This design comes from an exercise in tuning for small area on the open sky130 flow, not from production work.
Where RTL was checked, it was by simulation tests only, not by an equivalence proof against the original.
Some runs may be left out. An edit can pass the tests and still lose a function that they never use.
Only the layout flow was run in runs 2, 3 and 5; the RTL was not checked for function there.

===== flow/config.mk =====
export PLATFORM = sky130hd
export DESIGN_NAME = digital_loc
export DESIGN_NICKNAME = digital_loc
export VERILOG_FILES = /design/flow/design.v
export SDC_FILE = /design/flow/constraint.sdc
export NUM_CORES = 4
export LEC_CHECK = 0
export CAP_MARGIN = 20
export CORE_MARGIN = 2
export CORE_UTILIZATION = 40
export SLEW_MARGIN = 20

===== flow/constraint.sdc =====
create_clock -name core_clock -period 10.0 [get_ports {clk}]
set_input_delay 2.0000 -clock core_clock [delete_from_list [all_inputs] [get_ports {clk}]]
set_output_delay 2.0000 -clock core_clock [all_outputs]
set_load 0.01 [all_outputs]

===== flow/design.v =====
`timescale 1ns / 1ps
module D_flipflop(
    input D,
    input clk,
    input en,
    input reset,
	 output reg Q
    );
always @ (posedge clk or negedge reset)
if (!reset)
Q <= 1'b0;
else if (en)
Q <= D;
endmodule
`timescale 1ns / 1ps
module Debouncing(
    input In,
    input clk,
    input en,
	 input rst,
    output X
    );
	 wire temp1,temp2,temp3;
D_flipflop ONE(In,clk,en,rst,temp1),
			  TWO(temp1,clk,en,rst,temp2),
			  Three(temp2,clk,en,rst,temp3);
assign X= temp1 && temp2 && temp3 ;
endmodule
`timescale 1ns / 1ps
module Rising_Edge_Detector(
input LEVEL,
input clk,
input en,
input rst,
output Z
    );
reg [1:0] state, nextState;
parameter ONE=2'b00, ZERO=2'b01, EDGE=2'b10, X = 2'b11 ;
always @ (LEVEL or state)  begin
 case (state)
 ONE: if (LEVEL) nextState = ONE;
	else nextState = ZERO;
 ZERO: if (LEVEL) nextState = EDGE;
	else nextState = ZERO;
 EDGE: if (LEVEL) nextState = ONE;
	else nextState = ZERO;
 default:
	nextState = X;
 endcase
 end
always @ (posedge clk or negedge rst) begin
 if(!rst) state <= ZERO;
 else if (en) state <= nextState;
end
assign Z = (state == EDGE);
endmodule
`timescale 1ns / 1ps
module ClockDivider( clk, tick, rst);
	input clk,rst;
	output tick;
	reg out;
	integer i;
	assign tick = (i >= 3) && !out;
	always@(posedge clk or negedge rst) begin
		if(!rst) begin
			i <= 0;
			out <= 1'b0;
		end
		else begin
				if(i<3)
					i <= i+1;
				else begin
					out <= !out;
					i <= 0;
				end
			end
	end
endmodule
`timescale 1ns / 1ps
module UpCounter_SyncReset(clk, en, rst, Q);
input clk, en, rst;
output reg [1:0] Q;
always @ (posedge clk or negedge rst) begin
	if(!rst)
		Q<=2'b00;  
	else if (en) begin
		if(Q == 2'b11)
			Q<=2'b00;
		else
			Q<=Q+1'b1;
			end
end
endmodule
`timescale 1ns / 1ps
module dec(
	input [5:0] sec,
	input [3:0] min2,
	input [3:0] min1,
	input [3:0] H2,
	input [2:0] H1,
	input condition,
	input [3:0] Amin2,
	input [3:0] Amin1,
	input [3:0] AH2,
	input [1:0] AH1,
	input clk,
	input tick,
	input reset,
	output reg [6:0] out,
	output reg [3:0]selector
	);
	reg [6:0] out_min2;
	reg [6:0] out_min1;
	reg [6:0] out_H2;
	reg [6:0] out_H1;
	reg [6:0] out_Amin2;
	reg [6:0] out_Amin1;
	reg [6:0] out_AH2;
	reg [6:0] out_AH1;
always @ (*)
begin
	 case (min2)
			4'b0000: out_min2=7'b0000001;  
			4'b0001: out_min2=7'b1001111;  
			4'b0010: out_min2=7'b0010010;
			4'b0011: out_min2=7'b0000110; 
			4'b0100: out_min2=7'b1001100; 
			4'b0101: out_min2=7'b0100100;
			4'b0110: out_min2=7'b0100000;  
			4'b0111: out_min2=7'b0001111; 
			4'b1000: out_min2=7'b0000000; 
			4'b1001: out_min2=7'b0000100;
			4'b1010: out_min2=7'b0001000;  
			4'b1111: out_min2=7'b1101010;  
			default: out_min2=7'b1111111;  
		endcase
case (min1)
			4'b0000: out_min1=7'b0000001;  
			4'b0001: out_min1=7'b1001111;  
			4'b0010: out_min1=7'b0010010;
			4'b0011: out_min1=7'b0000110; 
			4'b0100: out_min1=7'b1001100; 
			4'b0101: out_min1=7'b0100100;
			4'b0110: out_min1=7'b0100000;  
			4'b0111: out_min1=7'b0001111; 
			4'b1000: out_min1=7'b0000000; 
			4'b1001: out_min1=7'b0000100;
			4'b1010: out_min1=7'b1110000;  
			4'b1111: out_min1=7'b0001000;  
			default: out_min1=7'b1111111;  
		endcase
		case (H2)
			4'b0000: out_H2=7'b0000001;  
			4'b0001: out_H2=7'b1001111;  
			4'b0010: out_H2=7'b0010010;
			4'b0011: out_H2=7'b0000110; 
			4'b0100: out_H2=7'b1001100; 
			4'b0101: out_H2=7'b0100100;
			4'b0110: out_H2=7'b0100000;  
			4'b0111: out_H2=7'b0001111; 
			4'b1000: out_H2=7'b0000000; 
			4'b1001: out_H2=7'b0000100; 
			4'b1010: out_H2=7'b0010000;  
			4'b1111: out_H2=7'b1110001;  
			default: out_H2=7'b1111111;  
		endcase
		case (H1)
			3'b000: out_H1=7'b0000001;  
			3'b001: out_H1=7'b1001111;  
			3'b010: out_H1=7'b0010010;
			3'b011: out_H1=7'b0100100;		 
			3'b111: out_H1=7'b0001000;		 
			default: out_H1=7'b1111111;  
		endcase
case (Amin2)
			4'b0000: out_Amin2=7'b0000001;  
			4'b0001: out_Amin2=7'b1001111;  
			4'b0010: out_Amin2=7'b0010010;
			4'b0011: out_Amin2=7'b0000110; 
			4'b0100: out_Amin2=7'b1001100; 
			4'b0101: out_Amin2=7'b0100100;
			4'b0110: out_Amin2=7'b0100000;  
			4'b0111: out_Amin2=7'b0001111; 
			4'b1000: out_Amin2=7'b0000000; 
			4'b1001: out_Amin2=7'b0000100;
			default: out_Amin2=7'b1111111;  
		endcase
case (Amin1)
			4'b0000: out_Amin1=7'b0000001;  
			4'b0001: out_Amin1=7'b1001111;  
			4'b0010: out_Amin1=7'b0010010;
			4'b0011: out_Amin1=7'b0000110; 
			4'b0100: out_Amin1=7'b1001100; 
			4'b0101: out_Amin1=7'b0100100;
			4'b0110: out_Amin1=7'b0100000;  
			4'b0111: out_Amin1=7'b0001111; 
			4'b1000: out_Amin1=7'b0000000; 
			4'b1001: out_Amin1=7'b0000100;
			default: out_Amin1=7'b1111111;  
		endcase
		case (AH2)
			4'b0000: out_AH2=7'b0000001;  
			4'b0001: out_AH2=7'b1001111;  
			4'b0010: out_AH2=7'b0010010;
			4'b0011: out_AH2=7'b0000110; 
			4'b0100: out_AH2=7'b1001100; 
			4'b0101: out_AH2=7'b0100100;
			4'b0110: out_AH2=7'b0100000;  
			4'b0111: out_AH2=7'b0001111; 
			4'b1000: out_AH2=7'b0000000; 
			4'b1001: out_AH2=7'b0000100; 
			default: out_AH2=7'b1111111;  
		endcase
		case (AH1)
			2'b00: out_AH1=7'b0000001;  
			2'b01: out_AH1=7'b1001111;  
			2'b10: out_AH1=7'b0010010;	
			default: out_AH1=7'b1111111;  
		endcase
end
wire [1:0] kk;
UpCounter_SyncReset clock_only(clk,tick,reset,kk);
always @(*)
if(condition==1'b1)
	case(kk) 
	2'b00:begin selector= 4'b1110; out=out_Amin2; end
	2'b01:begin selector= 4'b1101; out=out_Amin1; end
	2'b10:begin selector= 4'b1011; out=out_AH2; end
	2'b11:begin selector= 4'b0111; out=out_AH1; end
	endcase	
else
	case(kk) 
	2'b00:begin selector= 4'b1110; out=out_min2; end
	2'b01:begin selector= 4'b1101; out=out_min1; end
	2'b10:begin selector= 4'b1011; out=out_H2; end
	2'b11:begin selector= 4'b0111; out=out_H1; end
	endcase
endmodule
`timescale 1ns / 1ps
module clk1 (
	input clk,
	input rst,
	input clr,
	output rise,
	output reg out);
	integer i;
	assign rise = !clr && (i >= 5) && !out;
	always@(posedge clk or negedge rst) begin
		if(!rst) begin
			i <= 0;
			out <= 1'b0;
		end
		else if(clr) begin
			i <= 0;
			out <= 1'b0;
		end
		else begin
				if(i<5)
					i <= i+1;
				else begin
					out <= !out;
					i <= 0;
				end
			end
	end
endmodule
`timescale 1ns / 1ps
module clk2 (
	input clk,
	input rst,
	input clr,
	output rise,
	output reg out);
	integer i;
	assign rise = !clr && (i >= 799) && !out;
	always@(posedge clk or negedge rst) begin
		if(!rst) begin
			i <= 0;
			out <= 1'b0;
		end
		else if(clr) begin
			i <= 0;
			out <= 1'b0;
		end
		else begin
				if(i<799)
					i <= i+1;
				else begin
					out <= !out;
					i <= 0;
				end
			end
	end
endmodule
`timescale 1ns / 1ps
module clk3 (
	input clk,
	input rst,
	input clr,
	output rise,
	output reg out);
	integer i;
	assign rise = !clr && (i >= 24) && !out;
	always@(posedge clk or negedge rst) begin
		if(!rst) begin
			i <= 0;
			out <= 1'b0;
		end
		else if(clr) begin
			i <= 0;
			out <= 1'b0;
		end
		else begin
				if(i<24)
					i <= i+1;
				else begin
					out <= !out;
					i <= 0;
				end
			end
	end
endmodule
`timescale 1ns / 1ps
module I2s(
	 input CLK,
	 input rst,
	 input enable,
	 output S_CLK,
	 output LR_CLK,
	 output M_CLK,
	 output reg Sin
    );
wire [15:0] data= 16'b1101101101101110;
wire clk1,clk2,clk3;
wire rise1,rise2,rise3;
clk1  five_hundred_500KHz	 (CLK,rst,!enable,rise1,clk1);
clk2  four_4KHz			 	 (CLK,rst,!enable,rise2,clk2);
clk3 thirty_two_times_128KHz(CLK,rst,!enable,rise3,clk3);
assign M_CLK = clk1;
assign LR_CLK = clk2;
assign S_CLK = clk3;
integer i;
always @(posedge CLK or negedge rst)
begin
	if (!rst)
		begin
		i <=0;
		Sin <= 1'b0;
		end
	else if (!enable)
		begin
		i <=0;
		Sin <= 1'b0;
		end
	else if (rise3)
		begin
		Sin<=data[i[3:0]];
		i <= i+1;
		end
end
endmodule
`timescale 1ns / 1ps
module digital_loc(
    input key_a,
    input key_b,
    input key_c,
    input key_d,
    input reset,
	 input clk,
    output [6:0] postion_state,
	 output  [3:0] x,
	 output reg [1:0] Led2,
	 output  [3:0] selector,
	 output reg dot,
	 output S_CLK,
	 output LR_CLK,
	 output M_CLK,
	 output  Sin
    );
	  wire tick;
	 reg [3:0] min2; reg[3:0] min1; reg[2:0] H1; reg [3:0] H2;
	 reg [3:0] A_min2; reg [3:0] A_min1; reg [1:0] A_H1; reg [3:0] A_H2;
	 reg [5:0] sec;
	 ClockDivider twohundredHZ(clk, tick, reset);
	 wire tempa, tempb, tempc, tempd;
	 Debouncing a(key_a,clk,tick,reset,tempa),
					b(key_b,clk,tick,reset,tempb),
					c(key_c,clk,tick,reset,tempc),
					d(key_d,clk,tick,reset,tempd);
	 wire tempAA,tempBB,tempCC,tempDD;
	Rising_Edge_Detector		AA(tempa,clk,tick,reset,tempAA),
									BB(tempb,clk,tick,reset,tempBB),
									CC(tempc,clk,tick,reset,tempCC),
									DD(tempd,clk,tick,reset,tempDD);
integer interal_counter;
reg alarm_sound;
reg [20:0] old_value;
reg condition_alarm;
 reg [3:0] state, nextState;
parameter state_Clock=4'b0001        ,state_Adjust_min2= 4'b0010;
parameter state_Adjust_min1= 4'b0011 ,state_Adjust_H2= 4'b0100;
parameter state_Adjust_H1= 4'b0101   ,state_Adjust_Amin2= 4'b0110;
parameter state_Adjust_Amin1= 4'b0111,state_Adjust_AH2= 4'b1000;
parameter state_Adjust_AH1= 4'b1001  ,state_Pause=4'b1010;
parameter state_Stop_A= 4'b1011      , state_Adjust_X=4'b1111;
assign x = state;
always @(*)
	condition_alarm = (state == state_Adjust_Amin2) || (state == state_Adjust_Amin1) ||
	                  (state == state_Adjust_AH2)   || (state == state_Adjust_AH1);
always @ (*)
if(!tempAA && !tempBB   )
	nextState=state;
else
 case (state)
	state_Clock: begin if(tempAA) nextState = state_Adjust_min2;
	else if(tempBB) nextState =state_Pause;
	else  nextState = state_Clock; end
	state_Pause: begin if(tempBB) nextState=state_Clock;
	else nextState=state_Pause; end
	state_Adjust_min2: begin if(tempAA) nextState= state_Adjust_min1;
	else nextState= state_Clock; end
	state_Adjust_min1: begin if(tempAA) nextState= state_Adjust_H2;
	else nextState= state_Clock; end
	state_Adjust_H2: begin if(tempAA) nextState= state_Adjust_H1;
	else nextState= state_Clock; end
	state_Adjust_H1: begin if(tempAA) nextState= state_Adjust_Amin2;
	else nextState= state_Clock; end
	state_Adjust_Amin2: begin if(tempAA) nextState= state_Adjust_Amin1;
	else nextState= state_Clock; end
	state_Adjust_Amin1: begin if(tempAA) nextState= state_Adjust_AH2;
	else nextState= state_Clock; end
	state_Adjust_AH2:begin if(tempAA) nextState= state_Adjust_AH1;
	else nextState= state_Clock; end
	state_Adjust_AH1:begin if(tempAA) nextState= state_Adjust_min2;
	else nextState= state_Clock; end
 default: nextState = state_Adjust_X;
 endcase
always @ (posedge clk or negedge reset)
begin
	if(!reset)
		state <= state_Clock;
	else if(tick)
		state <= nextState;
end
always @(posedge clk or negedge reset)
	if(!reset )
			begin
				min2<=0;
				min1<=0;
				H1 <=0;
				H2 <=0;
				sec<=0;
				A_min2<=0;
				A_min1<=4'b0000;
				A_H1 <=0;
				A_H2 <=0;
				Led2<=2'b00;
				alarm_sound<=0;
				interal_counter<=0;
				dot<=0;
				old_value<=21'b0;
			end
else if(tick) begin
if(interal_counter<199)
					interal_counter<=interal_counter+1;
else begin
							interal_counter<=0;
							dot<=!dot;
if(state == state_Pause) begin min2<=min2; min1<=min1; H1<=H1; H2<=H2; dot<=0; end   
else if(Led2==2'b11)
							begin
							Led2<=2'b00; alarm_sound<=0; sec<=old_value[5:0];
							min2<=old_value[9:6]; min1<= old_value[13:10]; H2<= old_value[17:14]; H1<= old_value[20:18];
							old_value <=21'b000000000000000000000;
							end
else begin
							if(sec == 6'b111011)
								begin
								sec <= 6'b000000;
								if(min2==4'b1001)
									begin
									min2<=4'b0000;
									if(min1==4'b0101)
										begin
										min1<=4'b0000;
										if( (H1==3'b010) && (H2==4'b0011) )
											begin H1<=3'b000; H2<=4'b0000; end
										else if(H2==4'b1001)
											begin H2<=4'b0000; H1<=H1+1'b1; end
										else
											H2<=H2+1'b1;
										end
									else
										min1<=min1+1'b1;
									end
								else
									min2<=min2+1'b1;
								end
							else
								sec <= sec+1'b1;
							if( (H1==A_H1) && (H2==A_H2) && (min1==A_min1) && (min2==A_min2) && (sec==6'b000000))
								begin
								Led2<=2'b11; alarm_sound<=1;
								old_value <={H1,H2,min1,min2,(sec+1'b1)};
								min2<= 4'b1111; min1<= 4'b1111; H2<= 4'b1111; H1<= 3'b111;
								end
		end
		end
if((state != state_Clock) && (state != state_Pause))
		begin
		dot<=0;
		begin min2<=min2; min1<=min1; H1<=H1; H2<=H2; end
		 if((tempCC==1) && (state == state_Adjust_min2))
			if(min2==4'b1001)
					min2 <= 4'b0000;
			else	min2<=min2+1'b1;
	else if((tempCC==1) && (state == state_Adjust_min1))
			if(min1==4'b0101)
					min1 <= 4'b0000;
			else	min1<=min1+1'b1;
	else if((tempCC==1) && (state == state_Adjust_H2))
			if( H2==4'b1001)
					H2<=4'b0000;
			else
					H2<=H2+1'b1;
	else if((tempCC==1) && (state == state_Adjust_H1))
			if(H1==3'b010)
				H1<=3'b000;
			else	H1<=H1+1'b1;
	else if((tempCC==1) && (state == state_Adjust_Amin2))
			begin
			if(A_min2==4'b1001)
					A_min2 <= 4'b0000;
			else	A_min2<= A_min2+1'b1;
			end
	else if((tempCC==1) && (state == state_Adjust_Amin1))
			begin
			if(A_min1==4'b0101)
					A_min1 <= 4'b0000;
			else	A_min1<=A_min1+1'b1;
			end
	else if((tempCC==1) && (state == state_Adjust_AH2))
			begin
			if( A_H2==4'b1001)
					A_H2<=4'b0000;
			else
					A_H2<=A_H2+1'b1;
			end
	else if((tempCC==1) && (state == state_Adjust_AH1))
			begin
			if(A_H1==2'b10)
				A_H1<=2'b00;
			else	A_H1<=A_H1+1'b1;
			end
if((tempDD==1) && (state == state_Adjust_min2))
			if( min2==0)
					min2<= 4'b1001;
			else
					min2<=min2-1'b1;
	else if((tempDD==1) && (state == state_Adjust_min1))
			if(min1==0)
				min1 <= 4'b0101;
			else
				min1<=min1-1'b1;
	else if((tempDD==1) && (state == state_Adjust_H2))
			if( H2==0)
				H2<=4'b1001;
			else
				H2<=H2-1'b1;
	else if((tempDD==1) && (state == state_Adjust_H1))
			if (H1==0)
				H1 <= 3'b010;
			else
				H1 <= H1-1'b1;
	else if((tempDD==1) && (state == state_Adjust_Amin2))
			begin
			if( A_min2==0)
					A_min2<= 4'b1001;
			else
					A_min2<=A_min2-1'b1;
			end
	else if((tempDD==1) && (state == state_Adjust_Amin1))
			begin
			if(A_min1==0)
				A_min1 <= 4'b0101;
			else
				A_min1<=A_min1-1'b1;
			end
	else if((tempDD==1) && (state == state_Adjust_AH2))
			begin
			if( A_H2==0)
				A_H2<=4'b1001;
			else
				A_H2<=A_H2-1'b1;
			end
	else if((tempDD==1) && (state == state_Adjust_AH1))
			begin
			if (A_H1==0)
				A_H1 <= 2'b10;
			else
				A_H1 <= A_H1-1'b1;
			end
end
end
I2s sound(clk,reset,alarm_sound,S_CLK,LR_CLK,M_CLK,Sin);
dec print_satus(sec,min2,min1,H2,H1,condition_alarm,A_min2, A_min1, A_H2,A_H1,clk,tick,reset, postion_state,selector);
endmodule

===== flow/run.sh =====
#!/bin/bash
# synth_recipe.tcl (not shown) runs the flow's synth.tcl, then flattens the netlist and writes it again
# the make line also repeats each setting of config.mk as NAME=value (left out here)
make -C /OpenROAD-flow-scripts/flow DESIGN_CONFIG=/design/flow/config.mk WORK_HOME=/design/flow/orfs CLKGATE_MAP_FILE= SYNTH_SCRIPT=/design/flow/synth_recipe.tcl finish

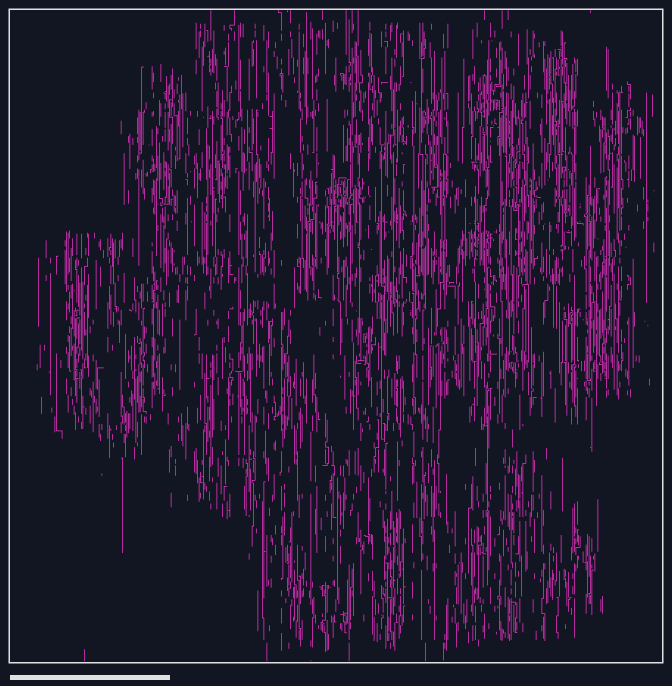
Run 1: met2 routing
The bar under the picture is 50 um long.
nets with wire on the layer: 1,527
longest straight run: 65.6 um
share of all routed wire: 45%
wire length on this layer: 17,400 um
main direction: vertical

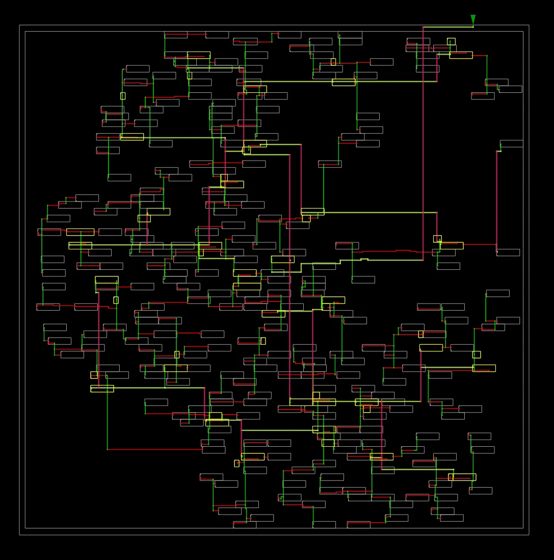
Run 1: clock wiring as the flow saved it
Sinks on Clock Net: 253
clkbuf count: 32

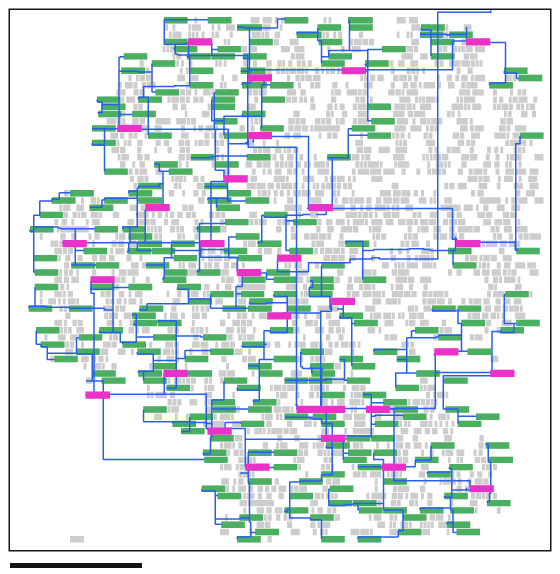
Run 1: clock wires, drivers and flops
The bar under the picture is 50 um long.
legend:
  blue:
    item: clock wires
    length: 3,780 um
  green:
    item: flip-flops
    count: 253
  magenta:
    item: clock drivers
    count: 29
routed clock nets: 30
flops lie: all over the die

==> out/metrics.cfg, run 1 <==
[worst_setup_path]
cp_cell_sequence=nand2b_1 > mux2i_1 > a221oi_1 > nand2_1 > o22ai_1 > o31ai_1 > clkdlybuf4s50_1
crit_path_start=state[3]
cp_slowest_cell=mux2i_1
rr_worst_depth=6
r2r_slack_ps=6820
crit_path_max_incr_delay_ps=800
endpoint=postion_state[2]
worstSetupPathType=reg -> out
crit_cells=7
critical_path.max_fanout=23
startpoint_type=flop
r2r_end=min2[3]
worst_setup_path_end_kind=output pin
r2r-start=min1[2]

[timing]
worstMarginPinSlew_ps=1064
min_period_over_period_pct=56.37
fin_hold_ws_ps=466.1
rsz0062_at_grt=no
min_period_ps=5637
slew_headroom_pct=28.89
fin_setup_tns_ps=0
worst_slack_ps=4363
fmax_ghz=0.1774
drv_slew=0
hold_violations=0
setup_viol=0

[grt]
grt_pass1_vias=12880
antenna_found_initial=0
grt.total_usage_pct=18.42
grt.overflow.total=0
grt_max_degree=129
grt_pass1_wl_um=64200
met3_usage_pct=2.535

[yosys]
synth_common_cells=dfrtp_1 (248), nor2_1 (205), nand2_1 (178)
synth_edf_count=0
synth.net_count=1925
synth_top_family_by_area=simple AND/OR/NAND/NOR gates
netlist.area_leader.share_pct=38.86
yosysMostFrequentCell=dfrtp_1
ys_seq_area_share_pct=39.68
syn_area_per_cell_um2=8.647
yosysWarnings=10
yosys_register_bits=253
synth_area_leaders=dfrtp_1 (39%), ha_1 (5.6%), nor2_1 (4.8%)
synthAdderAreaFrac_pct=5.641
synth_xor_xnor_area_share_pct=7.842
synth_mux_area_share_pct=2.852
ys_types=85
synth-simple-area-share_pct=23.89
synthCells=1847

[finish]
final_cell_mix=dfrtp_1 (248), nor2_1 (204), nand2_1 (178), o21ai_0 (134), nand3_1 (87)
final_util_pct=44.57
nNetsFinal=1899
final_area_mm2=0.01763
instances_no_fill=2369
clk_share_pct=5.444
drive_above_1_share_pct=6.128
largest_cell_class=multi-input combinational cells
buf_share_pct=2.314
fill_cells=3846
antennaDiodeCount=0
inverters=83
seqCellArea_mm2=0.006337
multi_input_area_mm2=0.008955
seq_cell_count=253
multi_input_cells=1412
syn_to_final_growth_pct=10.38
seq_area_share_pct=35.95
layout_commonest_cell=dfrtp_1

[clock_network]
tritoncts=built
cts_buffers=29
post_cts_buffers=0
worstSkewPairLatency_ps=570
cts_hold_buf=0
post_cts_resized=0
clk_pin_slew_worst_paths_ps=60

[die]
ios=28
start_util_pct=40.38
dieArea_mm2=0.04154
die-width_um=203.8
core-area_mm2=0.03955

[min_path]
min_path_cells=2
worstHoldEndpoint=d.Three.Q
min_from=d.Three.Q

[routing]
dr.pass1.iters=7
drc=0
wl_per_cell_um=16.16
routed_wl_um=38280
viasPerCell=5.634
top_layer_used=met4
first_iter_violations=908
dr_wl_met3_um=1698

[status]
status=no timing/DRC/antenna violations

[place]
dp_cells=2314
place_ws_ps=5048
gp_congestion=0.8997
port_buffers=27
place_area_mm2=0.01663

[job]
drv_cap=0

Run 1, placed standard cells:
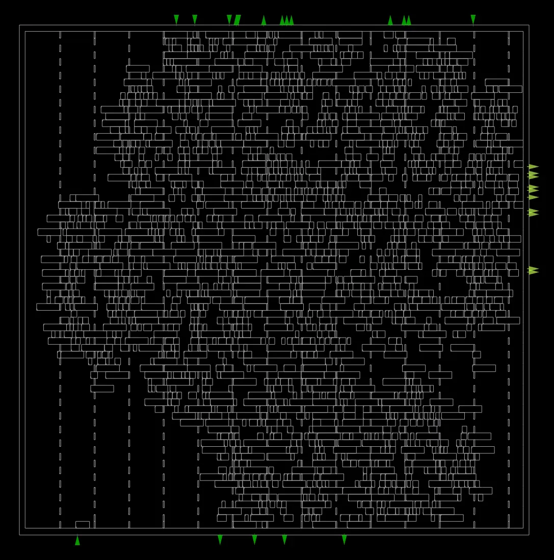

## Run 2: files that changed since run 1, shown whole
==> flow/design.v <==
`timescale 1ns / 1ps
module keyedge(
	input clk,
	input rst,
	input en,
	input in,
	output z
	);
	reg [2:0] s;
	assign z = (s == 3'd4) || (s == 3'd6);
	always @(posedge clk or negedge rst)
		if (!rst)
			s <= 3'd0;
		else if (en) begin
			if (in)
				s <= (s == 3'd5) ? 3'd5 : (s == 3'd6) ? 3'd1 : s + 3'd1;
			else
				s <= (s == 3'd3) ? 3'd6 : 3'd0;
		end
endmodule
module digital_loc(
    input key_a,
    input key_b,
    input key_c,
    input key_d,
    input reset,
	 input clk,
    output [6:0] postion_state,
	 output  [3:0] x,
	 output [1:0] Led2,
	 output reg [3:0] selector,
	 output reg dot,
	 output S_CLK,
	 output LR_CLK,
	 output M_CLK,
	 output reg Sin
    );
	reg [5:0] r;
	reg [4:0] q;
	wire [4:0] gm = r[4:0] + {q[3:0], 1'b0} + {q[0], 4'b0};    
	wire tick = (gm[2:0] == 3'b111);
	wire [1:0] kk = gm[4:3];
	wire second = tick && (q == 5'd31) && (r == 6'd49);
	always @(posedge clk or negedge reset)
		if (!reset) begin
			r <= 6'd4;
			q <= 5'd0;
		end else if (r == 6'd49) begin
			r <= 6'd0;
			q <= q + 5'd1;
		end else
			r <= r + 6'd1;
	wire ka, kb, kc, kd;
	keyedge ea(clk, reset, tick, key_a, ka);
	keyedge eb(clk, reset, tick, key_b, kb);
	keyedge ec(clk, reset, tick, key_c, kc);
	keyedge ed(clk, reset, tick, key_d, kd);
	reg [3:0] state;
	assign x = state;
	localparam S_CLOCK = 4'd1, S_PAUSE = 4'd10;
	wire adjust = (state != S_CLOCK) && (state != S_PAUSE);
	wire condition = (state == 4'd6) || (state == 4'd7) || (state == 4'd8) || (state == 4'd9);
	always @(posedge clk or negedge reset)
		if (!reset)
			state <= S_CLOCK;
		else if (tick && (ka || kb)) begin
			case (state)
				S_CLOCK: state <= ka ? 4'd2 : S_PAUSE;
				S_PAUSE: state <= kb ? S_CLOCK : S_PAUSE;
				4'd2, 4'd3, 4'd4, 4'd5, 4'd6, 4'd7, 4'd8:
				         state <= ka ? state + 4'd1 : S_CLOCK;
				4'd9:    state <= ka ? 4'd2 : S_CLOCK;
				default: state <= 4'd15;
			endcase
		end
	reg [3:0] min2, min1, H2;
	reg [2:0] H1;
	reg [3:0] A_min2, A_H2;
	reg [2:0] A_min1;
	reg [1:0] A_H1;
	reg [5:0] sec;
	reg alarm;
	reg [14:0] old;
	assign Led2 = {alarm, alarm};
	function [3:0] step;
		input [3:0] v;
		input [3:0] top;
		input down;
		begin
			if (down)
				step = (v == 4'd0) ? top : v - 4'd1;
			else
				step = (v == top) ? 4'd0 : v + 4'd1;
		end
	endfunction
	wire edit = kc || kd;
	wire down = kd;
	reg [3:0] ev, etop;
	always @(*) begin
		case (state)
			4'd2: ev = min2;
			4'd3: ev = min1;
			4'd4: ev = H2;
			4'd5: ev = {1'b0, H1};
			4'd6: ev = A_min2;
			4'd7: ev = {1'b0, A_min1};
			4'd8: ev = A_H2;
			default: ev = {2'b0, A_H1};
		endcase
		case (state[1:0])
			2'd3: etop = 4'd5;
			2'd1: etop = 4'd2;
			default: etop = 4'd9;
		endcase
	end
	wire [3:0] es = step(ev, etop, down);
	always @(posedge clk or negedge reset)
		if (!reset) begin
			min2 <= 0; min1 <= 0; H1 <= 0; H2 <= 0; sec <= 0;
			A_min2 <= 0; A_min1 <= 0; A_H1 <= 0; A_H2 <= 0;
			alarm <= 0; dot <= 0; old <= 0;
		end else if (tick) begin
			if (second) begin
				dot <= !dot;
				if (state == S_PAUSE)
					dot <= 0;
				else if (alarm) begin
					alarm <= 0; sec <= 6'd1;
					{H1, H2, min1, min2} <= old;
				end else begin
					if (sec == 6'd59) begin
						sec <= 0;
						if (min2 == 4'd9) begin
							min2 <= 0;
							if (min1 == 4'd5) begin
								min1 <= 0;
								if (H1 == 3'd2 && H2 == 4'd3) begin
									H1 <= 0; H2 <= 0;
								end else if (H2 == 4'd9) begin
									H2 <= 0; H1 <= H1 + 3'd1;
								end else
									H2 <= H2 + 4'd1;
							end else
								min1 <= min1 + 4'd1;
						end else
							min2 <= min2 + 4'd1;
					end else
						sec <= sec + 6'd1;
					if (H1 == {1'b0, A_H1} && H2 == A_H2 && min1 == {1'b0, A_min1} &&
					    min2 == A_min2 && sec == 6'd0) begin
						alarm <= 1;
						old <= {H1, H2, min1, min2};
						min2 <= 4'd15; min1 <= 4'd15; H2 <= 4'd15; H1 <= 3'd7;
					end
				end
			end
			if (adjust) begin
				dot <= 0;
				min2 <= min2; min1 <= min1; H1 <= H1; H2 <= H2;
				if (edit)
					case (state)
						4'd2: min2 <= es;
						4'd3: min1 <= es;
						4'd4: H2 <= es;
						4'd5: H1 <= es[2:0];
						4'd6: A_min2 <= es;
						4'd7: A_min1 <= es[2:0];
						4'd8: A_H2 <= es;
						4'd9: A_H1 <= es[1:0];
						default: ;
					endcase
			end
		end
	reg [3:0] v;
	always @(*) begin
		case ({condition, kk})
			3'b000: v = min2;
			3'b001: v = min1;
			3'b010: v = H2;
			3'b011: v = {1'b0, H1};
			3'b100: v = A_min2;
			3'b101: v = {1'b0, A_min1};
			3'b110: v = A_H2;
			default: v = {2'b0, A_H1};
		endcase
		case (kk)
			2'd0: selector = 4'b1110;
			2'd1: selector = 4'b1101;
			2'd2: selector = 4'b1011;
			default: selector = 4'b0111;
		endcase
	end
	reg [6:0] seg;
	always @(*) begin
		case (v)
			4'd0: seg = 7'b0000001;
			4'd1: seg = 7'b1001111;
			4'd2: seg = 7'b0010010;
			4'd3: seg = 7'b0000110;
			4'd4: seg = 7'b1001100;
			4'd5: seg = 7'b0100100;
			4'd6: seg = 7'b0100000;
			4'd7: seg = 7'b0001111;
			4'd8: seg = 7'b0000000;
			4'd9: seg = 7'b0000100;
			4'd10: seg = (kk == 2'd0) ? 7'b0001000 : (kk == 2'd1) ? 7'b1110000 : 7'b0010000;
			4'd15: seg = (kk == 2'd0) ? 7'b1101010 : (kk == 2'd1) ? 7'b0001000 : 7'b1110001;
			default: seg = 7'b1111111;
		endcase
		if (kk == 2'd3)
			case (v[2:0])
				3'd3: seg = 7'b0100100;
				3'd4, 3'd5, 3'd6: seg = 7'b1111111;
				3'd7: seg = 7'b0001000;
				default: ;
			endcase
	end
	assign postion_state = seg;
	reg [2:0] mi;
	reg mo;
	assign M_CLK = mo;
	assign S_CLK = alarm && (r >= 6'd25);
	assign LR_CLK = alarm && q[4];
	wire [15:0] data = 16'b1101101101101110;
	always @(posedge clk or negedge reset)
		if (!reset) begin
			mi <= 0; mo <= 0; Sin <= 0;
		end else if (!alarm) begin
			mi <= 0; mo <= 0; Sin <= 0;
		end else begin
			if (mi == 3'd5) begin
				mi <= 0; mo <= !mo;
			end else
				mi <= mi + 3'd1;
			if (r == 6'd24)
				Sin <= data[q[3:0]];
		end
endmodule
==> flow/config.mk <==
export PLATFORM = sky130hd
export DESIGN_NAME = digital_loc
export DESIGN_NICKNAME = digital_loc
export VERILOG_FILES = /design/flow/design.v
export SDC_FILE = /design/flow/constraint.sdc
export NUM_CORES = 4
export LEC_CHECK = 0
export ABC_AREA = 1
export CAP_MARGIN = 20
export CORE_MARGIN = 2
export CORE_UTILIZATION = 40
export CTS_BUF_LIST = sky130_fd_sc_hd__clkbuf_8
export CTS_CLUSTER_DIAMETER = 100
export CTS_CLUSTER_SIZE = 30
export SLEW_MARGIN = 20
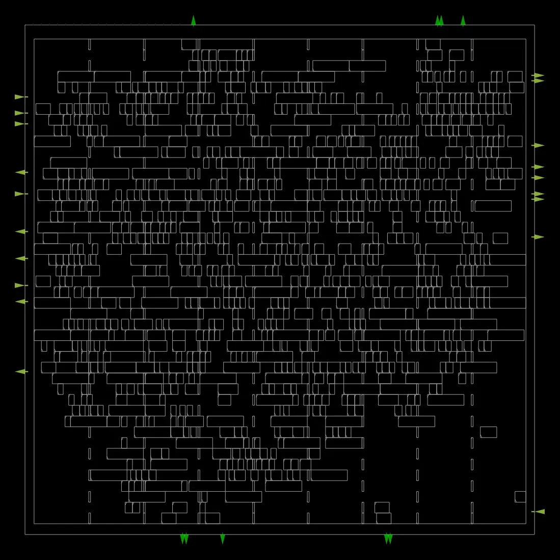
Run 2: placed standard cells
n_taps: 188
Finished Layout Cells: 1,110
final design utilization: 44.98%
core box area: 0.01520 mm^2
Layout fillers: 1,598

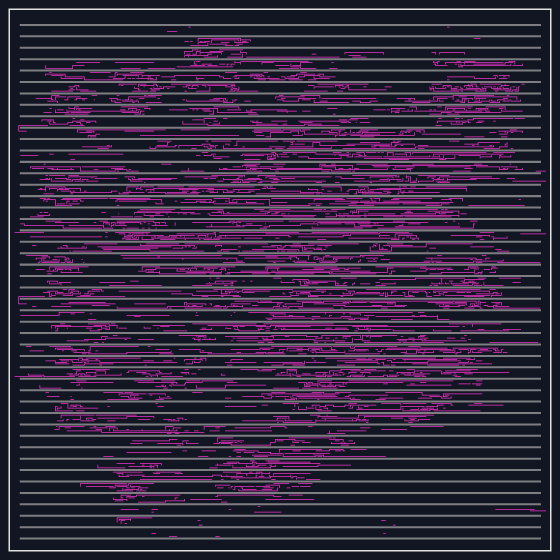
Run 2: M1 wires
Supply wires on this layer in grey.
share of all routed wire: 49%
longest straight run: 39.1 um
main direction: horizontal

==> out/metrics.cfg, run 2 <==
[status]
status=no timing/DRC/antenna violations  ; unchanged

[place]
place_ws_ps=3896  ; was 5048 ps
place_area_mm2=0.006624  ; was 0.01663 mm^2
dp_cells=1094  ; was 2,314
gp_congestion=0.9034  ; was 0.8997
port_buffers=27  ; unchanged

[yosys]
syn_area_per_cell_um2=6.908  ; was 8.647 um^2
synth-simple-area-share_pct=31.19  ; was 23.89%
synth_area_leaders=dfrtp_1 (33%), nand2_1 (12%), inv_1 (7.5%)  ; was dfrtp_1 (39%), ha_1 (5.6%), nor2_1 (4.8%)
synthCells=900  ; was 1,847
ys_seq_area_share_pct=33.45  ; was 39.68%
synth_xor_xnor_area_share_pct=2.958  ; was 7.842%
synthAdderAreaFrac_pct=6.158  ; was 5.641%
netlist.area_leader.share_pct=32.60  ; was 38.86%
synth_common_cells=nand2_1 (193), inv_1 (124), nor2_1 (106)  ; was dfrtp_1 (248), nor2_1 (205), nand2_1 (178)
yosysWarnings=2  ; was 10
synth_edf_count=0  ; unchanged
synth.net_count=936  ; was 1,925
yosys_register_bits=83  ; was 253
synth_mux_area_share_pct=0.1610  ; was 2.852%
synth_top_family_by_area=simple AND/OR/NAND/NOR gates  ; unchanged

[finish]
nNetsFinal=953  ; was 1,899
multi_input_area_mm2=0.003493  ; was 0.008955 mm^2
antennaDiodeCount=0  ; unchanged
seq_area_share_pct=30.41  ; was 35.95%
inverters=138  ; was 83
layout_commonest_cell=nand2_1  ; was dfrtp_1
final_area_mm2=0.006838  ; was 0.01763 mm^2
drive_above_1_share_pct=7.375  ; was 6.128%
largest_cell_class=multi-input combinational cells  ; unchanged
buf_share_pct=4.410  ; was 2.314%
final_cell_mix=nand2_1 (193), inv_1 (124), nor2_1 (106), dfrtp_1 (81), o21ai_0 (66)  ; was dfrtp_1 (248), nor2_1 (204), nand2_1 (178), o21ai_0 (134), nand3_1 (87)
multi_input_cells=654  ; was 1,412
seq_cell_count=83  ; was 253
clk_share_pct=3.074  ; was 5.444%

[die]
start_util_pct=40.90  ; was 40.38%
die-width_um=128.7  ; was 203.8 um
ios=28  ; unchanged
dieArea_mm2=0.01656  ; was 0.04154 mm^2

[timing]
min_period_ps=6585  ; was 5637 ps
worst_slack_ps=3415  ; was 4363 ps
fin_setup_tns_ps=0  ; unchanged
fmax_ghz=0.1519  ; was 0.1774 GHz
fin_hold_ws_ps=478.4  ; was 466.1 ps
slew_headroom_pct=46.72  ; was 28.89%
drv_slew=0  ; unchanged
hold_violations=0  ; unchanged
rsz0062_at_grt=no  ; unchanged
min_period_over_period_pct=65.85  ; was 56.37%
setup_viol=0  ; unchanged
worstMarginPinSlew_ps=798.3  ; was 1064 ps

[job]
drv_cap=0  ; unchanged

[routing]
dr_wl_met3_um=888  ; was 1698 um
wl_per_cell_um=15.10  ; was 16.16 um
viasPerCell=5.261  ; was 5.634
top_layer_used=met4  ; unchanged
drc=0  ; unchanged
dr.pass1.iters=6  ; was 7
first_iter_violations=449  ; was 908
routed_wl_um=16760  ; was 38,280 um

[grt]
grt_max_degree=77  ; was 129
antenna_found_initial=0  ; unchanged
grt_pass1_vias=5413  ; was 12,880
grt.total_usage_pct=21.42  ; was 18.42%
grt_pass1_wl_um=27970  ; was 64,200 um
grt.overflow.total=0  ; unchanged
met3_usage_pct=4.699  ; was 2.535%

[min_path]
worstHoldEndpoint=mo  ; was d.Three.Q
min_path_cells=1  ; was 2
min_from=mo  ; was d.Three.Q

[worst_setup_path]
rr_worst_depth=13  ; was 6
critical_path.max_fanout=18  ; was 23
crit_cells=17  ; was 7
r2r-start=state[0]  ; was min1[2]
crit_path_start=r[2]  ; was state[3]
worst_setup_path_end_kind=output pin  ; unchanged
worstPathArrival_ps=4590  ; was 3640 ps
endpoint=postion_state[3]  ; was postion_state[2]
r2r_slack_ps=6480  ; was 6820 ps
r2r_end=H2[1]  ; was min2[3]

[clock_network]
cts_hold_buf=0  ; unchanged
post_cts_resized=0  ; unchanged
clk_pin_slew_worst_paths_ps=100  ; was 60 ps
cts_buffers=9  ; was 29
cts.sinks=83  ; was 253
post_cts_buffers=0  ; unchanged
worstSkewPairLatency_ps=390  ; was 570 ps
tritoncts=built  ; unchanged

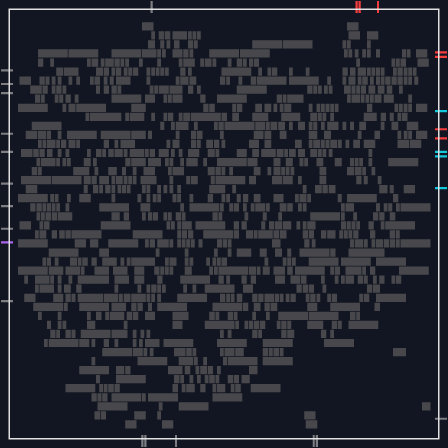
Run 2: I/O pins on the die edge
Pins as bars across the die edge, other pins in grey.
legend:
  red:
    port: `postion_state`
    pins: 7
    direction: output
    edge: 4 right, 3 top
  purple:
    port: `dot`
    pins: 1
    direction: output
    edge: left
  cyan:
    port: `selector`
    pins: 4
    direction: output
    edge: right
all pins by edge: 10 left, 9 right, 5 bottom, 4 top

Run 2, met2 routing:
The bar under the picture is 50 um long.
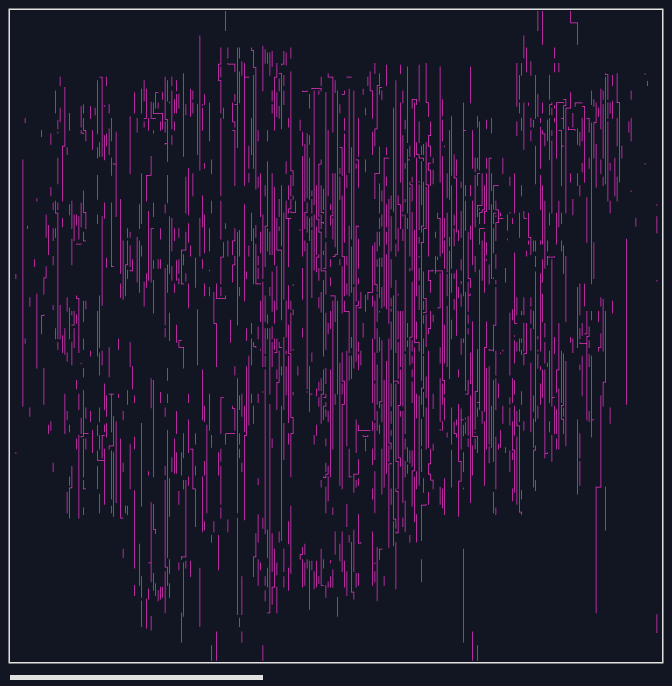

==> run 3: changes to the inputs <==
--- a/flow/config.mk
+++ b/flow/config.mk
@@ -7,3 +7,2 @@
 export LEC_CHECK = 0
-export ABC_AREA = 1
 export CAP_MARGIN = 20
@@ -11,5 +10,2 @@
 export CORE_UTILIZATION = 40
-export CTS_BUF_LIST = sky130_fd_sc_hd__clkbuf_8
-export CTS_CLUSTER_DIAMETER = 100
-export CTS_CLUSTER_SIZE = 30
 export SLEW_MARGIN = 20
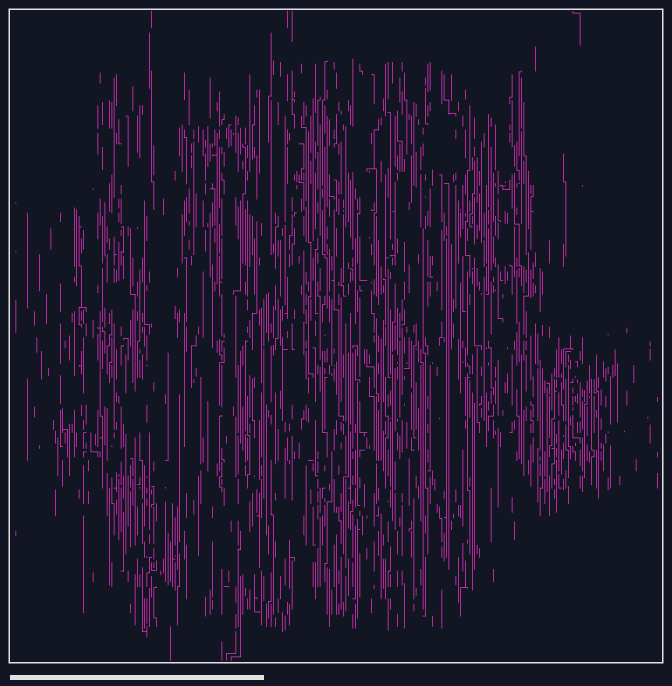
Run 3: met2 routing
The bar under the picture is 50 um long.
wire length on this layer: 7,690 um
longest straight run: 75.8 um

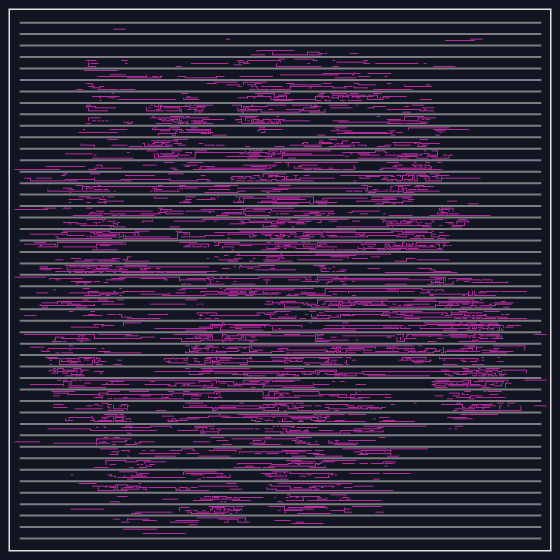
Run 3: M1 wires
Supply wires on this layer in grey.
nets with wire on the layer: 697
longest straight run: 39.1 um

==> out/metrics.cfg, run 3 <==
[clock_network]
tritoncts=built  ; unchanged
cts_hold_buf=0  ; unchanged
worstSkewPairLatency_ps=360  ; was 390 ps
post_cts_resized=0  ; unchanged
cts.sinks=83  ; unchanged
post_cts_buffers=0  ; unchanged
clk_pin_slew_worst_paths_ps=70  ; was 100 ps

[timing]
min_period_ps=6717  ; was 6585 ps
fin_setup_tns_ps=0  ; unchanged
fmax_ghz=0.1489  ; was 0.1519 GHz
setup_viol=0  ; unchanged
slew_headroom_pct=33.60  ; was 46.72%
hold_violations=0  ; unchanged
fin_hold_ws_ps=486.4  ; was 478.4 ps

[yosys]
synth_area_leaders=dfrtp_1 (33%), ha_1 (5.9%), nand2_1 (5.5%)  ; was dfrtp_1 (33%), nand2_1 (12%), inv_1 (7.5%)
yosysWarnings=2  ; unchanged
ys_types=78  ; was 52
netlist.area_leader.share_pct=32.89  ; was 32.60%
yosys_register_bits=83  ; unchanged
synth_xor_xnor_area_share_pct=4.893  ; was 2.958%
synth_edf_count=0  ; unchanged
synth-simple-area-share_pct=19.94  ; was 31.19%
synth_top_family_by_area=compound AO/OA/AOI/OAI gates  ; was simple AND/OR/NAND/NOR gates
synth_mux_area_share_pct=6.497  ; was 0.1610%
ys_seq_area_share_pct=33.75  ; was 33.45%
synth.net_count=771  ; was 936
yosysMostFrequentCell=nand2_1  ; unchanged
synth_common_cells=nand2_1 (90), dfrtp_1 (81), o21ai_0 (63)  ; was nand2_1 (193), inv_1 (124), nor2_1 (106)

[worst_setup_path]
r2r_end=min2[1]  ; was H2[1]
crit_path_start=r[2]  ; unchanged
worstPathArrival_ps=4720  ; was 4590 ps
cp_cell_sequence=ha_1 > ha_1 > inv_1 > fa_1 > xnor3_1 > xnor2_1 > a211oi_1 > a211oi_1 > nor3_2 > nand2_1 > a21oi_1 > a21o_1 > a221oi_1 > clkdlybuf4s50_1  ; was ha_1 > ha_1 > inv_1 > fa_1 > inv_1 > nand4_1 > nand2_1 > nor2_1 > nand2_2 > nor2_2 > inv_1 > nor2_1 > nor2_1 > nand3_1 > nand2_1 > nand2_1 > clkdlybuf4s50_1
crit_path_max_incr_delay_ps=800  ; was 990 ps
cp_slowest_cell=xnor2_1  ; was fa_1
r2r_slack_ps=6150  ; was 6480 ps
crit_cells=14  ; was 17
endpoint=postion_state[6]  ; was postion_state[3]
r2r-start=state[0]  ; unchanged
startpoint_type=flop  ; unchanged
rr_worst_depth=13  ; unchanged
worst_setup_path_end_kind=output pin  ; unchanged
critical_path.max_fanout=12  ; was 18

[grt]
grt.overflow.total=0  ; unchanged
grt.total_usage_pct=20.89  ; was 21.42%
grt_pass1_vias=5309  ; was 5,413
met3_usage_pct=3.255  ; was 4.699%
grt_pass1_wl_um=27210  ; was 27,970 um
grt_max_degree=55  ; was 77
antenna_found_initial=0  ; unchanged

[finish]
inverters=34  ; was 138
multi_input_area_mm2=0.003750  ; was 0.003493 mm^2
final_area_mm2=0.006788  ; was 0.006838 mm^2
syn_to_final_growth_pct=10.15  ; was 9.982%
nNetsFinal=764  ; was 953
final_util_pct=44.82  ; was 44.98%
drive_above_1_share_pct=8.186  ; was 7.375%
multi_input_cells=570  ; was 654
largest_cell_class=multi-input combinational cells  ; unchanged
final_cell_mix=nand2_1 (90), dfrtp_1 (81), o21ai_0 (63), nor2_1 (55), a21oi_1 (43)  ; was nand2_1 (193), inv_1 (124), nor2_1 (106), dfrtp_1 (81), o21ai_0 (66)
antennaDiodeCount=0  ; unchanged

[routing]
drc=0  ; unchanged
first_iter_violations=417  ; was 449
dr.pass1.iters=5  ; was 6
wl_per_cell_um=17.72  ; was 15.10 um
viasPerCell=6.018  ; was 5.261
top_layer_used=met4  ; unchanged

[place]
place_area_mm2=0.006482  ; was 0.006624 mm^2
place_ws_ps=3691  ; was 3896 ps
gp_congestion=0.8786  ; was 0.9034
port_buffers=27  ; unchanged

[job]
drv_cap=0  ; unchanged

[min_path]
min_from=old[12]  ; was mo
min_path_cells=2  ; was 1
worstHoldEndpoint=old[12]  ; was mo

[status]
status=no timing/DRC/antenna violations  ; unchanged

[die]
ios=28  ; unchanged
die-width_um=128.1  ; was 128.7 um
start_util_pct=40.69  ; was 40.90%
tapCellCount=188  ; unchanged

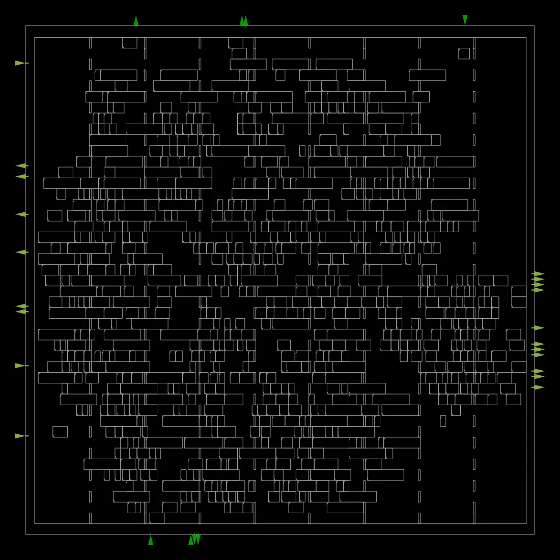
Run 3: placed standard cells
core box area: 0.01515 mm^2
Seq/total area: 30.64%
site row count: 45
Finished Layout Cells: 921

Run 3, clock wires, drivers and flops:
The bar under the picture is 50 um long.
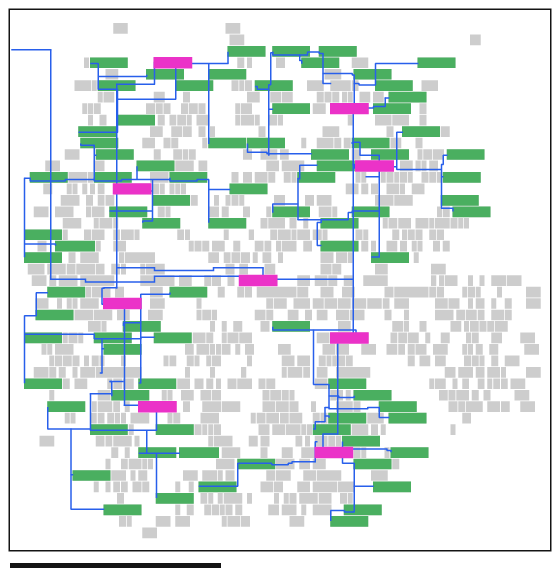

==> run 4: changes to the inputs <==
--- a/flow/design.v
+++ b/flow/design.v
@@ -97,21 +97,5 @@
 	wire down = kd;
-	reg [3:0] ev, etop;
-	always @(*) begin
-		case (state)
-			4'd2: ev = min2;
-			4'd3: ev = min1;
-			4'd4: ev = H2;
-			4'd5: ev = {1'b0, H1};
-			4'd6: ev = A_min2;
-			4'd7: ev = {1'b0, A_min1};
-			4'd8: ev = A_H2;
-			default: ev = {2'b0, A_H1};
-		endcase
-		case (state[1:0])
-			2'd3: etop = 4'd5;
-			2'd1: etop = 4'd2;
-			default: etop = 4'd9;
-		endcase
-	end
-	wire [3:0] es = step(ev, etop, down);
+	wire [3:0] H1s = step({1'b0, H1}, 4'd2, down);
+	wire [3:0] AH1s = step({2'b0, A_H1}, 4'd2, down);
+	wire [3:0] Am1s = step({1'b0, A_min1}, 4'd5, down);
 	always @(posedge clk or negedge reset)
@@ -161,10 +145,10 @@
 					case (state)
-						4'd2: min2 <= es;
-						4'd3: min1 <= es;
-						4'd4: H2 <= es;
-						4'd5: H1 <= es[2:0];
-						4'd6: A_min2 <= es;
-						4'd7: A_min1 <= es[2:0];
-						4'd8: A_H2 <= es;
-						4'd9: A_H1 <= es[1:0];
+						4'd2: min2 <= step(min2, 4'd9, down);
+						4'd3: min1 <= step(min1, 4'd5, down);
+						4'd4: H2 <= step(H2, 4'd9, down);
+						4'd5: H1 <= H1s[2:0];
+						4'd6: A_min2 <= step(A_min2, 4'd9, down);
+						4'd7: A_min1 <= Am1s[2:0];
+						4'd8: A_H2 <= step(A_H2, 4'd9, down);
+						4'd9: A_H1 <= AH1s[1:0];
 						default: ;
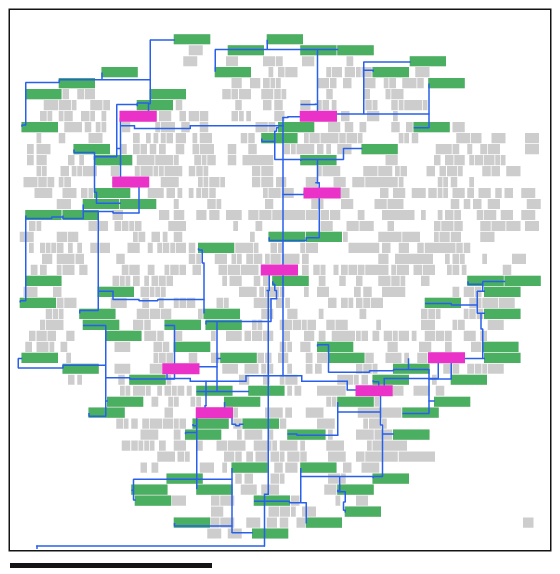
Run 4: clock wires, drivers and flops
The bar under the picture is 50 um long.
legend:
  green:
    item: flip-flops
    count: 83
  blue:
    item: clock wires
    length: 1,330 um
  magenta:
    item: clock drivers
    count: 9
flops lie: all over the die

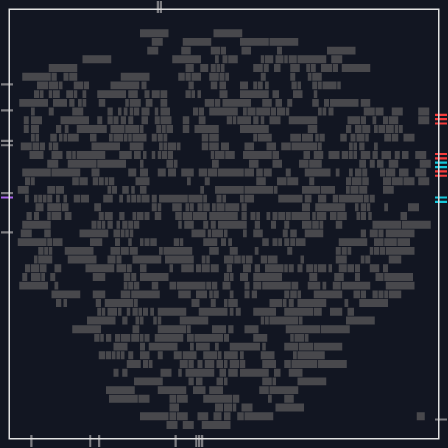
Run 4: I/O pins on the die edge
Pins as bars across the die edge, other pins in grey.
legend:
  red:
    port: `postion_state`
    pins: 7
    direction: output
    edge: right
  cyan:
    port: `selector`
    pins: 4
    direction: output
    edge: right
  purple:
    port: `dot`
    pins: 1
    direction: output
    edge: left
all pins by edge: 12 right, 7 bottom, 7 left, 2 top

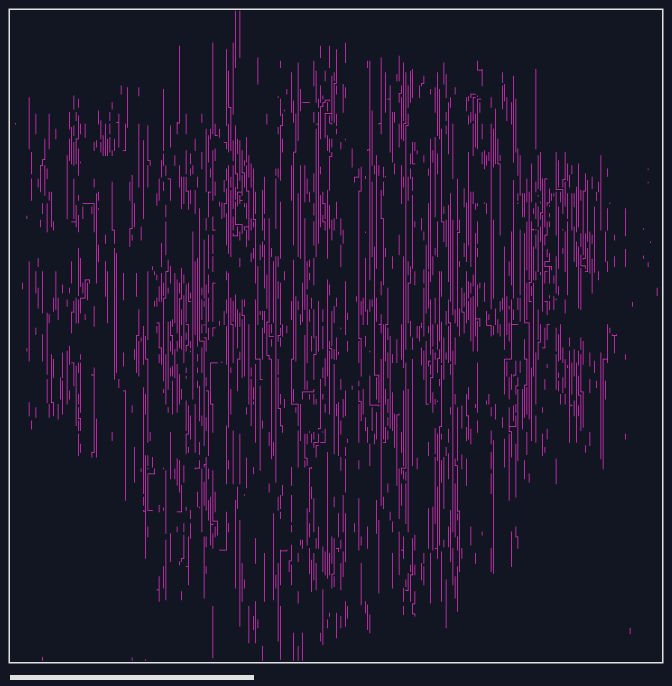
Run 4: met2 routing
The bar under the picture is 50 um long.
wire length on this layer: 7,040 um
nets with wire on the layer: 624
longest straight run: 46.2 um

==> out/metrics.cfg, run 4 <==
[routing]
wl_per_cell_um=16.00  ; was 17.72 um
wl_met2_um=7043  ; was 7685 um
dr_wl_met3_um=680  ; was 941 um
vias=5739  ; was 5,543
routed_wl_um=16230  ; was 16,320 um
wl_met1_um=8298  ; was 7342 um
drc=0  ; unchanged
dr.pass1.iters=5  ; unchanged
viasPerCell=5.660  ; was 6.018
top_layer_used=met4  ; unchanged
first_iter_violations=507  ; was 417
ant_nets=0  ; unchanged

[place]
gp_congestion=0.8568  ; was 0.8786
port_buffers=27  ; unchanged
dp_cells=998  ; was 905
place_area_mm2=0.006970  ; was 0.006482 mm^2
dpl.hpwl_um=11430  ; was 11,450 um
place_ws_ps=3341  ; was 3691 ps

[clock_network]
worstSkewPairLatency_ps=350  ; was 360 ps
cts_root_buf=clkbuf_16  ; unchanged
cts_hold_buf=0  ; unchanged
htree_levels=3  ; unchanged
tritoncts=built  ; unchanged
post_cts_resized=0  ; unchanged
cts.sinks=83  ; unchanged
post_cts_buffers=0  ; unchanged
clk_pin_slew_worst_paths_ps=60  ; was 70 ps
cts_buffers=9  ; unchanged
clockBufferDepth=2  ; unchanged

[finish]
layout_commonest_cell=nand2_1  ; unchanged
drive_above_1_share_pct=8.312  ; was 8.186%
nNetsFinal=828  ; was 764
n_all_buffers=33  ; was 30
clk_share_pct=4.031  ; was 4.498%
largest_registers=old: 15 flops, r: 6 flops, sec: 6 flops  ; unchanged
nClkBuffers=10  ; was 11
seq_cell_count=83  ; unchanged
final_cell_mix=nand2_1 (95), dfrtp_1 (81), o21ai_0 (73), nor2_1 (56), a21oi_1 (53)  ; was nand2_1 (90), dfrtp_1 (81), o21ai_0 (63), nor2_1 (55), a21oi_1 (43)
top_register=old  ; unchanged
instances_no_fill=1014  ; was 921
seqCellArea_mm2=0.002079  ; unchanged
buf_share_pct=4.307  ; was 4.276%
syn_to_final_growth_pct=7.900  ; was 10.15%
final_util_pct=43.95  ; was 44.82%
antennaDiodeCount=0  ; unchanged
largest_register_ffs=15  ; unchanged
multi_input_area_share_pct=57.35  ; was 55.24%
multi_input_area_mm2=0.004165  ; was 0.003750 mm^2
fill_cells=1651  ; was 1,461
multi_input_cells=626  ; was 570
inverters=36  ; was 34
largest_cell_class=multi-input combinational cells  ; unchanged
final_area_mm2=0.007263  ; was 0.006788 mm^2
seq_area_share_pct=28.63  ; was 30.64%

[yosys]
netlist.area_leader.share_pct=30.11  ; was 32.89%
synth.net_count=844  ; was 771
yosysTopAreaCell=dfrtp_1  ; unchanged
synth_common_cells=nand2_1 (95), dfrtp_1 (81), o21ai_0 (73)  ; was nand2_1 (90), dfrtp_1 (81), o21ai_0 (63)
synth_mux_area_share_pct=5.799  ; was 6.497%
synth_area_leaders=dfrtp_1 (30%), ha_1 (5.9%), o21ai_0 (5.4%)  ; was dfrtp_1 (33%), ha_1 (5.9%), nand2_1 (5.5%)
yosysMostFrequentCell=nand2_1  ; unchanged
synthCells=805  ; was 735
ys_types=84  ; was 78
synthAdderAreaFrac_pct=6.245  ; was 6.376%
syn_area_per_cell_um2=8.362  ; was 8.384 um^2
synth_edf_count=0  ; unchanged
synth_ff_type=dfrtp_1  ; unchanged
async_reset_ff_share_pct=100.0  ; unchanged
yosys_register_bits=83  ; unchanged
synth-simple-area-share_pct=21.25  ; was 19.94%
synth_xor_xnor_area_share_pct=5.613  ; was 4.893%
yosysWarnings=2  ; unchanged
synth_compound_area_share_pct=22.97  ; was 23.15%
synth_top_family_by_area=compound AO/OA/AOI/OAI gates  ; unchanged
ys_seq_area_share_pct=30.89  ; was 33.75%
synth_area_mm2=0.006731  ; was 0.006162 mm^2

[worst_setup_path]
crit_path_max_incr_delay_ps=1000  ; was 800 ps
worstPathArrival_ps=5040  ; was 4720 ps
r2r-start=sec[0]  ; was state[0]
startpoint_type=flop  ; unchanged
crit_path_start=r[2]  ; unchanged
crit_buf_inv=3  ; was 2
endpoint=postion_state[5]  ; was postion_state[6]
rr_worst_depth=7  ; was 13
cp_data_required_time_ps=8000  ; about the same
worst_setup_path_end_kind=output pin  ; unchanged
critical_path.max_fanout=21  ; was 12
crit_family=adder cells  ; was XOR/XNOR gates
worstSetupPathType=reg -> out  ; unchanged
r2r_end=old[5]  ; was min2[1]
crit_cells=13  ; was 14
cp_cell_sequence=ha_1 > ha_1 > inv_1 > fa_1 > inv_1 > or4_1 > o311ai_4 > o31ai_4 > nand2_2 > nor2_2 > a22o_1 > a222oi_1 > clkdlybuf4s50_1  ; was ha_1 > ha_1 > inv_1 > fa_1 > xnor3_1 > xnor2_1 > a211oi_1 > a211oi_1 > nor3_2 > nand2_1 > a21oi_1 > a21o_1 > a221oi_1 > clkdlybuf4s50_1
r2r_slack_ps=6620  ; was 6150 ps
cp_slowest_cell=fa_1  ; was xnor2_1

[timing]
worstMarginPinSlew_ps=794.2  ; was 989.4 ps
slew_headroom_pct=47.00  ; was 33.60%
fin_setup_tns_ps=0  ; unchanged
fmax_ghz=0.1420  ; was 0.1489 GHz
worst_slack_ps=2956  ; was 3283 ps
fin_hold_ws_ps=489.2  ; was 486.4 ps
min_period_ps=7044  ; was 6717 ps
rsz0062_at_grt=no  ; unchanged
setup_viol=0  ; unchanged
fin_skew_ps=11.79  ; was 10.06 ps
hold_violations=0  ; unchanged
drv_slew=0  ; unchanged
min_period_over_period_pct=70.44  ; was 67.17%

[grt]
grt.total_usage_pct=18.91  ; was 20.89%
busiest_layer=met2  ; unchanged
grt_pass1_vias=5267  ; was 5,309
grt.met1_usage_pct=27.47  ; was 28.43%
met3_usage_pct=3.691  ; was 3.255%
grt.overflow.total=0  ; unchanged
grt_pass1_wl_um=27300  ; was 27,210 um
grt_max_degree=57  ; was 55
antenna_found_initial=0  ; unchanged
grt_util_met2_pct=28.83  ; was 32.81%

[min_path]
min_path_type=reg -> reg  ; unchanged
min_from=old[7]  ; was old[12]
worstHoldEndpoint=old[7]  ; was old[12]
min_path_cells=1  ; was 2

[die]
core-area_mm2=0.01652  ; was 0.01515 mm^2
rows=47  ; was 45
ios=28  ; unchanged
die-width_um=133.7  ; was 128.1 um
tapCellCount=220  ; was 188
die_height_um=133.7  ; was 128.1 um
dieArea_mm2=0.01788  ; was 0.01641 mm^2
start_util_pct=40.74  ; was 40.69%

[status]
status=no timing/DRC/antenna violations  ; unchanged

[job]
drv_cap=0  ; unchanged

Run 4, placed standard cells:
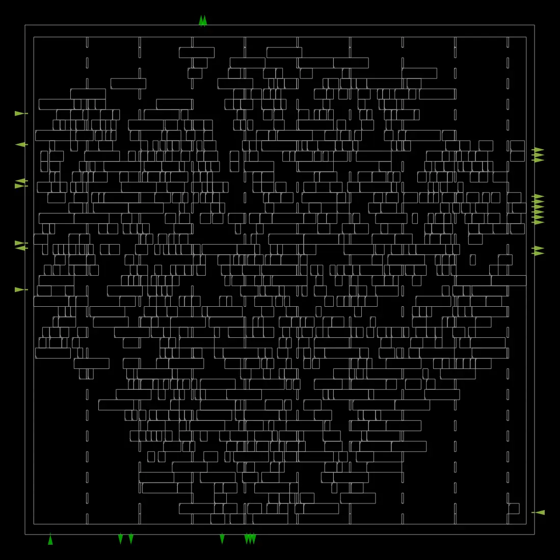

==> run 5: changes to the inputs <==
--- a/flow/design.v
+++ b/flow/design.v
@@ -97,5 +97,21 @@
 	wire down = kd;
-	wire [3:0] H1s = step({1'b0, H1}, 4'd2, down);
-	wire [3:0] AH1s = step({2'b0, A_H1}, 4'd2, down);
-	wire [3:0] Am1s = step({1'b0, A_min1}, 4'd5, down);
+	reg [3:0] ev, etop;
+	always @(*) begin
+		case (state)
+			4'd2: ev = min2;
+			4'd3: ev = min1;
+			4'd4: ev = H2;
+			4'd5: ev = {1'b0, H1};
+			4'd6: ev = A_min2;
+			4'd7: ev = {1'b0, A_min1};
+			4'd8: ev = A_H2;
+			default: ev = {2'b0, A_H1};
+		endcase
+		case (state[1:0])
+			2'd3: etop = 4'd5;
+			2'd1: etop = 4'd2;
+			default: etop = 4'd9;
+		endcase
+	end
+	wire [3:0] es = step(ev, etop, down);
 	always @(posedge clk or negedge reset)
@@ -145,10 +161,10 @@
 					case (state)
-						4'd2: min2 <= step(min2, 4'd9, down);
-						4'd3: min1 <= step(min1, 4'd5, down);
-						4'd4: H2 <= step(H2, 4'd9, down);
-						4'd5: H1 <= H1s[2:0];
-						4'd6: A_min2 <= step(A_min2, 4'd9, down);
-						4'd7: A_min1 <= Am1s[2:0];
-						4'd8: A_H2 <= step(A_H2, 4'd9, down);
-						4'd9: A_H1 <= AH1s[1:0];
+						4'd2: min2 <= es;
+						4'd3: min1 <= es;
+						4'd4: H2 <= es;
+						4'd5: H1 <= es[2:0];
+						4'd6: A_min2 <= es;
+						4'd7: A_min1 <= es[2:0];
+						4'd8: A_H2 <= es;
+						4'd9: A_H1 <= es[1:0];
 						default: ;
==> flow/flow/run.sh (new file) <==
#!/bin/bash
# Own flow: the standard synthesis, its combinational logic re-mapped with a deeper ABC script
# (registers untouched), then the standard ORFS layout with lighter clock tree and port buffers.
set -euo pipefail
W=$PWD
R=$W/orfs/results/$FLOW_PLATFORM/digital_loc/base
bash standard.sh synth > $W/std_synth.log 2>&1
cp $R/1_2_yosys.v $W/1_2_yosys_standard.v
if python3 $W/flow/resynth.py $W/1_2_yosys_standard.v $W/1_2_yosys_resynth.v $W > $W/resynth.log 2>&1; then
  cp $W/1_2_yosys_resynth.v $R/1_2_yosys.v
  rm -f $R/1_synth.odb $R/1_synth.sdc
else
  echo "resynthesis failed, keeping the standard netlist" >> $W/resynth.log
fi
export BUFFER_PORTS_ARGS="-buffer_cell sky130_fd_sc_hd__buf_1"
export CTS_ARGS="-sink_clustering_enable -repair_clock_nets -dont_use_dummy_load"
bash standard.sh finish > $W/std_finish.log 2>&1
==> flow/flow/resynth.py (new file) <==
"""Re-map the combinational logic of the standard synthesis netlist with a deeper ABC script.
Registers (instances, names, cell types) are kept as the standard synthesis made them."""
import os, re, subprocess, sys

src, dst, work = sys.argv[1], sys.argv[2], sys.argv[3]
plat = os.environ.get("FLOW_PLATFORM", "sky130hd")
flow_home = os.environ["FLOW_HOME"]
lib = f"{flow_home}/platforms/{plat}/lib/sky130_fd_sc_hd__tt_025C_1v80.lib"
cfg = open(f"{flow_home}/platforms/{plat}/config.mk").read()
m = re.search(r"DONT_USE_CELLS \+= \\\n((?:.*\\\n)*.*\n)", cfg)
dont = re.findall(r"sky130_fd_sc_hd__\w+", m.group(1)) if m else []
tmp = os.path.join(work, "resynth_out.v")
ys = open(os.path.join(os.path.dirname(__file__), "resynth.ys.in")).read()
ys = (ys.replace("@LIB@", lib).replace("@IN@", src).replace("@TOP@", os.environ.get("FLOW_TOP", "digital_loc"))
        .replace("@DONTUSE@", " ".join("-dont_use " + c for c in dont))
        .replace("@T@", os.environ.get("RESYNTH_T", "60"))
        .replace("@STAT@", os.path.join(work, "resynth_stat.txt")).replace("@OUT@", tmp))
open(os.path.join(work, "resynth.ys"), "w").write(ys)
with open(os.path.join(work, "resynth_yosys.log"), "w") as log:
    subprocess.run(["yosys", "-s", os.path.join(work, "resynth.ys")], stdout=log, stderr=subprocess.STDOUT, check=True)

text = open(tmp).read()
# keep only the top module (the register cells were kept as modules for flattening)
mods = re.split(r"(?=^module )", text, flags=re.M)
top = [x for x in mods if x.startswith("module " + os.environ.get("FLOW_TOP", "digital_loc") + "(")]
assert len(top) == 1
out = top[0]
out = out[: out.index("endmodule") + len("endmodule")] + "\n"

def regs(t):
    return sorted(re.findall(r"^\s*(sky130_fd_sc_hd__df\w+)\s+(\S+)\s*\(", t, flags=re.M))

a, b = regs(open(src).read()), regs(out)
assert a == b and len(a) > 0, "registers changed"
assert "assign" not in out, "assign left in netlist"
open(dst, "w").write(out)
print(f"resynth ok: {len(a)} registers kept")
==> flow/flow/resynth.ys.in (new file) <==
read_liberty -ignore_miss_func @LIB@
read_verilog @IN@
hierarchy -top @TOP@
setattr -mod -set keep_hierarchy 1 sky130_fd_sc_hd__df*
flatten
rename -hide w:*.*
opt_clean -purge
abc -liberty @LIB@ @DONTUSE@ -script +strash;&get,-n;&deepsyn,-T,@T@;&put;dch,-f;amap;topo
opt_clean -purge
hilomap -singleton -hicell sky130_fd_sc_hd__conb_1 HI -locell sky130_fd_sc_hd__conb_1 LO
splitnets
opt_clean -purge
insbuf -buf sky130_fd_sc_hd__buf_1 A X
opt_clean -purge
tee -o @STAT@ stat -liberty @LIB@
write_verilog -noattr -noexpr -nohex -nodec @OUT@
==> flow/standard.sh (new file) <==
#!/bin/bash
# synth_recipe.tcl (not shown) runs the flow's synth.tcl, then flattens the netlist and writes it again
# the make line also repeats each setting of config.mk as NAME=value (left out here)
make -C /OpenROAD-flow-scripts/flow DESIGN_CONFIG=/design/flow/config.mk WORK_HOME=/design/flow/orfs CLKGATE_MAP_FILE= SYNTH_SCRIPT=/design/flow/synth_recipe.tcl "${@:-finish}"
removed: flow/run.sh
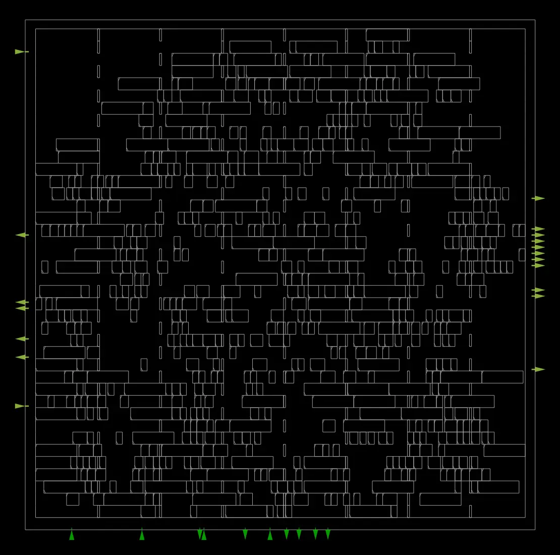
Run 5: placed standard cells
n_taps: 147
num sequential: 83

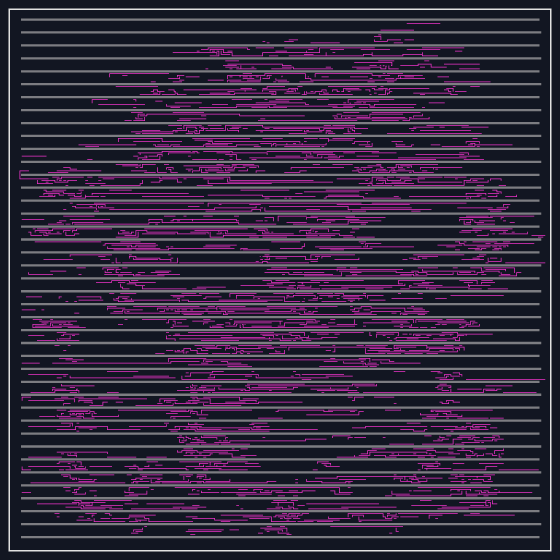
Run 5: M1 wires
Supply wires on this layer in grey.
nets with wire on the layer: 635
main direction: horizontal
wire length on this layer: 6,860 um

==> out/metrics.cfg, run 5 <==
[place]
place_ws_ps=3680  ; was 3341 ps
place_area_mm2=0.005102  ; was 0.006970 mm^2
dp_cells=799  ; was 998

[worst_setup_path]
cp_cell_sequence=nor2_1 > clkinv_1 > o32ai_1 > buf_4 > clkinv_1 > o22ai_1 > o32ai_1 > nor3_1 > clkinv_1 > a21oi_1 > nor2_1 > a21oi_1 > nor2_1 > a31oi_1 > a21boi_0 > nor2_1 > nor3_1 > buf_1  ; was ha_1 > ha_1 > inv_1 > fa_1 > inv_1 > or4_1 > o311ai_4 > o31ai_4 > nand2_2 > nor2_2 > a22o_1 > a222oi_1 > clkdlybuf4s50_1
endpoint=postion_state[5]  ; unchanged
cp_slowest_cell=dfrtp_1  ; was fa_1
crit_cells=18  ; was 13
crit_path_max_incr_delay_ps=490  ; was 1000 ps
cp_data_required_time_ps=8000  ; about the same
r2r_slack_ps=4440  ; was 6620 ps
startpoint_type=flop  ; unchanged
r2r-start=state[0]  ; was sec[0]
rr_worst_depth=17  ; was 7
worstSetupPathType=reg -> out  ; unchanged
worst_setup_path_end_kind=output pin  ; unchanged
crit_path_start=state[2]  ; was r[2]

[finish]
seqCellArea_mm2=0.002079  ; unchanged
antennaDiodeCount=0  ; unchanged
top_register=old  ; unchanged
multi_input_cells=437  ; was 626
nNetsFinal=669  ; was 828
multi_input_area_share_pct=43.64  ; was 57.35%
seq_area_share_pct=39.03  ; was 28.63%
final_cell_mix=nor2_1 (136), clkinv_1 (101), dfrtp_1 (81), a21oi_1 (54)  ; was nand2_1 (95), dfrtp_1 (81), o21ai_0 (73), nor2_1 (56), a21oi_1 (53)
drive_above_1_share_pct=2.421  ; was 8.312%
syn_to_final_growth_pct=11.03  ; was 7.900%
final_area_mm2=0.005328  ; was 0.007263 mm^2
buf_share_pct=2.536  ; was 4.307%
largest_register_ffs=15  ; unchanged
largest_registers=old: 15 flops, r: 6 flops, sec: 6 flops  ; unchanged
largest_cell_class=multi-input combinational cells  ; unchanged

[die]
ios=28  ; unchanged
dieArea_mm2=0.01289  ; was 0.01788 mm^2
core-area_mm2=0.01186  ; was 0.01652 mm^2
die-width_um=113.5  ; was 133.7 um

[clock_network]
cts_hold_buf=0  ; unchanged
clk_pin_slew_worst_paths_ps=50  ; was 60 ps
clockBufferDepth=2  ; unchanged
post_cts_resized=0  ; unchanged
worstSkewPairLatency_ps=350  ; about the same
post_cts_buffers=0  ; unchanged

[yosys]
syn_area_per_cell_um2=7.677  ; was 8.362 um^2
synthCells=625  ; was 805
yosysWarnings=2  ; unchanged

[grt]
antenna_found_initial=0  ; unchanged
grt.overflow.total=0  ; unchanged
grt_util_met2_pct=38.16  ; was 28.83%
grt_max_degree=48  ; was 57
grt.total_usage_pct=24.43  ; was 18.91%
grt_pass1_vias=4621  ; was 5,267
grt.met1_usage_pct=33.68  ; was 27.47%
met3_usage_pct=4.729  ; was 3.691%

[routing]
routed_wl_um=15010  ; was 16,230 um
viasPerCell=5.986  ; was 5.660
dr_wl_met3_um=951  ; was 680 um
wl_per_cell_um=18.57  ; was 16.00 um
wl_met1_um=6860  ; was 8298 um
vias=4837  ; was 5,739

[timing]
worstMarginPinSlew_ps=955.1  ; was 794.2 ps
slew_headroom_pct=35.65  ; was 47.00%
worst_slack_ps=3216  ; was 2956 ps
rsz0062_at_grt=no  ; unchanged
drv_slew=0  ; unchanged
fin_skew_ps=8.269  ; was 11.79 ps
fmax_ghz=0.1474  ; was 0.1420 GHz
min_period_ps=6784  ; was 7044 ps

[min_path]
min_path_type=reg -> reg  ; unchanged
min_path_cells=1  ; unchanged

[status]
status=no timing/DRC/antenna violations  ; unchanged

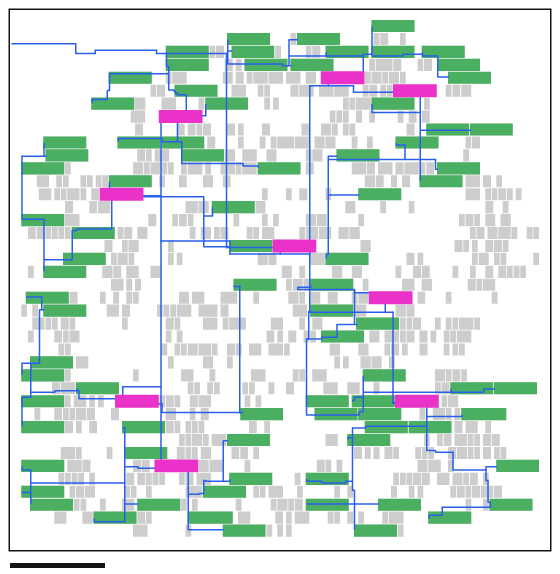
Run 5: clock wires, drivers and flops
The bar under the picture is 20 um long.
legend:
  blue:
    item: clock wires
    length: 1,200 um
  green:
    item: flip-flops
    count: 83
  magenta:
    item: clock drivers
    count: 9
routed clock nets: 10
flops lie: all over the die

Run 5, clock wiring as the flow saved it:
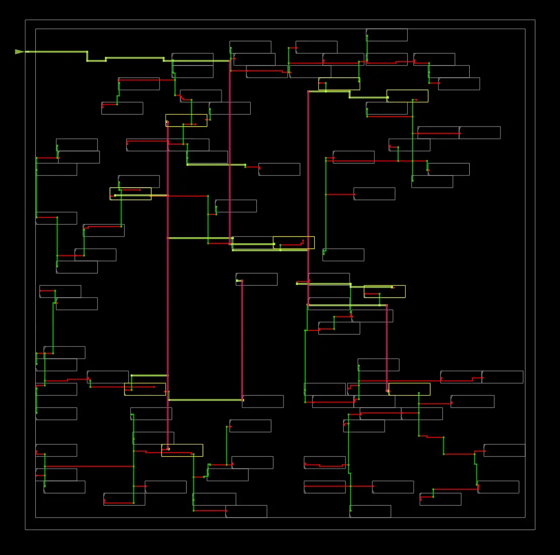

==> run 6: changes to the inputs <==
--- a/flow/design.v
+++ b/flow/design.v
@@ -9,11 +9,10 @@
 	reg [2:0] s;
-	assign z = (s == 3'd4) || (s == 3'd6);
+	assign z = s[1] && !s[0];
 	always @(posedge clk or negedge rst)
 		if (!rst)
-			s <= 3'd0;
+			s <= 3'b000;
 		else if (en) begin
-			if (in)
-				s <= (s == 3'd5) ? 3'd5 : (s == 3'd6) ? 3'd1 : s + 3'd1;
-			else
-				s <= (s == 3'd3) ? 3'd6 : 3'd0;
+			s[0] <= in && !s[2];
+			s[1] <= s[0] && (in || (s[2] && s[1]));
+			s[2] <= in && (s[2] || (s[1] && s[0]));
 		end
@@ -40,5 +39,6 @@
 	wire [4:0] gm = r[4:0] + {q[3:0], 1'b0} + {q[0], 4'b0};    
-	wire tick = (gm[2:0] == 3'b111);
+	wire tick = r[0] && (gm[2:1] == 2'b11);
 	wire [1:0] kk = gm[4:3];
-	wire second = tick && (q == 5'd31) && (r == 6'd49);
+	wire r49 = r[5] && r[4] && r[0];           
+	wire second = (q == 5'd31) && r49;          
 	always @(posedge clk or negedge reset)
@@ -47,3 +47,3 @@
 			q <= 5'd0;
-		end else if (r == 6'd49) begin
+		end else if (r49) begin
 			r <= 6'd0;
@@ -121,3 +121,3 @@
 			alarm <= 0; dot <= 0; old <= 0;
-		end else if (tick) begin
+		end else if (tick || second) begin
 			if (second) begin
@@ -130,3 +130,3 @@
 				end else begin
-					if (sec == 6'd59) begin
+					if (sec[5] && sec[4] && sec[3] && sec[1] && sec[0]) begin    
 						sec <= 0;
--- a/flow/flow/run.sh
+++ b/flow/flow/run.sh
@@ -15,3 +15,3 @@
 export BUFFER_PORTS_ARGS="-buffer_cell sky130_fd_sc_hd__buf_1"
-export CTS_ARGS="-sink_clustering_enable -repair_clock_nets -dont_use_dummy_load"
+export CTS_ARGS="-sink_clustering_enable -repair_clock_nets -dont_use_dummy_load -buf_list sky130_fd_sc_hd__clkbuf_8 -root_buf sky130_fd_sc_hd__clkbuf_8 -sink_clustering_size 90 -sink_clustering_max_diameter 500"
 bash standard.sh finish > $W/std_finish.log 2>&1
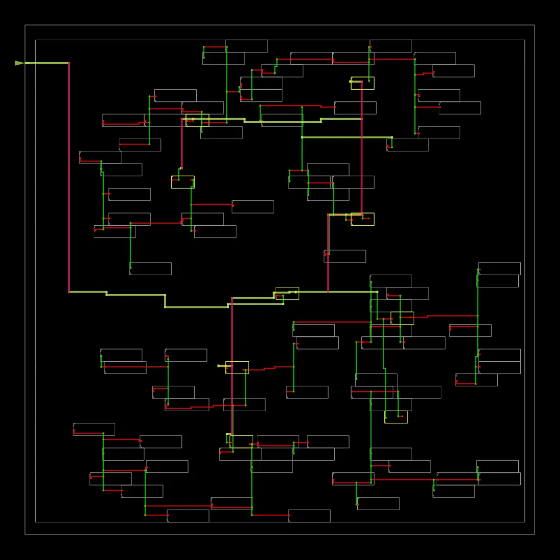
Run 6: clock wiring as the flow saved it
clock skew: 20.79 ps
Sinks on Clock Net: 83
TritonCTS Buffers: 9

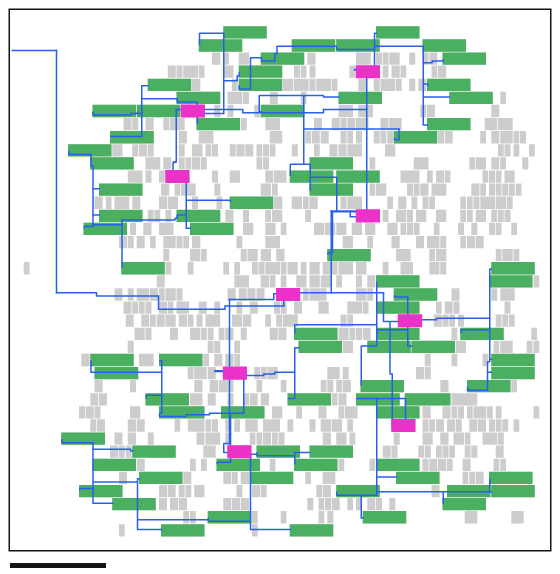
Run 6: clock wires, drivers and flops
The bar under the picture is 20 um long.
legend:
  green:
    item: flip-flops
    count: 83
  magenta:
    item: clock drivers
    count: 9
  blue:
    item: clock wires
    length: 1,110 um
flops lie: all over the die
routed clock nets: 10

==> out/metrics.cfg, run 6 <==
[place]
port_buffers=27  ; unchanged
dpl.hpwl_um=10480  ; was 11,400 um
place_ws_ps=3949  ; was 3680 ps
gp_congestion=1.030  ; was 0.9825
place_area_mm2=0.004979  ; was 0.005102 mm^2

[finish]
top_register=old  ; unchanged
clk_share_pct=2.428  ; was 4.227%
multi_input_area_share_pct=43.67  ; was 43.64%
layout_commonest_cell=nor2_1  ; unchanged
final_util_pct=44.69  ; was 44.92%
seqCellArea_mm2=0.002079  ; unchanged
buf_share_pct=2.648  ; was 2.536%
antennaDiodeCount=0  ; unchanged
multi_input_area_mm2=0.002228  ; was 0.002325 mm^2
multi_input_cells=433  ; was 437
inverters=95  ; was 101
fill_cells=1180  ; was 1,211
nClkBuffers=9  ; unchanged
n_all_buffers=31  ; unchanged
syn_to_final_growth_pct=9.183  ; was 11.03%
largest_registers=old: 15 flops, r: 6 flops, sec: 6 flops  ; unchanged
largest_cell_class=multi-input combinational cells  ; unchanged
instances_no_fill=794  ; was 808
seq_area_share_pct=40.76  ; was 39.03%
final_cell_mix=nor2_1 (134), clkinv_1 (95), dfrtp_1 (81), o21ai_0 (57), a21oi_1 (56)  ; was nor2_1 (136), clkinv_1 (101), dfrtp_1 (81), a21oi_1 (54)
seq_cell_count=83  ; unchanged

[clock_network]
post_cts_resized=0  ; unchanged
clockBufferDepth=2  ; unchanged
cts_hold_buf=0  ; unchanged
worstSkewPairLatency_ps=380  ; was 350 ps
clk_pin_slew_worst_paths_ps=90  ; was 50 ps
tritoncts=built  ; unchanged
cts_root_buf=clkbuf_8  ; was clkbuf_16
htree_levels=3  ; unchanged

[min_path]
worstHoldEndpoint=ea.s[0]  ; was mi[0]
min_path_cells=1  ; unchanged

[grt]
grt_pass1_vias=4604  ; was 4,621
grt.overflow.total=0  ; unchanged
grt.met1_usage_pct=31.35  ; was 33.68%
grt_util_met2_pct=37.59  ; was 38.16%
antenna_found_initial=0  ; unchanged
grt.total_usage_pct=23.34  ; was 24.43%
met3_usage_pct=4.266  ; was 4.729%
busiest_layer=met2  ; unchanged
grt_max_degree=74  ; was 48
grt_pass1_wl_um=23450  ; was 24,590 um

[worst_setup_path]
crit_buf_inv=7  ; was 5
crit_cells=20  ; was 18
cp_cell_sequence=clkinv_1 > o22ai_1 > o21ai_0 > clkinv_1 > nor2_1 > a21oi_1 > nor2b_1 > clkinv_1 > o21ai_0 > a2111oi_0 > a31oi_1 > clkinv_1 > nand2_1 > clkinv_1 > o22ai_1 > clkinv_1 > a21oi_1 > nor2_1 > o21ai_0 > buf_1  ; was nor2_1 > clkinv_1 > o32ai_1 > buf_4 > clkinv_1 > o22ai_1 > o32ai_1 > nor3_1 > clkinv_1 > a21oi_1 > nor2_1 > a21oi_1 > nor2_1 > a31oi_1 > a21boi_0 > nor2_1 > nor3_1 > buf_1
rr_worst_depth=15  ; was 17
startpoint_type=flop  ; unchanged
critical_path.max_fanout=6  ; was 10
crit_path_start=r[2]  ; was state[2]
endpoint=postion_state[0]  ; was postion_state[5]
r2r_end=H2[1]  ; was H1[2]
r2r-start=state[2]  ; was state[0]
cp_slowest_cell=dfstp_2  ; was dfrtp_1
crit_path_max_incr_delay_ps=570  ; was 490 ps
worstPathArrival_ps=4510  ; was 4780 ps
worstSetupPathType=reg -> out  ; unchanged
crit_family=compound AO/OA/AOI/OAI gates  ; unchanged
r2r_slack_ps=5580  ; was 4440 ps

[timing]
hold_violations=0  ; unchanged
drv_slew=0  ; unchanged
setup_viol=0  ; unchanged
fin_setup_tns_ps=0  ; unchanged
worstMarginPinSlew_ps=970.0  ; was 955.1 ps
slew_headroom_pct=34.51  ; was 35.65%
min_period_ps=6514  ; was 6784 ps
min_period_over_period_pct=65.14  ; was 67.84%
rsz0062_at_grt=no  ; unchanged

[die]
die-width_um=112.1  ; was 113.5 um
die_height_um=112.1  ; was 113.5 um
core-area_mm2=0.01142  ; was 0.01186 mm^2
rows=39  ; was 40
tapCellCount=143  ; was 147

[routing]
wl_per_cell_um=17.75  ; was 18.57 um
dr_wl_met3_um=1118  ; was 951 um
routed_wl_um=14090  ; was 15,010 um
viasPerCell=5.991  ; was 5.986
drc=0  ; unchanged
wl_met2_um=6488  ; was 6824 um
top_layer_used=met4  ; unchanged
vias=4757  ; was 4,837
ant_nets=0  ; unchanged

[job]
drv_cap=0  ; unchanged

[yosys]
synthCells=615  ; was 625
synth.net_count=621  ; was 631
synth_area_mm2=0.004673  ; was 0.004798 mm^2

[status]
status=no timing/DRC/antenna violations  ; unchanged

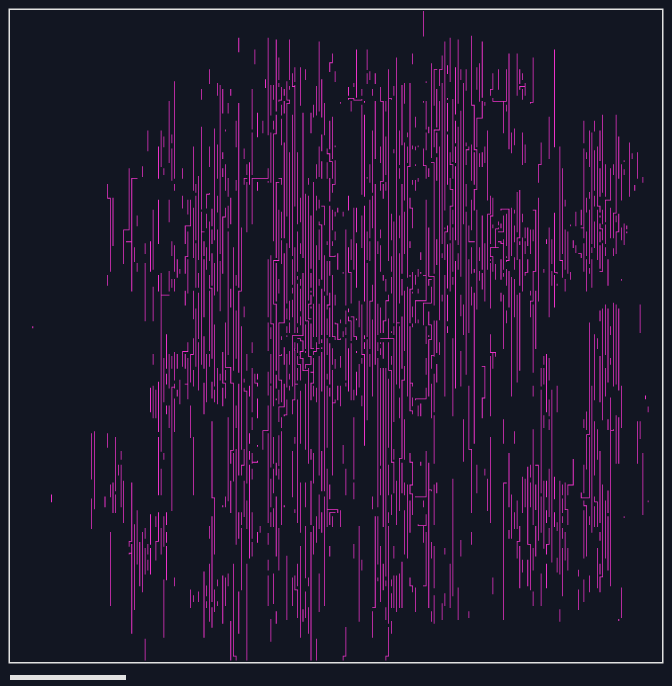
Run 6: met2 routing
The bar under the picture is 20 um long.
longest straight run: 56.1 um
main direction: vertical
wire length on this layer: 6,490 um
nets with wire on the layer: 566
share of all routed wire: 46%

Run 6, M1 wires:
Supply wires on this layer in grey.
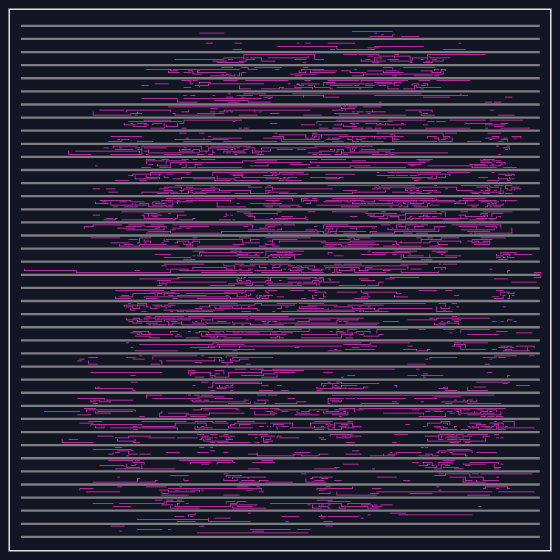

==> run 7: changes to the inputs <==
--- a/flow/design.v
+++ b/flow/design.v
@@ -82,3 +82,5 @@
 	reg alarm;
-	reg [14:0] old;
+	reg [3:0] O_min2, O_H2;
+	reg [2:0] O_min1;
+	reg [1:0] O_H1;
 	assign Led2 = {alarm, alarm};
@@ -96,18 +98,28 @@
 	wire edit = kc || kd;
-	wire down = kd;
+	wire down = adjust && kd;
+	wire c0 = (min2 == 4'd9);                      
+	wire c1 = c0 && (min1 == 4'd5);                
+	wire h23 = (H1 == 3'd2) && (H2 == 4'd3);       
+	wire c2 = c1 && (H2 == 4'd9);                  
+	reg [2:0] idx;
 	reg [3:0] ev, etop;
 	always @(*) begin
-		case (state)
-			4'd2: ev = min2;
-			4'd3: ev = min1;
-			4'd4: ev = H2;
-			4'd5: ev = {1'b0, H1};
-			4'd6: ev = A_min2;
-			4'd7: ev = {1'b0, A_min1};
-			4'd8: ev = A_H2;
+		if (adjust)
+			idx = state[2:0] - 3'd2;
+		else
+			idx = !c0 ? 3'd0 : !c1 ? 3'd1 : !c2 ? 3'd2 : 3'd3;
+		case (idx)
+			3'd0: ev = min2;
+			3'd1: ev = min1;
+			3'd2: ev = H2;
+			3'd3: ev = {1'b0, H1};
+			3'd4: ev = A_min2;
+			3'd5: ev = {1'b0, A_min1};
+			3'd6: ev = A_H2;
 			default: ev = {2'b0, A_H1};
 		endcase
-		case (state[1:0])
-			2'd3: etop = 4'd5;
-			2'd1: etop = 4'd2;
+		case (idx)
+			3'd1, 3'd5: etop = 4'd5;
+			3'd3: etop = adjust ? 4'd2 : 4'd7;
+			3'd7: etop = 4'd2;
 			default: etop = 4'd9;
@@ -120,3 +132,3 @@
 			A_min2 <= 0; A_min1 <= 0; A_H1 <= 0; A_H2 <= 0;
-			alarm <= 0; dot <= 0; old <= 0;
+			alarm <= 0; dot <= 0;
 		end else if (tick || second) begin
@@ -128,3 +140,3 @@
 					alarm <= 0; sec <= 6'd1;
-					{H1, H2, min1, min2} <= old;
+					H1 <= {1'b0, O_H1}; H2 <= O_H2; min1 <= {1'b0, O_min1}; min2 <= O_min2;
 				end else begin
@@ -132,16 +144,9 @@
 						sec <= 0;
-						if (min2 == 4'd9) begin
-							min2 <= 0;
-							if (min1 == 4'd5) begin
-								min1 <= 0;
-								if (H1 == 3'd2 && H2 == 4'd3) begin
-									H1 <= 0; H2 <= 0;
-								end else if (H2 == 4'd9) begin
-									H2 <= 0; H1 <= H1 + 3'd1;
-								end else
-									H2 <= H2 + 4'd1;
-							end else
-								min1 <= min1 + 4'd1;
-						end else
-							min2 <= min2 + 4'd1;
+						min2 <= c0 ? 4'd0 : es;
+						if (c0) min1 <= c1 ? 4'd0 : es;
+						if (c1) begin
+							H2 <= (h23 || c2) ? 4'd0 : es;
+							if (h23) H1 <= 3'd0;
+							else if (c2) H1 <= es[2:0];
+						end
 					end else
@@ -151,3 +156,2 @@
 						alarm <= 1;
-						old <= {H1, H2, min1, min2};
 						min2 <= 4'd15; min1 <= 4'd15; H2 <= 4'd15; H1 <= 3'd7;
@@ -173,2 +177,8 @@
 		end
+	always @(posedge clk or negedge reset)
+		if (!reset) begin
+			O_min2 <= 0; O_min1 <= 0; O_H2 <= 0; O_H1 <= 0;
+		end else if (!alarm) begin
+			O_min2 <= A_min2; O_min1 <= A_min1; O_H2 <= A_H2; O_H1 <= A_H1;
+		end
 	reg [3:0] v;
--- a/flow/config.mk
+++ b/flow/config.mk
@@ -9,3 +9,3 @@
 export CORE_MARGIN = 2
-export CORE_UTILIZATION = 40
+export CORE_UTILIZATION = 65
 export SLEW_MARGIN = 20
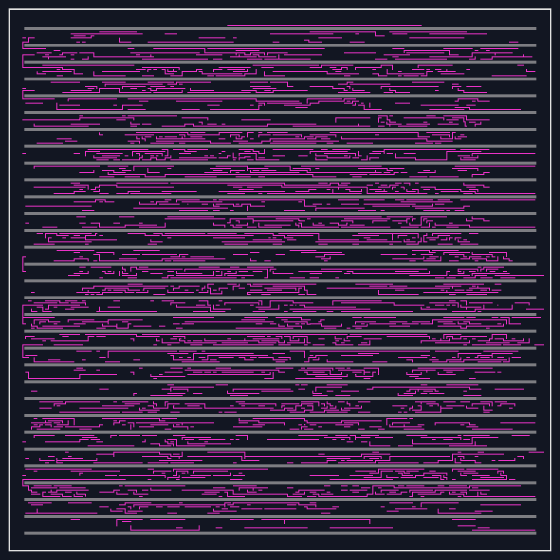
Run 7: M1 wires
Supply wires on this layer in grey.
nets with wire on the layer: 593
longest straight run: 33.1 um
wire length on this layer: 5,350 um

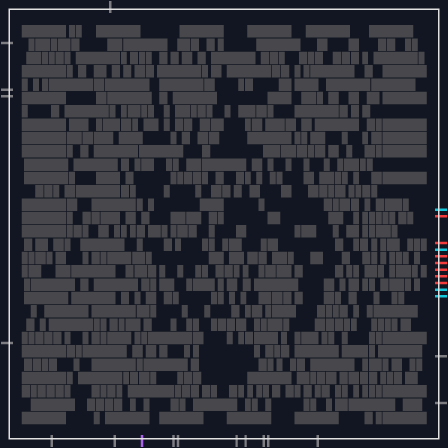
Run 7: I/O pins on the die edge
Pins as bars across the die edge, other pins in grey.
legend:
  red:
    port: `postion_state`
    pins: 7
    direction: output
    edge: right
  cyan:
    port: `selector`
    pins: 4
    direction: output
    edge: right
  purple:
    port: `dot`
    pins: 1
    direction: output
    edge: bottom
all pins by edge: 13 right, 10 bottom, 4 left, 1 top

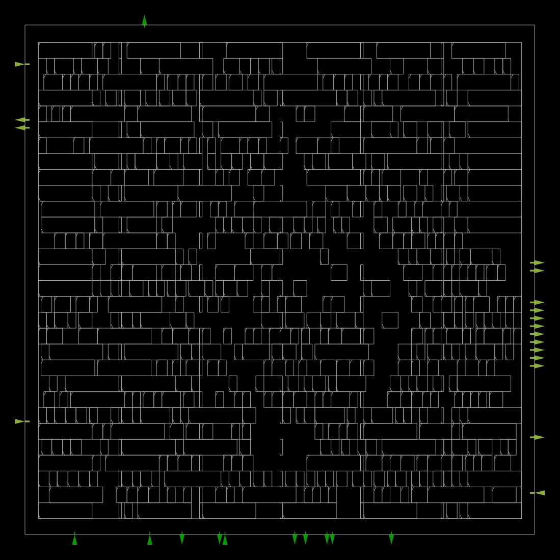
Run 7: placed standard cells
site row count: 30
final design utilization: 72.00%
Layout fillers: 547
Finished Layout Cells: 694

==> out/metrics.cfg, run 7 <==
[die]
dieArea_mm2=0.007624  ; was 0.01256 mm^2
core-area_mm2=0.006756  ; was 0.01142 mm^2
tapCellCount=80  ; was 143
die-width_um=87.32  ; was 112.1 um
die_height_um=87.32  ; was 112.1 um
start_util_pct=66.78  ; was 40.93%
ios=28  ; unchanged

[timing]
rsz0062_at_grt=no  ; unchanged
fin_skew_ps=27.30  ; was 20.79 ps
slew_headroom_pct=26.63  ; was 34.51%
setup_viol=0  ; unchanged
fmax_ghz=0.1436  ; was 0.1535 GHz
worst_slack_ps=3038  ; was 3486 ps
min_period_ps=6962  ; was 6514 ps
drv_slew=0  ; unchanged
min_period_over_period_pct=69.62  ; was 65.14%
fin_hold_ws_ps=454.6  ; was 482.5 ps
fin_setup_tns_ps=0  ; unchanged
hold_violations=0  ; unchanged
worstMarginPinSlew_ps=1093  ; was 970.0 ps

[worst_setup_path]
crit_buf_inv=3  ; was 7
crit_cells=18  ; was 20
crit_path_max_incr_delay_ps=610  ; was 570 ps
worstPathArrival_ps=4960  ; was 4510 ps
endpoint=postion_state[1]  ; was postion_state[0]
rr_worst_depth=18  ; was 15
r2r-start=state[0]  ; was state[2]
worstSetupPathType=reg -> out  ; unchanged
r2r_slack_ps=4340  ; was 5580 ps
crit_family=compound AO/OA/AOI/OAI gates  ; unchanged
crit_path_start=state[2]  ; was r[2]
cp_slowest_cell=dfrtp_1  ; was dfstp_2
cp_data_required_time_ps=8000  ; about the same
critPathMostFrequentCell=nor2_1  ; was clkinv_1
startpoint_type=flop  ; unchanged
cp_cell_sequence=nor2_1 > clkinv_1 > nor2_1 > a31oi_2 > clkinv_1 > o221ai_1 > o21ai_0 > nor4_1 > o21ai_0 > nor2_1 > nand2_1 > o32ai_1 > nor2_1 > o32a_1 > nor2_1 > nor2_1 > a311oi_1 > buf_1  ; was clkinv_1 > o22ai_1 > o21ai_0 > clkinv_1 > nor2_1 > a21oi_1 > nor2b_1 > clkinv_1 > o21ai_0 > a2111oi_0 > a31oi_1 > clkinv_1 > nand2_1 > clkinv_1 > o22ai_1 > clkinv_1 > a21oi_1 > nor2_1 > o21ai_0 > buf_1
worst_setup_path_end_kind=output pin  ; unchanged
r2r_end=H2[3]  ; was H2[1]
critical_path.max_fanout=14  ; was 6

[clock_network]
clk_pin_slew_worst_paths_ps=90  ; about the same
tritoncts=built  ; unchanged
clockBufferDepth=2  ; unchanged
worstSkewPairLatency_ps=360  ; was 380 ps
cts_hold_buf=0  ; unchanged
cts.sinks=81  ; was 83
post_cts_resized=0  ; unchanged
cts_root_buf=clkbuf_8  ; unchanged
post_cts_buffers=0  ; unchanged
htree_levels=3  ; unchanged
cts_buffers=9  ; unchanged

[routing]
wl_per_cell_um=19.49  ; was 17.75 um
top_layer_used=met4  ; unchanged
viasPerCell=6.808  ; was 5.991
first_iter_violations=571  ; was 576
routed_wl_um=13530  ; was 14,090 um
wl_met1_um=5352  ; was 6120 um
wl_met2_um=6198  ; was 6488 um
ant_nets=0  ; unchanged
dr_wl_met3_um=1417  ; was 1118 um
drc=0  ; unchanged
vias=4725  ; was 4,757
dr.pass1.iters=8  ; was 6

[grt]
antenna_found_initial=0  ; unchanged
grt_pass1_wl_um=21290  ; was 23,450 um
grt_util_met2_pct=56.96  ; was 37.59%
met3_usage_pct=9.289  ; was 4.266%
grt_max_degree=82  ; was 74
busiest_layer=met2  ; unchanged
grt.overflow.total=0  ; unchanged
grt.met1_usage_pct=48.95  ; was 31.35%
grt_pass1_vias=4209  ; was 4,604
grt.total_usage_pct=36.64  ; was 23.34%

[finish]
nNetsFinal=622  ; was 659
buf_share_pct=2.855  ; was 2.648%
final_area_mm2=0.004865  ; was 0.005102 mm^2
final_cell_mix=nor2_1 (115), clkinv_1 (82), dfrtp_1 (79), o21ai_0 (52), a21oi_1 (46)  ; was nor2_1 (134), clkinv_1 (95), dfrtp_1 (81), o21ai_0 (57), a21oi_1 (56)
largest_registers=r: 6 flops, sec: 6 flops, q: 5 flops  ; was old: 15 flops, r: 6 flops, sec: 6 flops
antennaDiodeCount=0  ; unchanged
n_all_buffers=31  ; unchanged
layout_commonest_cell=nor2_1  ; unchanged
drive_above_1_share_pct=2.932  ; was 2.611%
clk_share_pct=2.546  ; was 2.428%
inverters=82  ; was 95
nClkBuffers=9  ; unchanged
multi_input_area_share_pct=44.50  ; was 43.67%
largest_cell_class=multi-input combinational cells  ; unchanged
seqCellArea_mm2=0.002029  ; was 0.002079 mm^2
seq_area_share_pct=41.72  ; was 40.76%
syn_to_final_growth_pct=7.820  ; was 9.183%
multi_input_area_mm2=0.002165  ; was 0.002228 mm^2
seq_cell_count=81  ; was 83
multi_input_cells=411  ; was 433

[job]
drv_cap=0  ; unchanged

[place]
place_ws_ps=3201  ; was 3949 ps
port_buffers=27  ; unchanged
dpl.hpwl_um=9924  ; was 10,480 um
gp_congestion=1.015  ; was 1.030
dp_cells=685  ; was 785
place_area_mm2=0.004731  ; was 0.004979 mm^2

[yosys]
synth_area_mm2=0.004512  ; was 0.004673 mm^2
yosysWarnings=2  ; unchanged
synthCells=580  ; was 615
synth.net_count=586  ; was 621
syn_area_per_cell_um2=7.779  ; was 7.599 um^2

[min_path]
worstHoldEndpoint=mi[0]  ; was ea.s[0]
min_path_type=reg -> reg  ; unchanged
min_path_cells=1  ; unchanged
min_from=mi[0]  ; was ea.s[2]

[status]
status=no timing/DRC/antenna violations  ; unchanged

Run 7, clock wiring as the flow saved it:
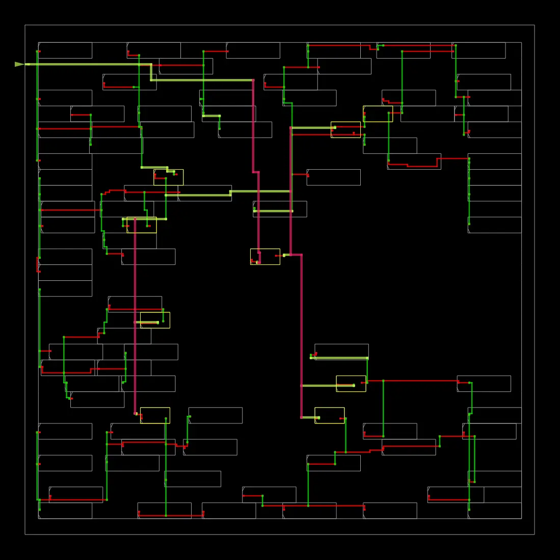

==> run 8: changes to the inputs <==
--- a/flow/config.mk
+++ b/flow/config.mk
@@ -9,3 +9,4 @@
 export CORE_MARGIN = 2
-export CORE_UTILIZATION = 65
+export CORE_UTILIZATION = 80
+export PLACE_DENSITY = 0.85
 export SLEW_MARGIN = 20
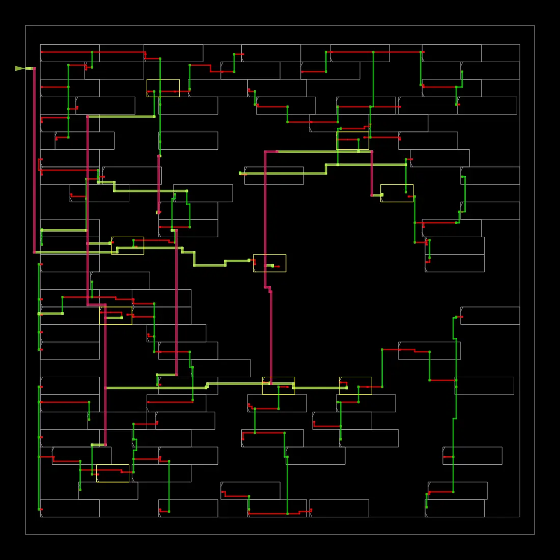
Run 8: clock wiring as the flow saved it
num sequential: 81
clkbuf count: 9

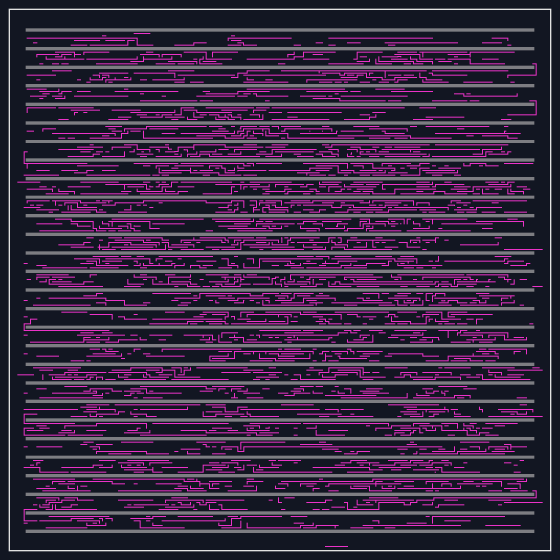
Run 8: M1 wires
Supply wires on this layer in grey.
longest straight run: 29.0 um
share of all routed wire: 34%
wire length on this layer: 4,850 um
nets with wire on the layer: 586
main direction: horizontal

==> out/metrics.cfg, run 8 <==
[routing]
wl_met1_um=4850  ; was 5352 um
drc=0  ; unchanged
wl_per_cell_um=20.65  ; was 19.49 um
wl_met2_um=6307  ; was 6198 um
dr_wl_met3_um=1869  ; was 1417 um
vias=5076  ; was 4,725
ant_nets=0  ; unchanged
top_layer_used=met4  ; unchanged
dr.pass1.iters=14  ; was 8
first_iter_violations=1219  ; was 571
viasPerCell=7.399  ; was 6.808
routed_wl_um=14170  ; was 13,530 um

[worst_setup_path]
rr_worst_depth=20  ; was 18
crit_buf_inv=4  ; was 3
crit_path_max_incr_delay_ps=620  ; was 610 ps
startpoint_type=flop  ; unchanged
crit_family=compound AO/OA/AOI/OAI gates  ; unchanged
crit_path_start=state[2]  ; unchanged
critPathMostFrequentCell=nor2_1  ; unchanged
crit_cells=19  ; was 18
worstPathArrival_ps=5070  ; was 4960 ps
r2r-start=state[2]  ; was state[0]
cp_slowest_cell=dfrtp_1  ; unchanged
worstSetupPathType=reg -> out  ; unchanged
worst_setup_path_end_kind=output pin  ; unchanged
critical_path.max_fanout=14  ; unchanged
r2r_slack_ps=4490  ; was 4340 ps
cp_cell_sequence=nor2_1 > clkinv_1 > nor2_1 > a31oi_2 > clkinv_1 > nand2_1 > o22ai_1 > a311oi_1 > o21a_1 > o21ai_0 > clkinv_1 > nor2_1 > nor2_1 > a21oi_1 > o32a_1 > nor2_1 > nor2_1 > a311oi_1 > buf_1  ; was nor2_1 > clkinv_1 > nor2_1 > a31oi_2 > clkinv_1 > o221ai_1 > o21ai_0 > nor4_1 > o21ai_0 > nor2_1 > nand2_1 > o32ai_1 > nor2_1 > o32a_1 > nor2_1 > nor2_1 > a311oi_1 > buf_1
cp_data_required_time_ps=8000  ; about the same
endpoint=postion_state[1]  ; unchanged

[finish]
syn_to_final_growth_pct=7.599  ; was 7.820%
layout_commonest_cell=nor2_1  ; unchanged
final_cell_mix=nor2_1 (115), clkinv_1 (82), dfrtp_1 (79), o21ai_0 (52), a21oi_1 (46)  ; unchanged
antennaDiodeCount=0  ; unchanged
seqCellArea_mm2=0.002029  ; unchanged
seq_area_share_pct=41.80  ; was 41.72%
buf_share_pct=2.861  ; was 2.855%
inverters=82  ; unchanged
clk_share_pct=2.552  ; was 2.546%
final_area_mm2=0.004855  ; was 0.004865 mm^2
largest_registers=r: 6 flops, sec: 6 flops, q: 5 flops  ; unchanged
drive_above_1_share_pct=2.932  ; unchanged
largest_cell_class=multi-input combinational cells  ; unchanged
n_all_buffers=31  ; unchanged
nNetsFinal=622  ; unchanged
multi_input_area_mm2=0.002165  ; unchanged
multi_input_area_share_pct=44.59  ; was 44.50%

[clock_network]
clk_pin_slew_worst_paths_ps=80  ; was 90 ps
clockBufferDepth=2  ; unchanged
worstSkewPairLatency_ps=360  ; about the same
cts.sinks=81  ; unchanged
post_cts_buffers=0  ; unchanged
tritoncts=built  ; unchanged
htree_levels=3  ; unchanged
cts_hold_buf=0  ; unchanged
cts_buffers=9  ; unchanged

[place]
dpl.hpwl_um=9571  ; was 9924 um
place_area_mm2=0.004721  ; was 0.004731 mm^2
gp_congestion=1.179  ; was 1.015
place_ws_ps=3292  ; was 3201 ps
dp_cells=677  ; was 685
port_buffers=27  ; unchanged

[die]
die-width_um=79.10  ; was 87.32 um
dieArea_mm2=0.006257  ; was 0.007624 mm^2
ios=28  ; unchanged
die_height_um=79.10  ; was 87.32 um
tapCellCount=72  ; was 80
core-area_mm2=0.005473  ; was 0.006756 mm^2
start_util_pct=82.44  ; was 66.78%

[yosys]
syn_area_per_cell_um2=7.779  ; unchanged
yosysWarnings=2  ; unchanged
synth_area_mm2=0.004512  ; unchanged
synthCells=580  ; unchanged

[timing]
min_period_over_period_pct=70.69  ; was 69.62%
fmax_ghz=0.1415  ; was 0.1436 GHz
worst_slack_ps=2931  ; was 3038 ps
hold_violations=0  ; unchanged
slew_headroom_pct=35.41  ; was 26.63%
min_period_ps=7069  ; was 6962 ps
setup_viol=0  ; unchanged
rsz0062_at_grt=no  ; unchanged
worstMarginPinSlew_ps=962.9  ; was 1093 ps
fin_skew_ps=25.56  ; was 27.30 ps
fin_hold_ws_ps=462.9  ; was 454.6 ps
fin_setup_tns_ps=0  ; unchanged
drv_slew=0  ; unchanged

[grt]
antenna_found_initial=0  ; unchanged
busiest_layer=met2  ; unchanged
grt_pass1_vias=4746  ; was 4,209
met3_usage_pct=12.95  ; was 9.289%
grt.overflow.total=0  ; unchanged
grt_pass1_wl_um=22540  ; was 21,290 um
grt.met1_usage_pct=58.39  ; was 48.95%
grt_util_met2_pct=74.49  ; was 56.96%
grt_max_degree=82  ; unchanged

[min_path]
worstHoldEndpoint=mi[0]  ; unchanged
min_path_type=reg -> reg  ; unchanged
min_from=mi[0]  ; unchanged
min_path_cells=1  ; unchanged

[status]
status=no timing/DRC/antenna violations  ; unchanged

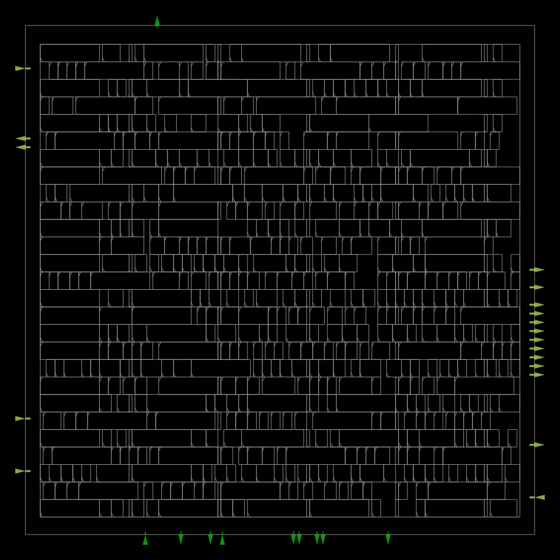
Run 8: placed standard cells
Finished Layout Cells: 686
final design utilization: 88.71%
Layout fillers: 275
site row count: 27

Run 8, clock wires, drivers and flops:
The bar under the picture is 20 um long.
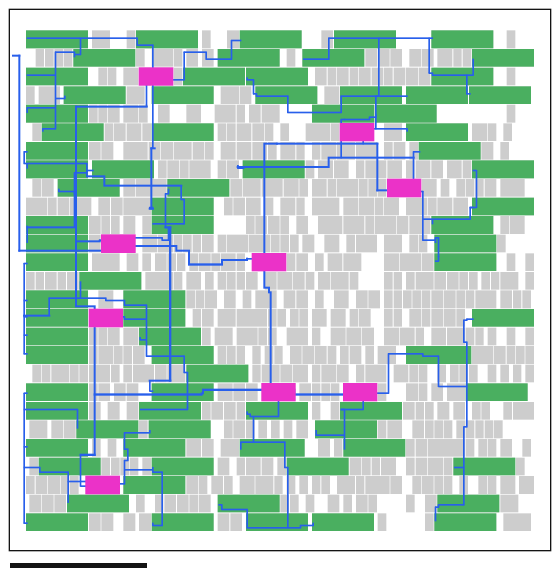

==> run 9: changes to the inputs <==
--- a/flow/config.mk
+++ b/flow/config.mk
@@ -9,4 +9,3 @@
 export CORE_MARGIN = 2
-export CORE_UTILIZATION = 80
-export PLACE_DENSITY = 0.85
+export CORE_UTILIZATION = 40
 export SLEW_MARGIN = 20
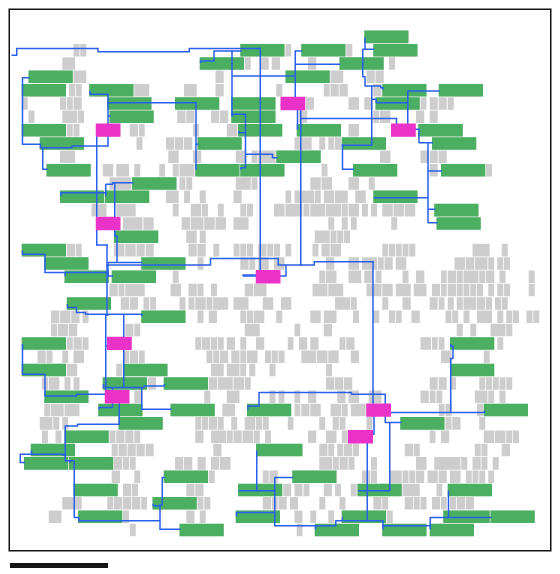
Run 9: clock wires, drivers and flops
The bar under the picture is 20 um long.
legend:
  magenta:
    item: clock drivers
    count: 9
  blue:
    item: clock wires
    length: 1,060 um
  green:
    item: flip-flops
    count: 81
flops lie: all over the die

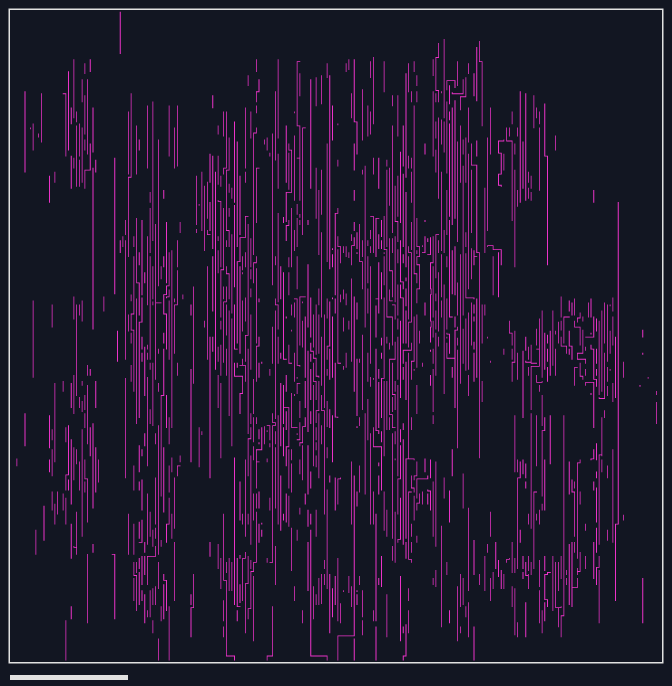
Run 9: met2 routing
The bar under the picture is 20 um long.
longest straight run: 54.4 um
share of all routed wire: 45%
main direction: vertical

==> out/metrics.cfg, run 9 <==
[status]
status=no timing/DRC/antenna violations  ; unchanged

[timing]
fin_hold_ws_ps=445.8  ; was 462.9 ps
setup_viol=0  ; unchanged
worst_slack_ps=2630  ; was 2931 ps
slew_headroom_pct=23.51  ; was 35.41%
min_period_over_period_pct=73.70  ; was 70.69%
rsz0062_at_grt=no  ; unchanged
fin_skew_ps=18.29  ; was 25.56 ps
drv_slew=0  ; unchanged
fin_setup_tns_ps=0  ; unchanged

[finish]
buf_share_pct=2.812  ; was 2.861%
final_area_mm2=0.004940  ; was 0.004855 mm^2
inverters=82  ; unchanged
seq_cell_count=81  ; unchanged
antennaDiodeCount=0  ; unchanged
seq_area_share_pct=41.08  ; was 41.80%
fill_cells=1122  ; was 275
clk_share_pct=2.508  ; was 2.552%
nNetsFinal=622  ; unchanged
final_util_pct=45.17  ; was 88.71%
n_all_buffers=31  ; unchanged
largest_cell_class=multi-input combinational cells  ; unchanged
syn_to_final_growth_pct=9.484  ; was 7.599%
largest_registers=r: 6 flops, sec: 6 flops, q: 5 flops  ; unchanged
nClkBuffers=9  ; unchanged
seqCellArea_mm2=0.002029  ; unchanged
instances_no_fill=754  ; was 686
drive_above_1_share_pct=2.932  ; unchanged
multi_input_area_share_pct=43.82  ; was 44.59%

[routing]
first_iter_violations=524  ; was 1,219
wl_met2_um=6145  ; was 6307 um
dr.pass1.iters=5  ; was 14
viasPerCell=5.993  ; was 7.399
drc=0  ; unchanged
routed_wl_um=13750  ; was 14,170 um
top_layer_used=met4  ; unchanged

[place]
dpl.hpwl_um=10170  ; was 9571 um
dp_cells=745  ; was 677
port_buffers=27  ; unchanged
place_ws_ps=3195  ; was 3292 ps
place_area_mm2=0.004812  ; was 0.004721 mm^2
gp_congestion=1.006  ; was 1.179

[worst_setup_path]
crit_family=compound AO/OA/AOI/OAI gates  ; unchanged
crit_path_start=state[2]  ; unchanged
cp_slowest_cell=a31oi_1  ; was dfrtp_1
r2r_slack_ps=4170  ; was 4490 ps
crit_path_max_incr_delay_ps=840  ; was 620 ps
r2r-start=state[2]  ; unchanged
worstPathArrival_ps=5370  ; was 5070 ps
startpoint_type=flop  ; unchanged
cp_cell_sequence=nor2_1 > clkinv_1 > nor2_1 > a31oi_1 > clkinv_1 > o221ai_1 > o21ai_0 > nor4_1 > o21ai_0 > nor2_1 > nand2_1 > o32ai_1 > nor2_1 > o32a_1 > nor2_1 > nor2_1 > a311oi_1 > buf_1  ; was nor2_1 > clkinv_1 > nor2_1 > a31oi_2 > clkinv_1 > nand2_1 > o22ai_1 > a311oi_1 > o21a_1 > o21ai_0 > clkinv_1 > nor2_1 > nor2_1 > a21oi_1 > o32a_1 > nor2_1 > nor2_1 > a311oi_1 > buf_1
r2r_end=min2[3]  ; unchanged
critical_path.max_fanout=14  ; unchanged
endpoint=postion_state[1]  ; unchanged
crit_cells=18  ; was 19
rr_worst_depth=18  ; was 20
worst_setup_path_end_kind=output pin  ; unchanged
critPathMostFrequentCell=nor2_1  ; unchanged

[yosys]
yosysWarnings=2  ; unchanged
synth_area_mm2=0.004512  ; unchanged
synth.net_count=586  ; unchanged
syn_area_per_cell_um2=7.779  ; unchanged

[min_path]
min_from=mi[0]  ; unchanged
min_path_cells=1  ; unchanged
min_path_type=reg -> reg  ; unchanged

[grt]
grt_pass1_wl_um=22400  ; was 22,540 um
busiest_layer=met2  ; unchanged
grt_pass1_vias=4227  ; was 4,746
grt_max_degree=82  ; unchanged

[clock_network]
cts.sinks=81  ; unchanged
worstSkewPairLatency_ps=360  ; about the same
cts_root_buf=clkbuf_8  ; unchanged
htree_levels=3  ; unchanged
tritoncts=built  ; unchanged
clockBufferDepth=2  ; unchanged

[job]
drv_cap=0  ; unchanged

[die]
core-area_mm2=0.01094  ; was 0.005473 mm^2
ios=28  ; unchanged

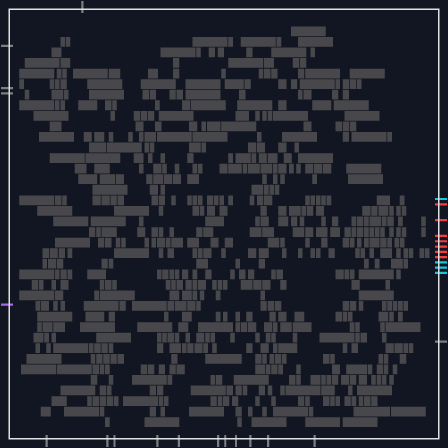
Run 9: I/O pins on the die edge
Pins as bars across the die edge, other pins in grey.
legend:
  cyan:
    port: `selector`
    pins: 4
    direction: output
    edge: right
  red:
    port: `postion_state`
    pins: 7
    direction: output
    edge: right
  purple:
    port: `dot`
    pins: 1
    direction: output
    edge: left


==> gallery <==
Clock wiring as the flow saved it.
panel A
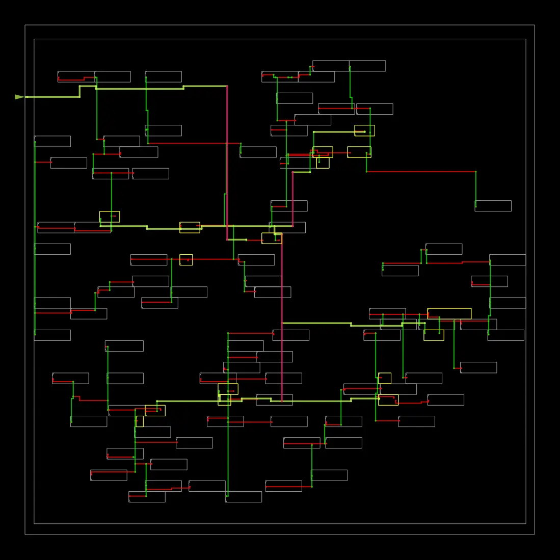
panel B
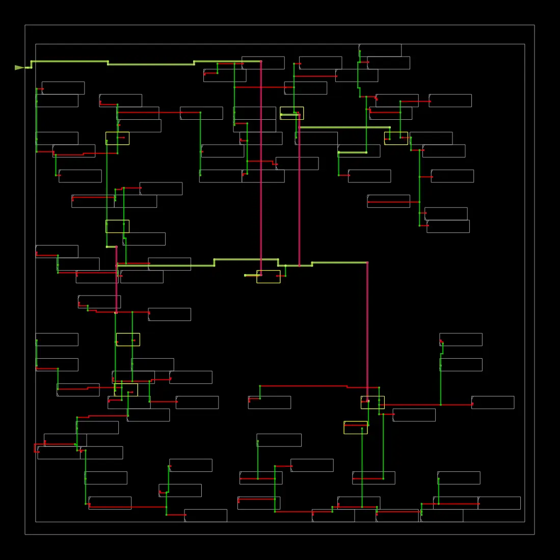
panel C
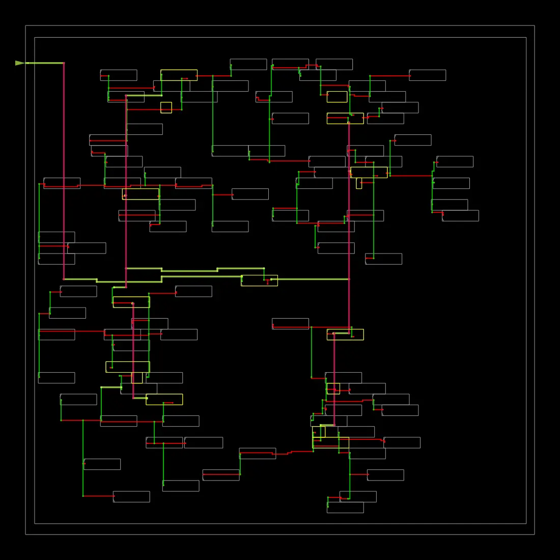
panel D
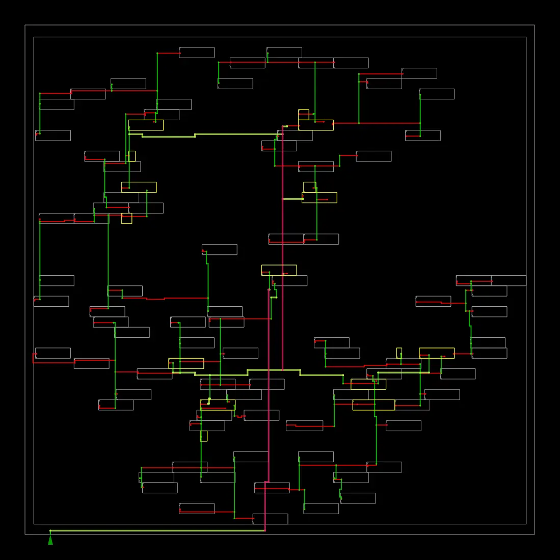
- run 4 = panel D
- run 2 = panel A
- run 9 = panel B
- run 3 = panel C


==> notes/layouts.md <==
Pictures saved along the way, in no particular order.

Met2 routing.
The bar under the picture is 20 um long.
Plate I
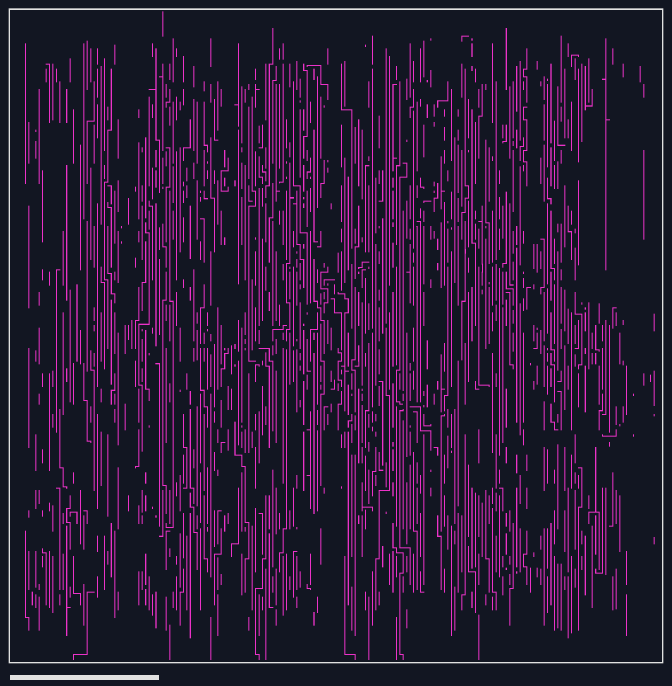
Plate II
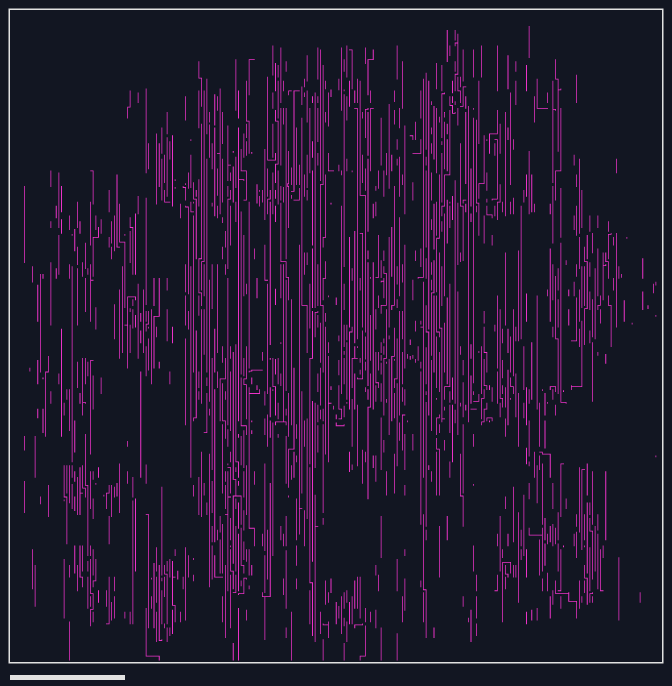
Of these, largest die: Plate II
| from | picture |
|---|---|
| run 5 | Plate II |
| run 7 | Plate I |

port drivers added, routing unchanged:
The flow's constraints put no driver on any port. The routed layouts listed below were extracted and timed again, unchanged, in two steps.
Step 1 assumes that a clkbuf_16 drives the clock port and a buf_2 every other input.
Step 2, shift: input delay + t, output delay - t, t = (earliest + latest rising clock arrival at the registers) / 2. This alone moves slack from input paths to output paths.
Slacks: no drivers / after step 1 / after step 2; pairs: no drivers / after step 1.
run | t, ns | slack for setup (ns) | hold slack, ns | worst setup path after step 2 | latest minus earliest clock arrival (ns)
run 1 | 0.616 | 4.363 / 4.308 / 4.924 | 0.466 / 0.466 / 0.466 | register to output | 0.026 / 0.026
run 2 | 0.418 | 3.415 / 3.378 / 3.797 | 0.478 / 0.478 / 0.478 | register to output | 0.015 / 0.015
run 3 | 0.389 | 3.283 / 3.244 / 3.633 | 0.486 / 0.486 / 0.486 | register to output | 0.010 / 0.010
run 4 | 0.383 | 2.956 / 2.914 / 3.297 | 0.489 / 0.489 / 0.489 | register to output | 0.011 / 0.012
run 5 | 0.386 | 3.216 / 3.176 / 3.562 | 0.448 / 0.448 / 0.448 | register to output | 0.008 / 0.008
run 6 | 0.401 | 3.486 / 3.450 / 3.852 | 0.483 / 0.483 / 0.483 | register to output | 0.021 / 0.021
run 7 | 0.378 | 3.038 / 3.007 / 3.385 | 0.455 / 0.455 / 0.455 | register to output | 0.027 / 0.028
run 8 | 0.382 | 2.931 / 2.901 / 3.283 | 0.463 / 0.463 / 0.463 | register to output | 0.027 / 0.026
run 9 | 0.388 | 2.630 / 2.596 / 2.984 | 0.446 / 0.446 / 0.446 | register to output | 0.018 / 0.018
After both steps every run listed still meets setup and hold.
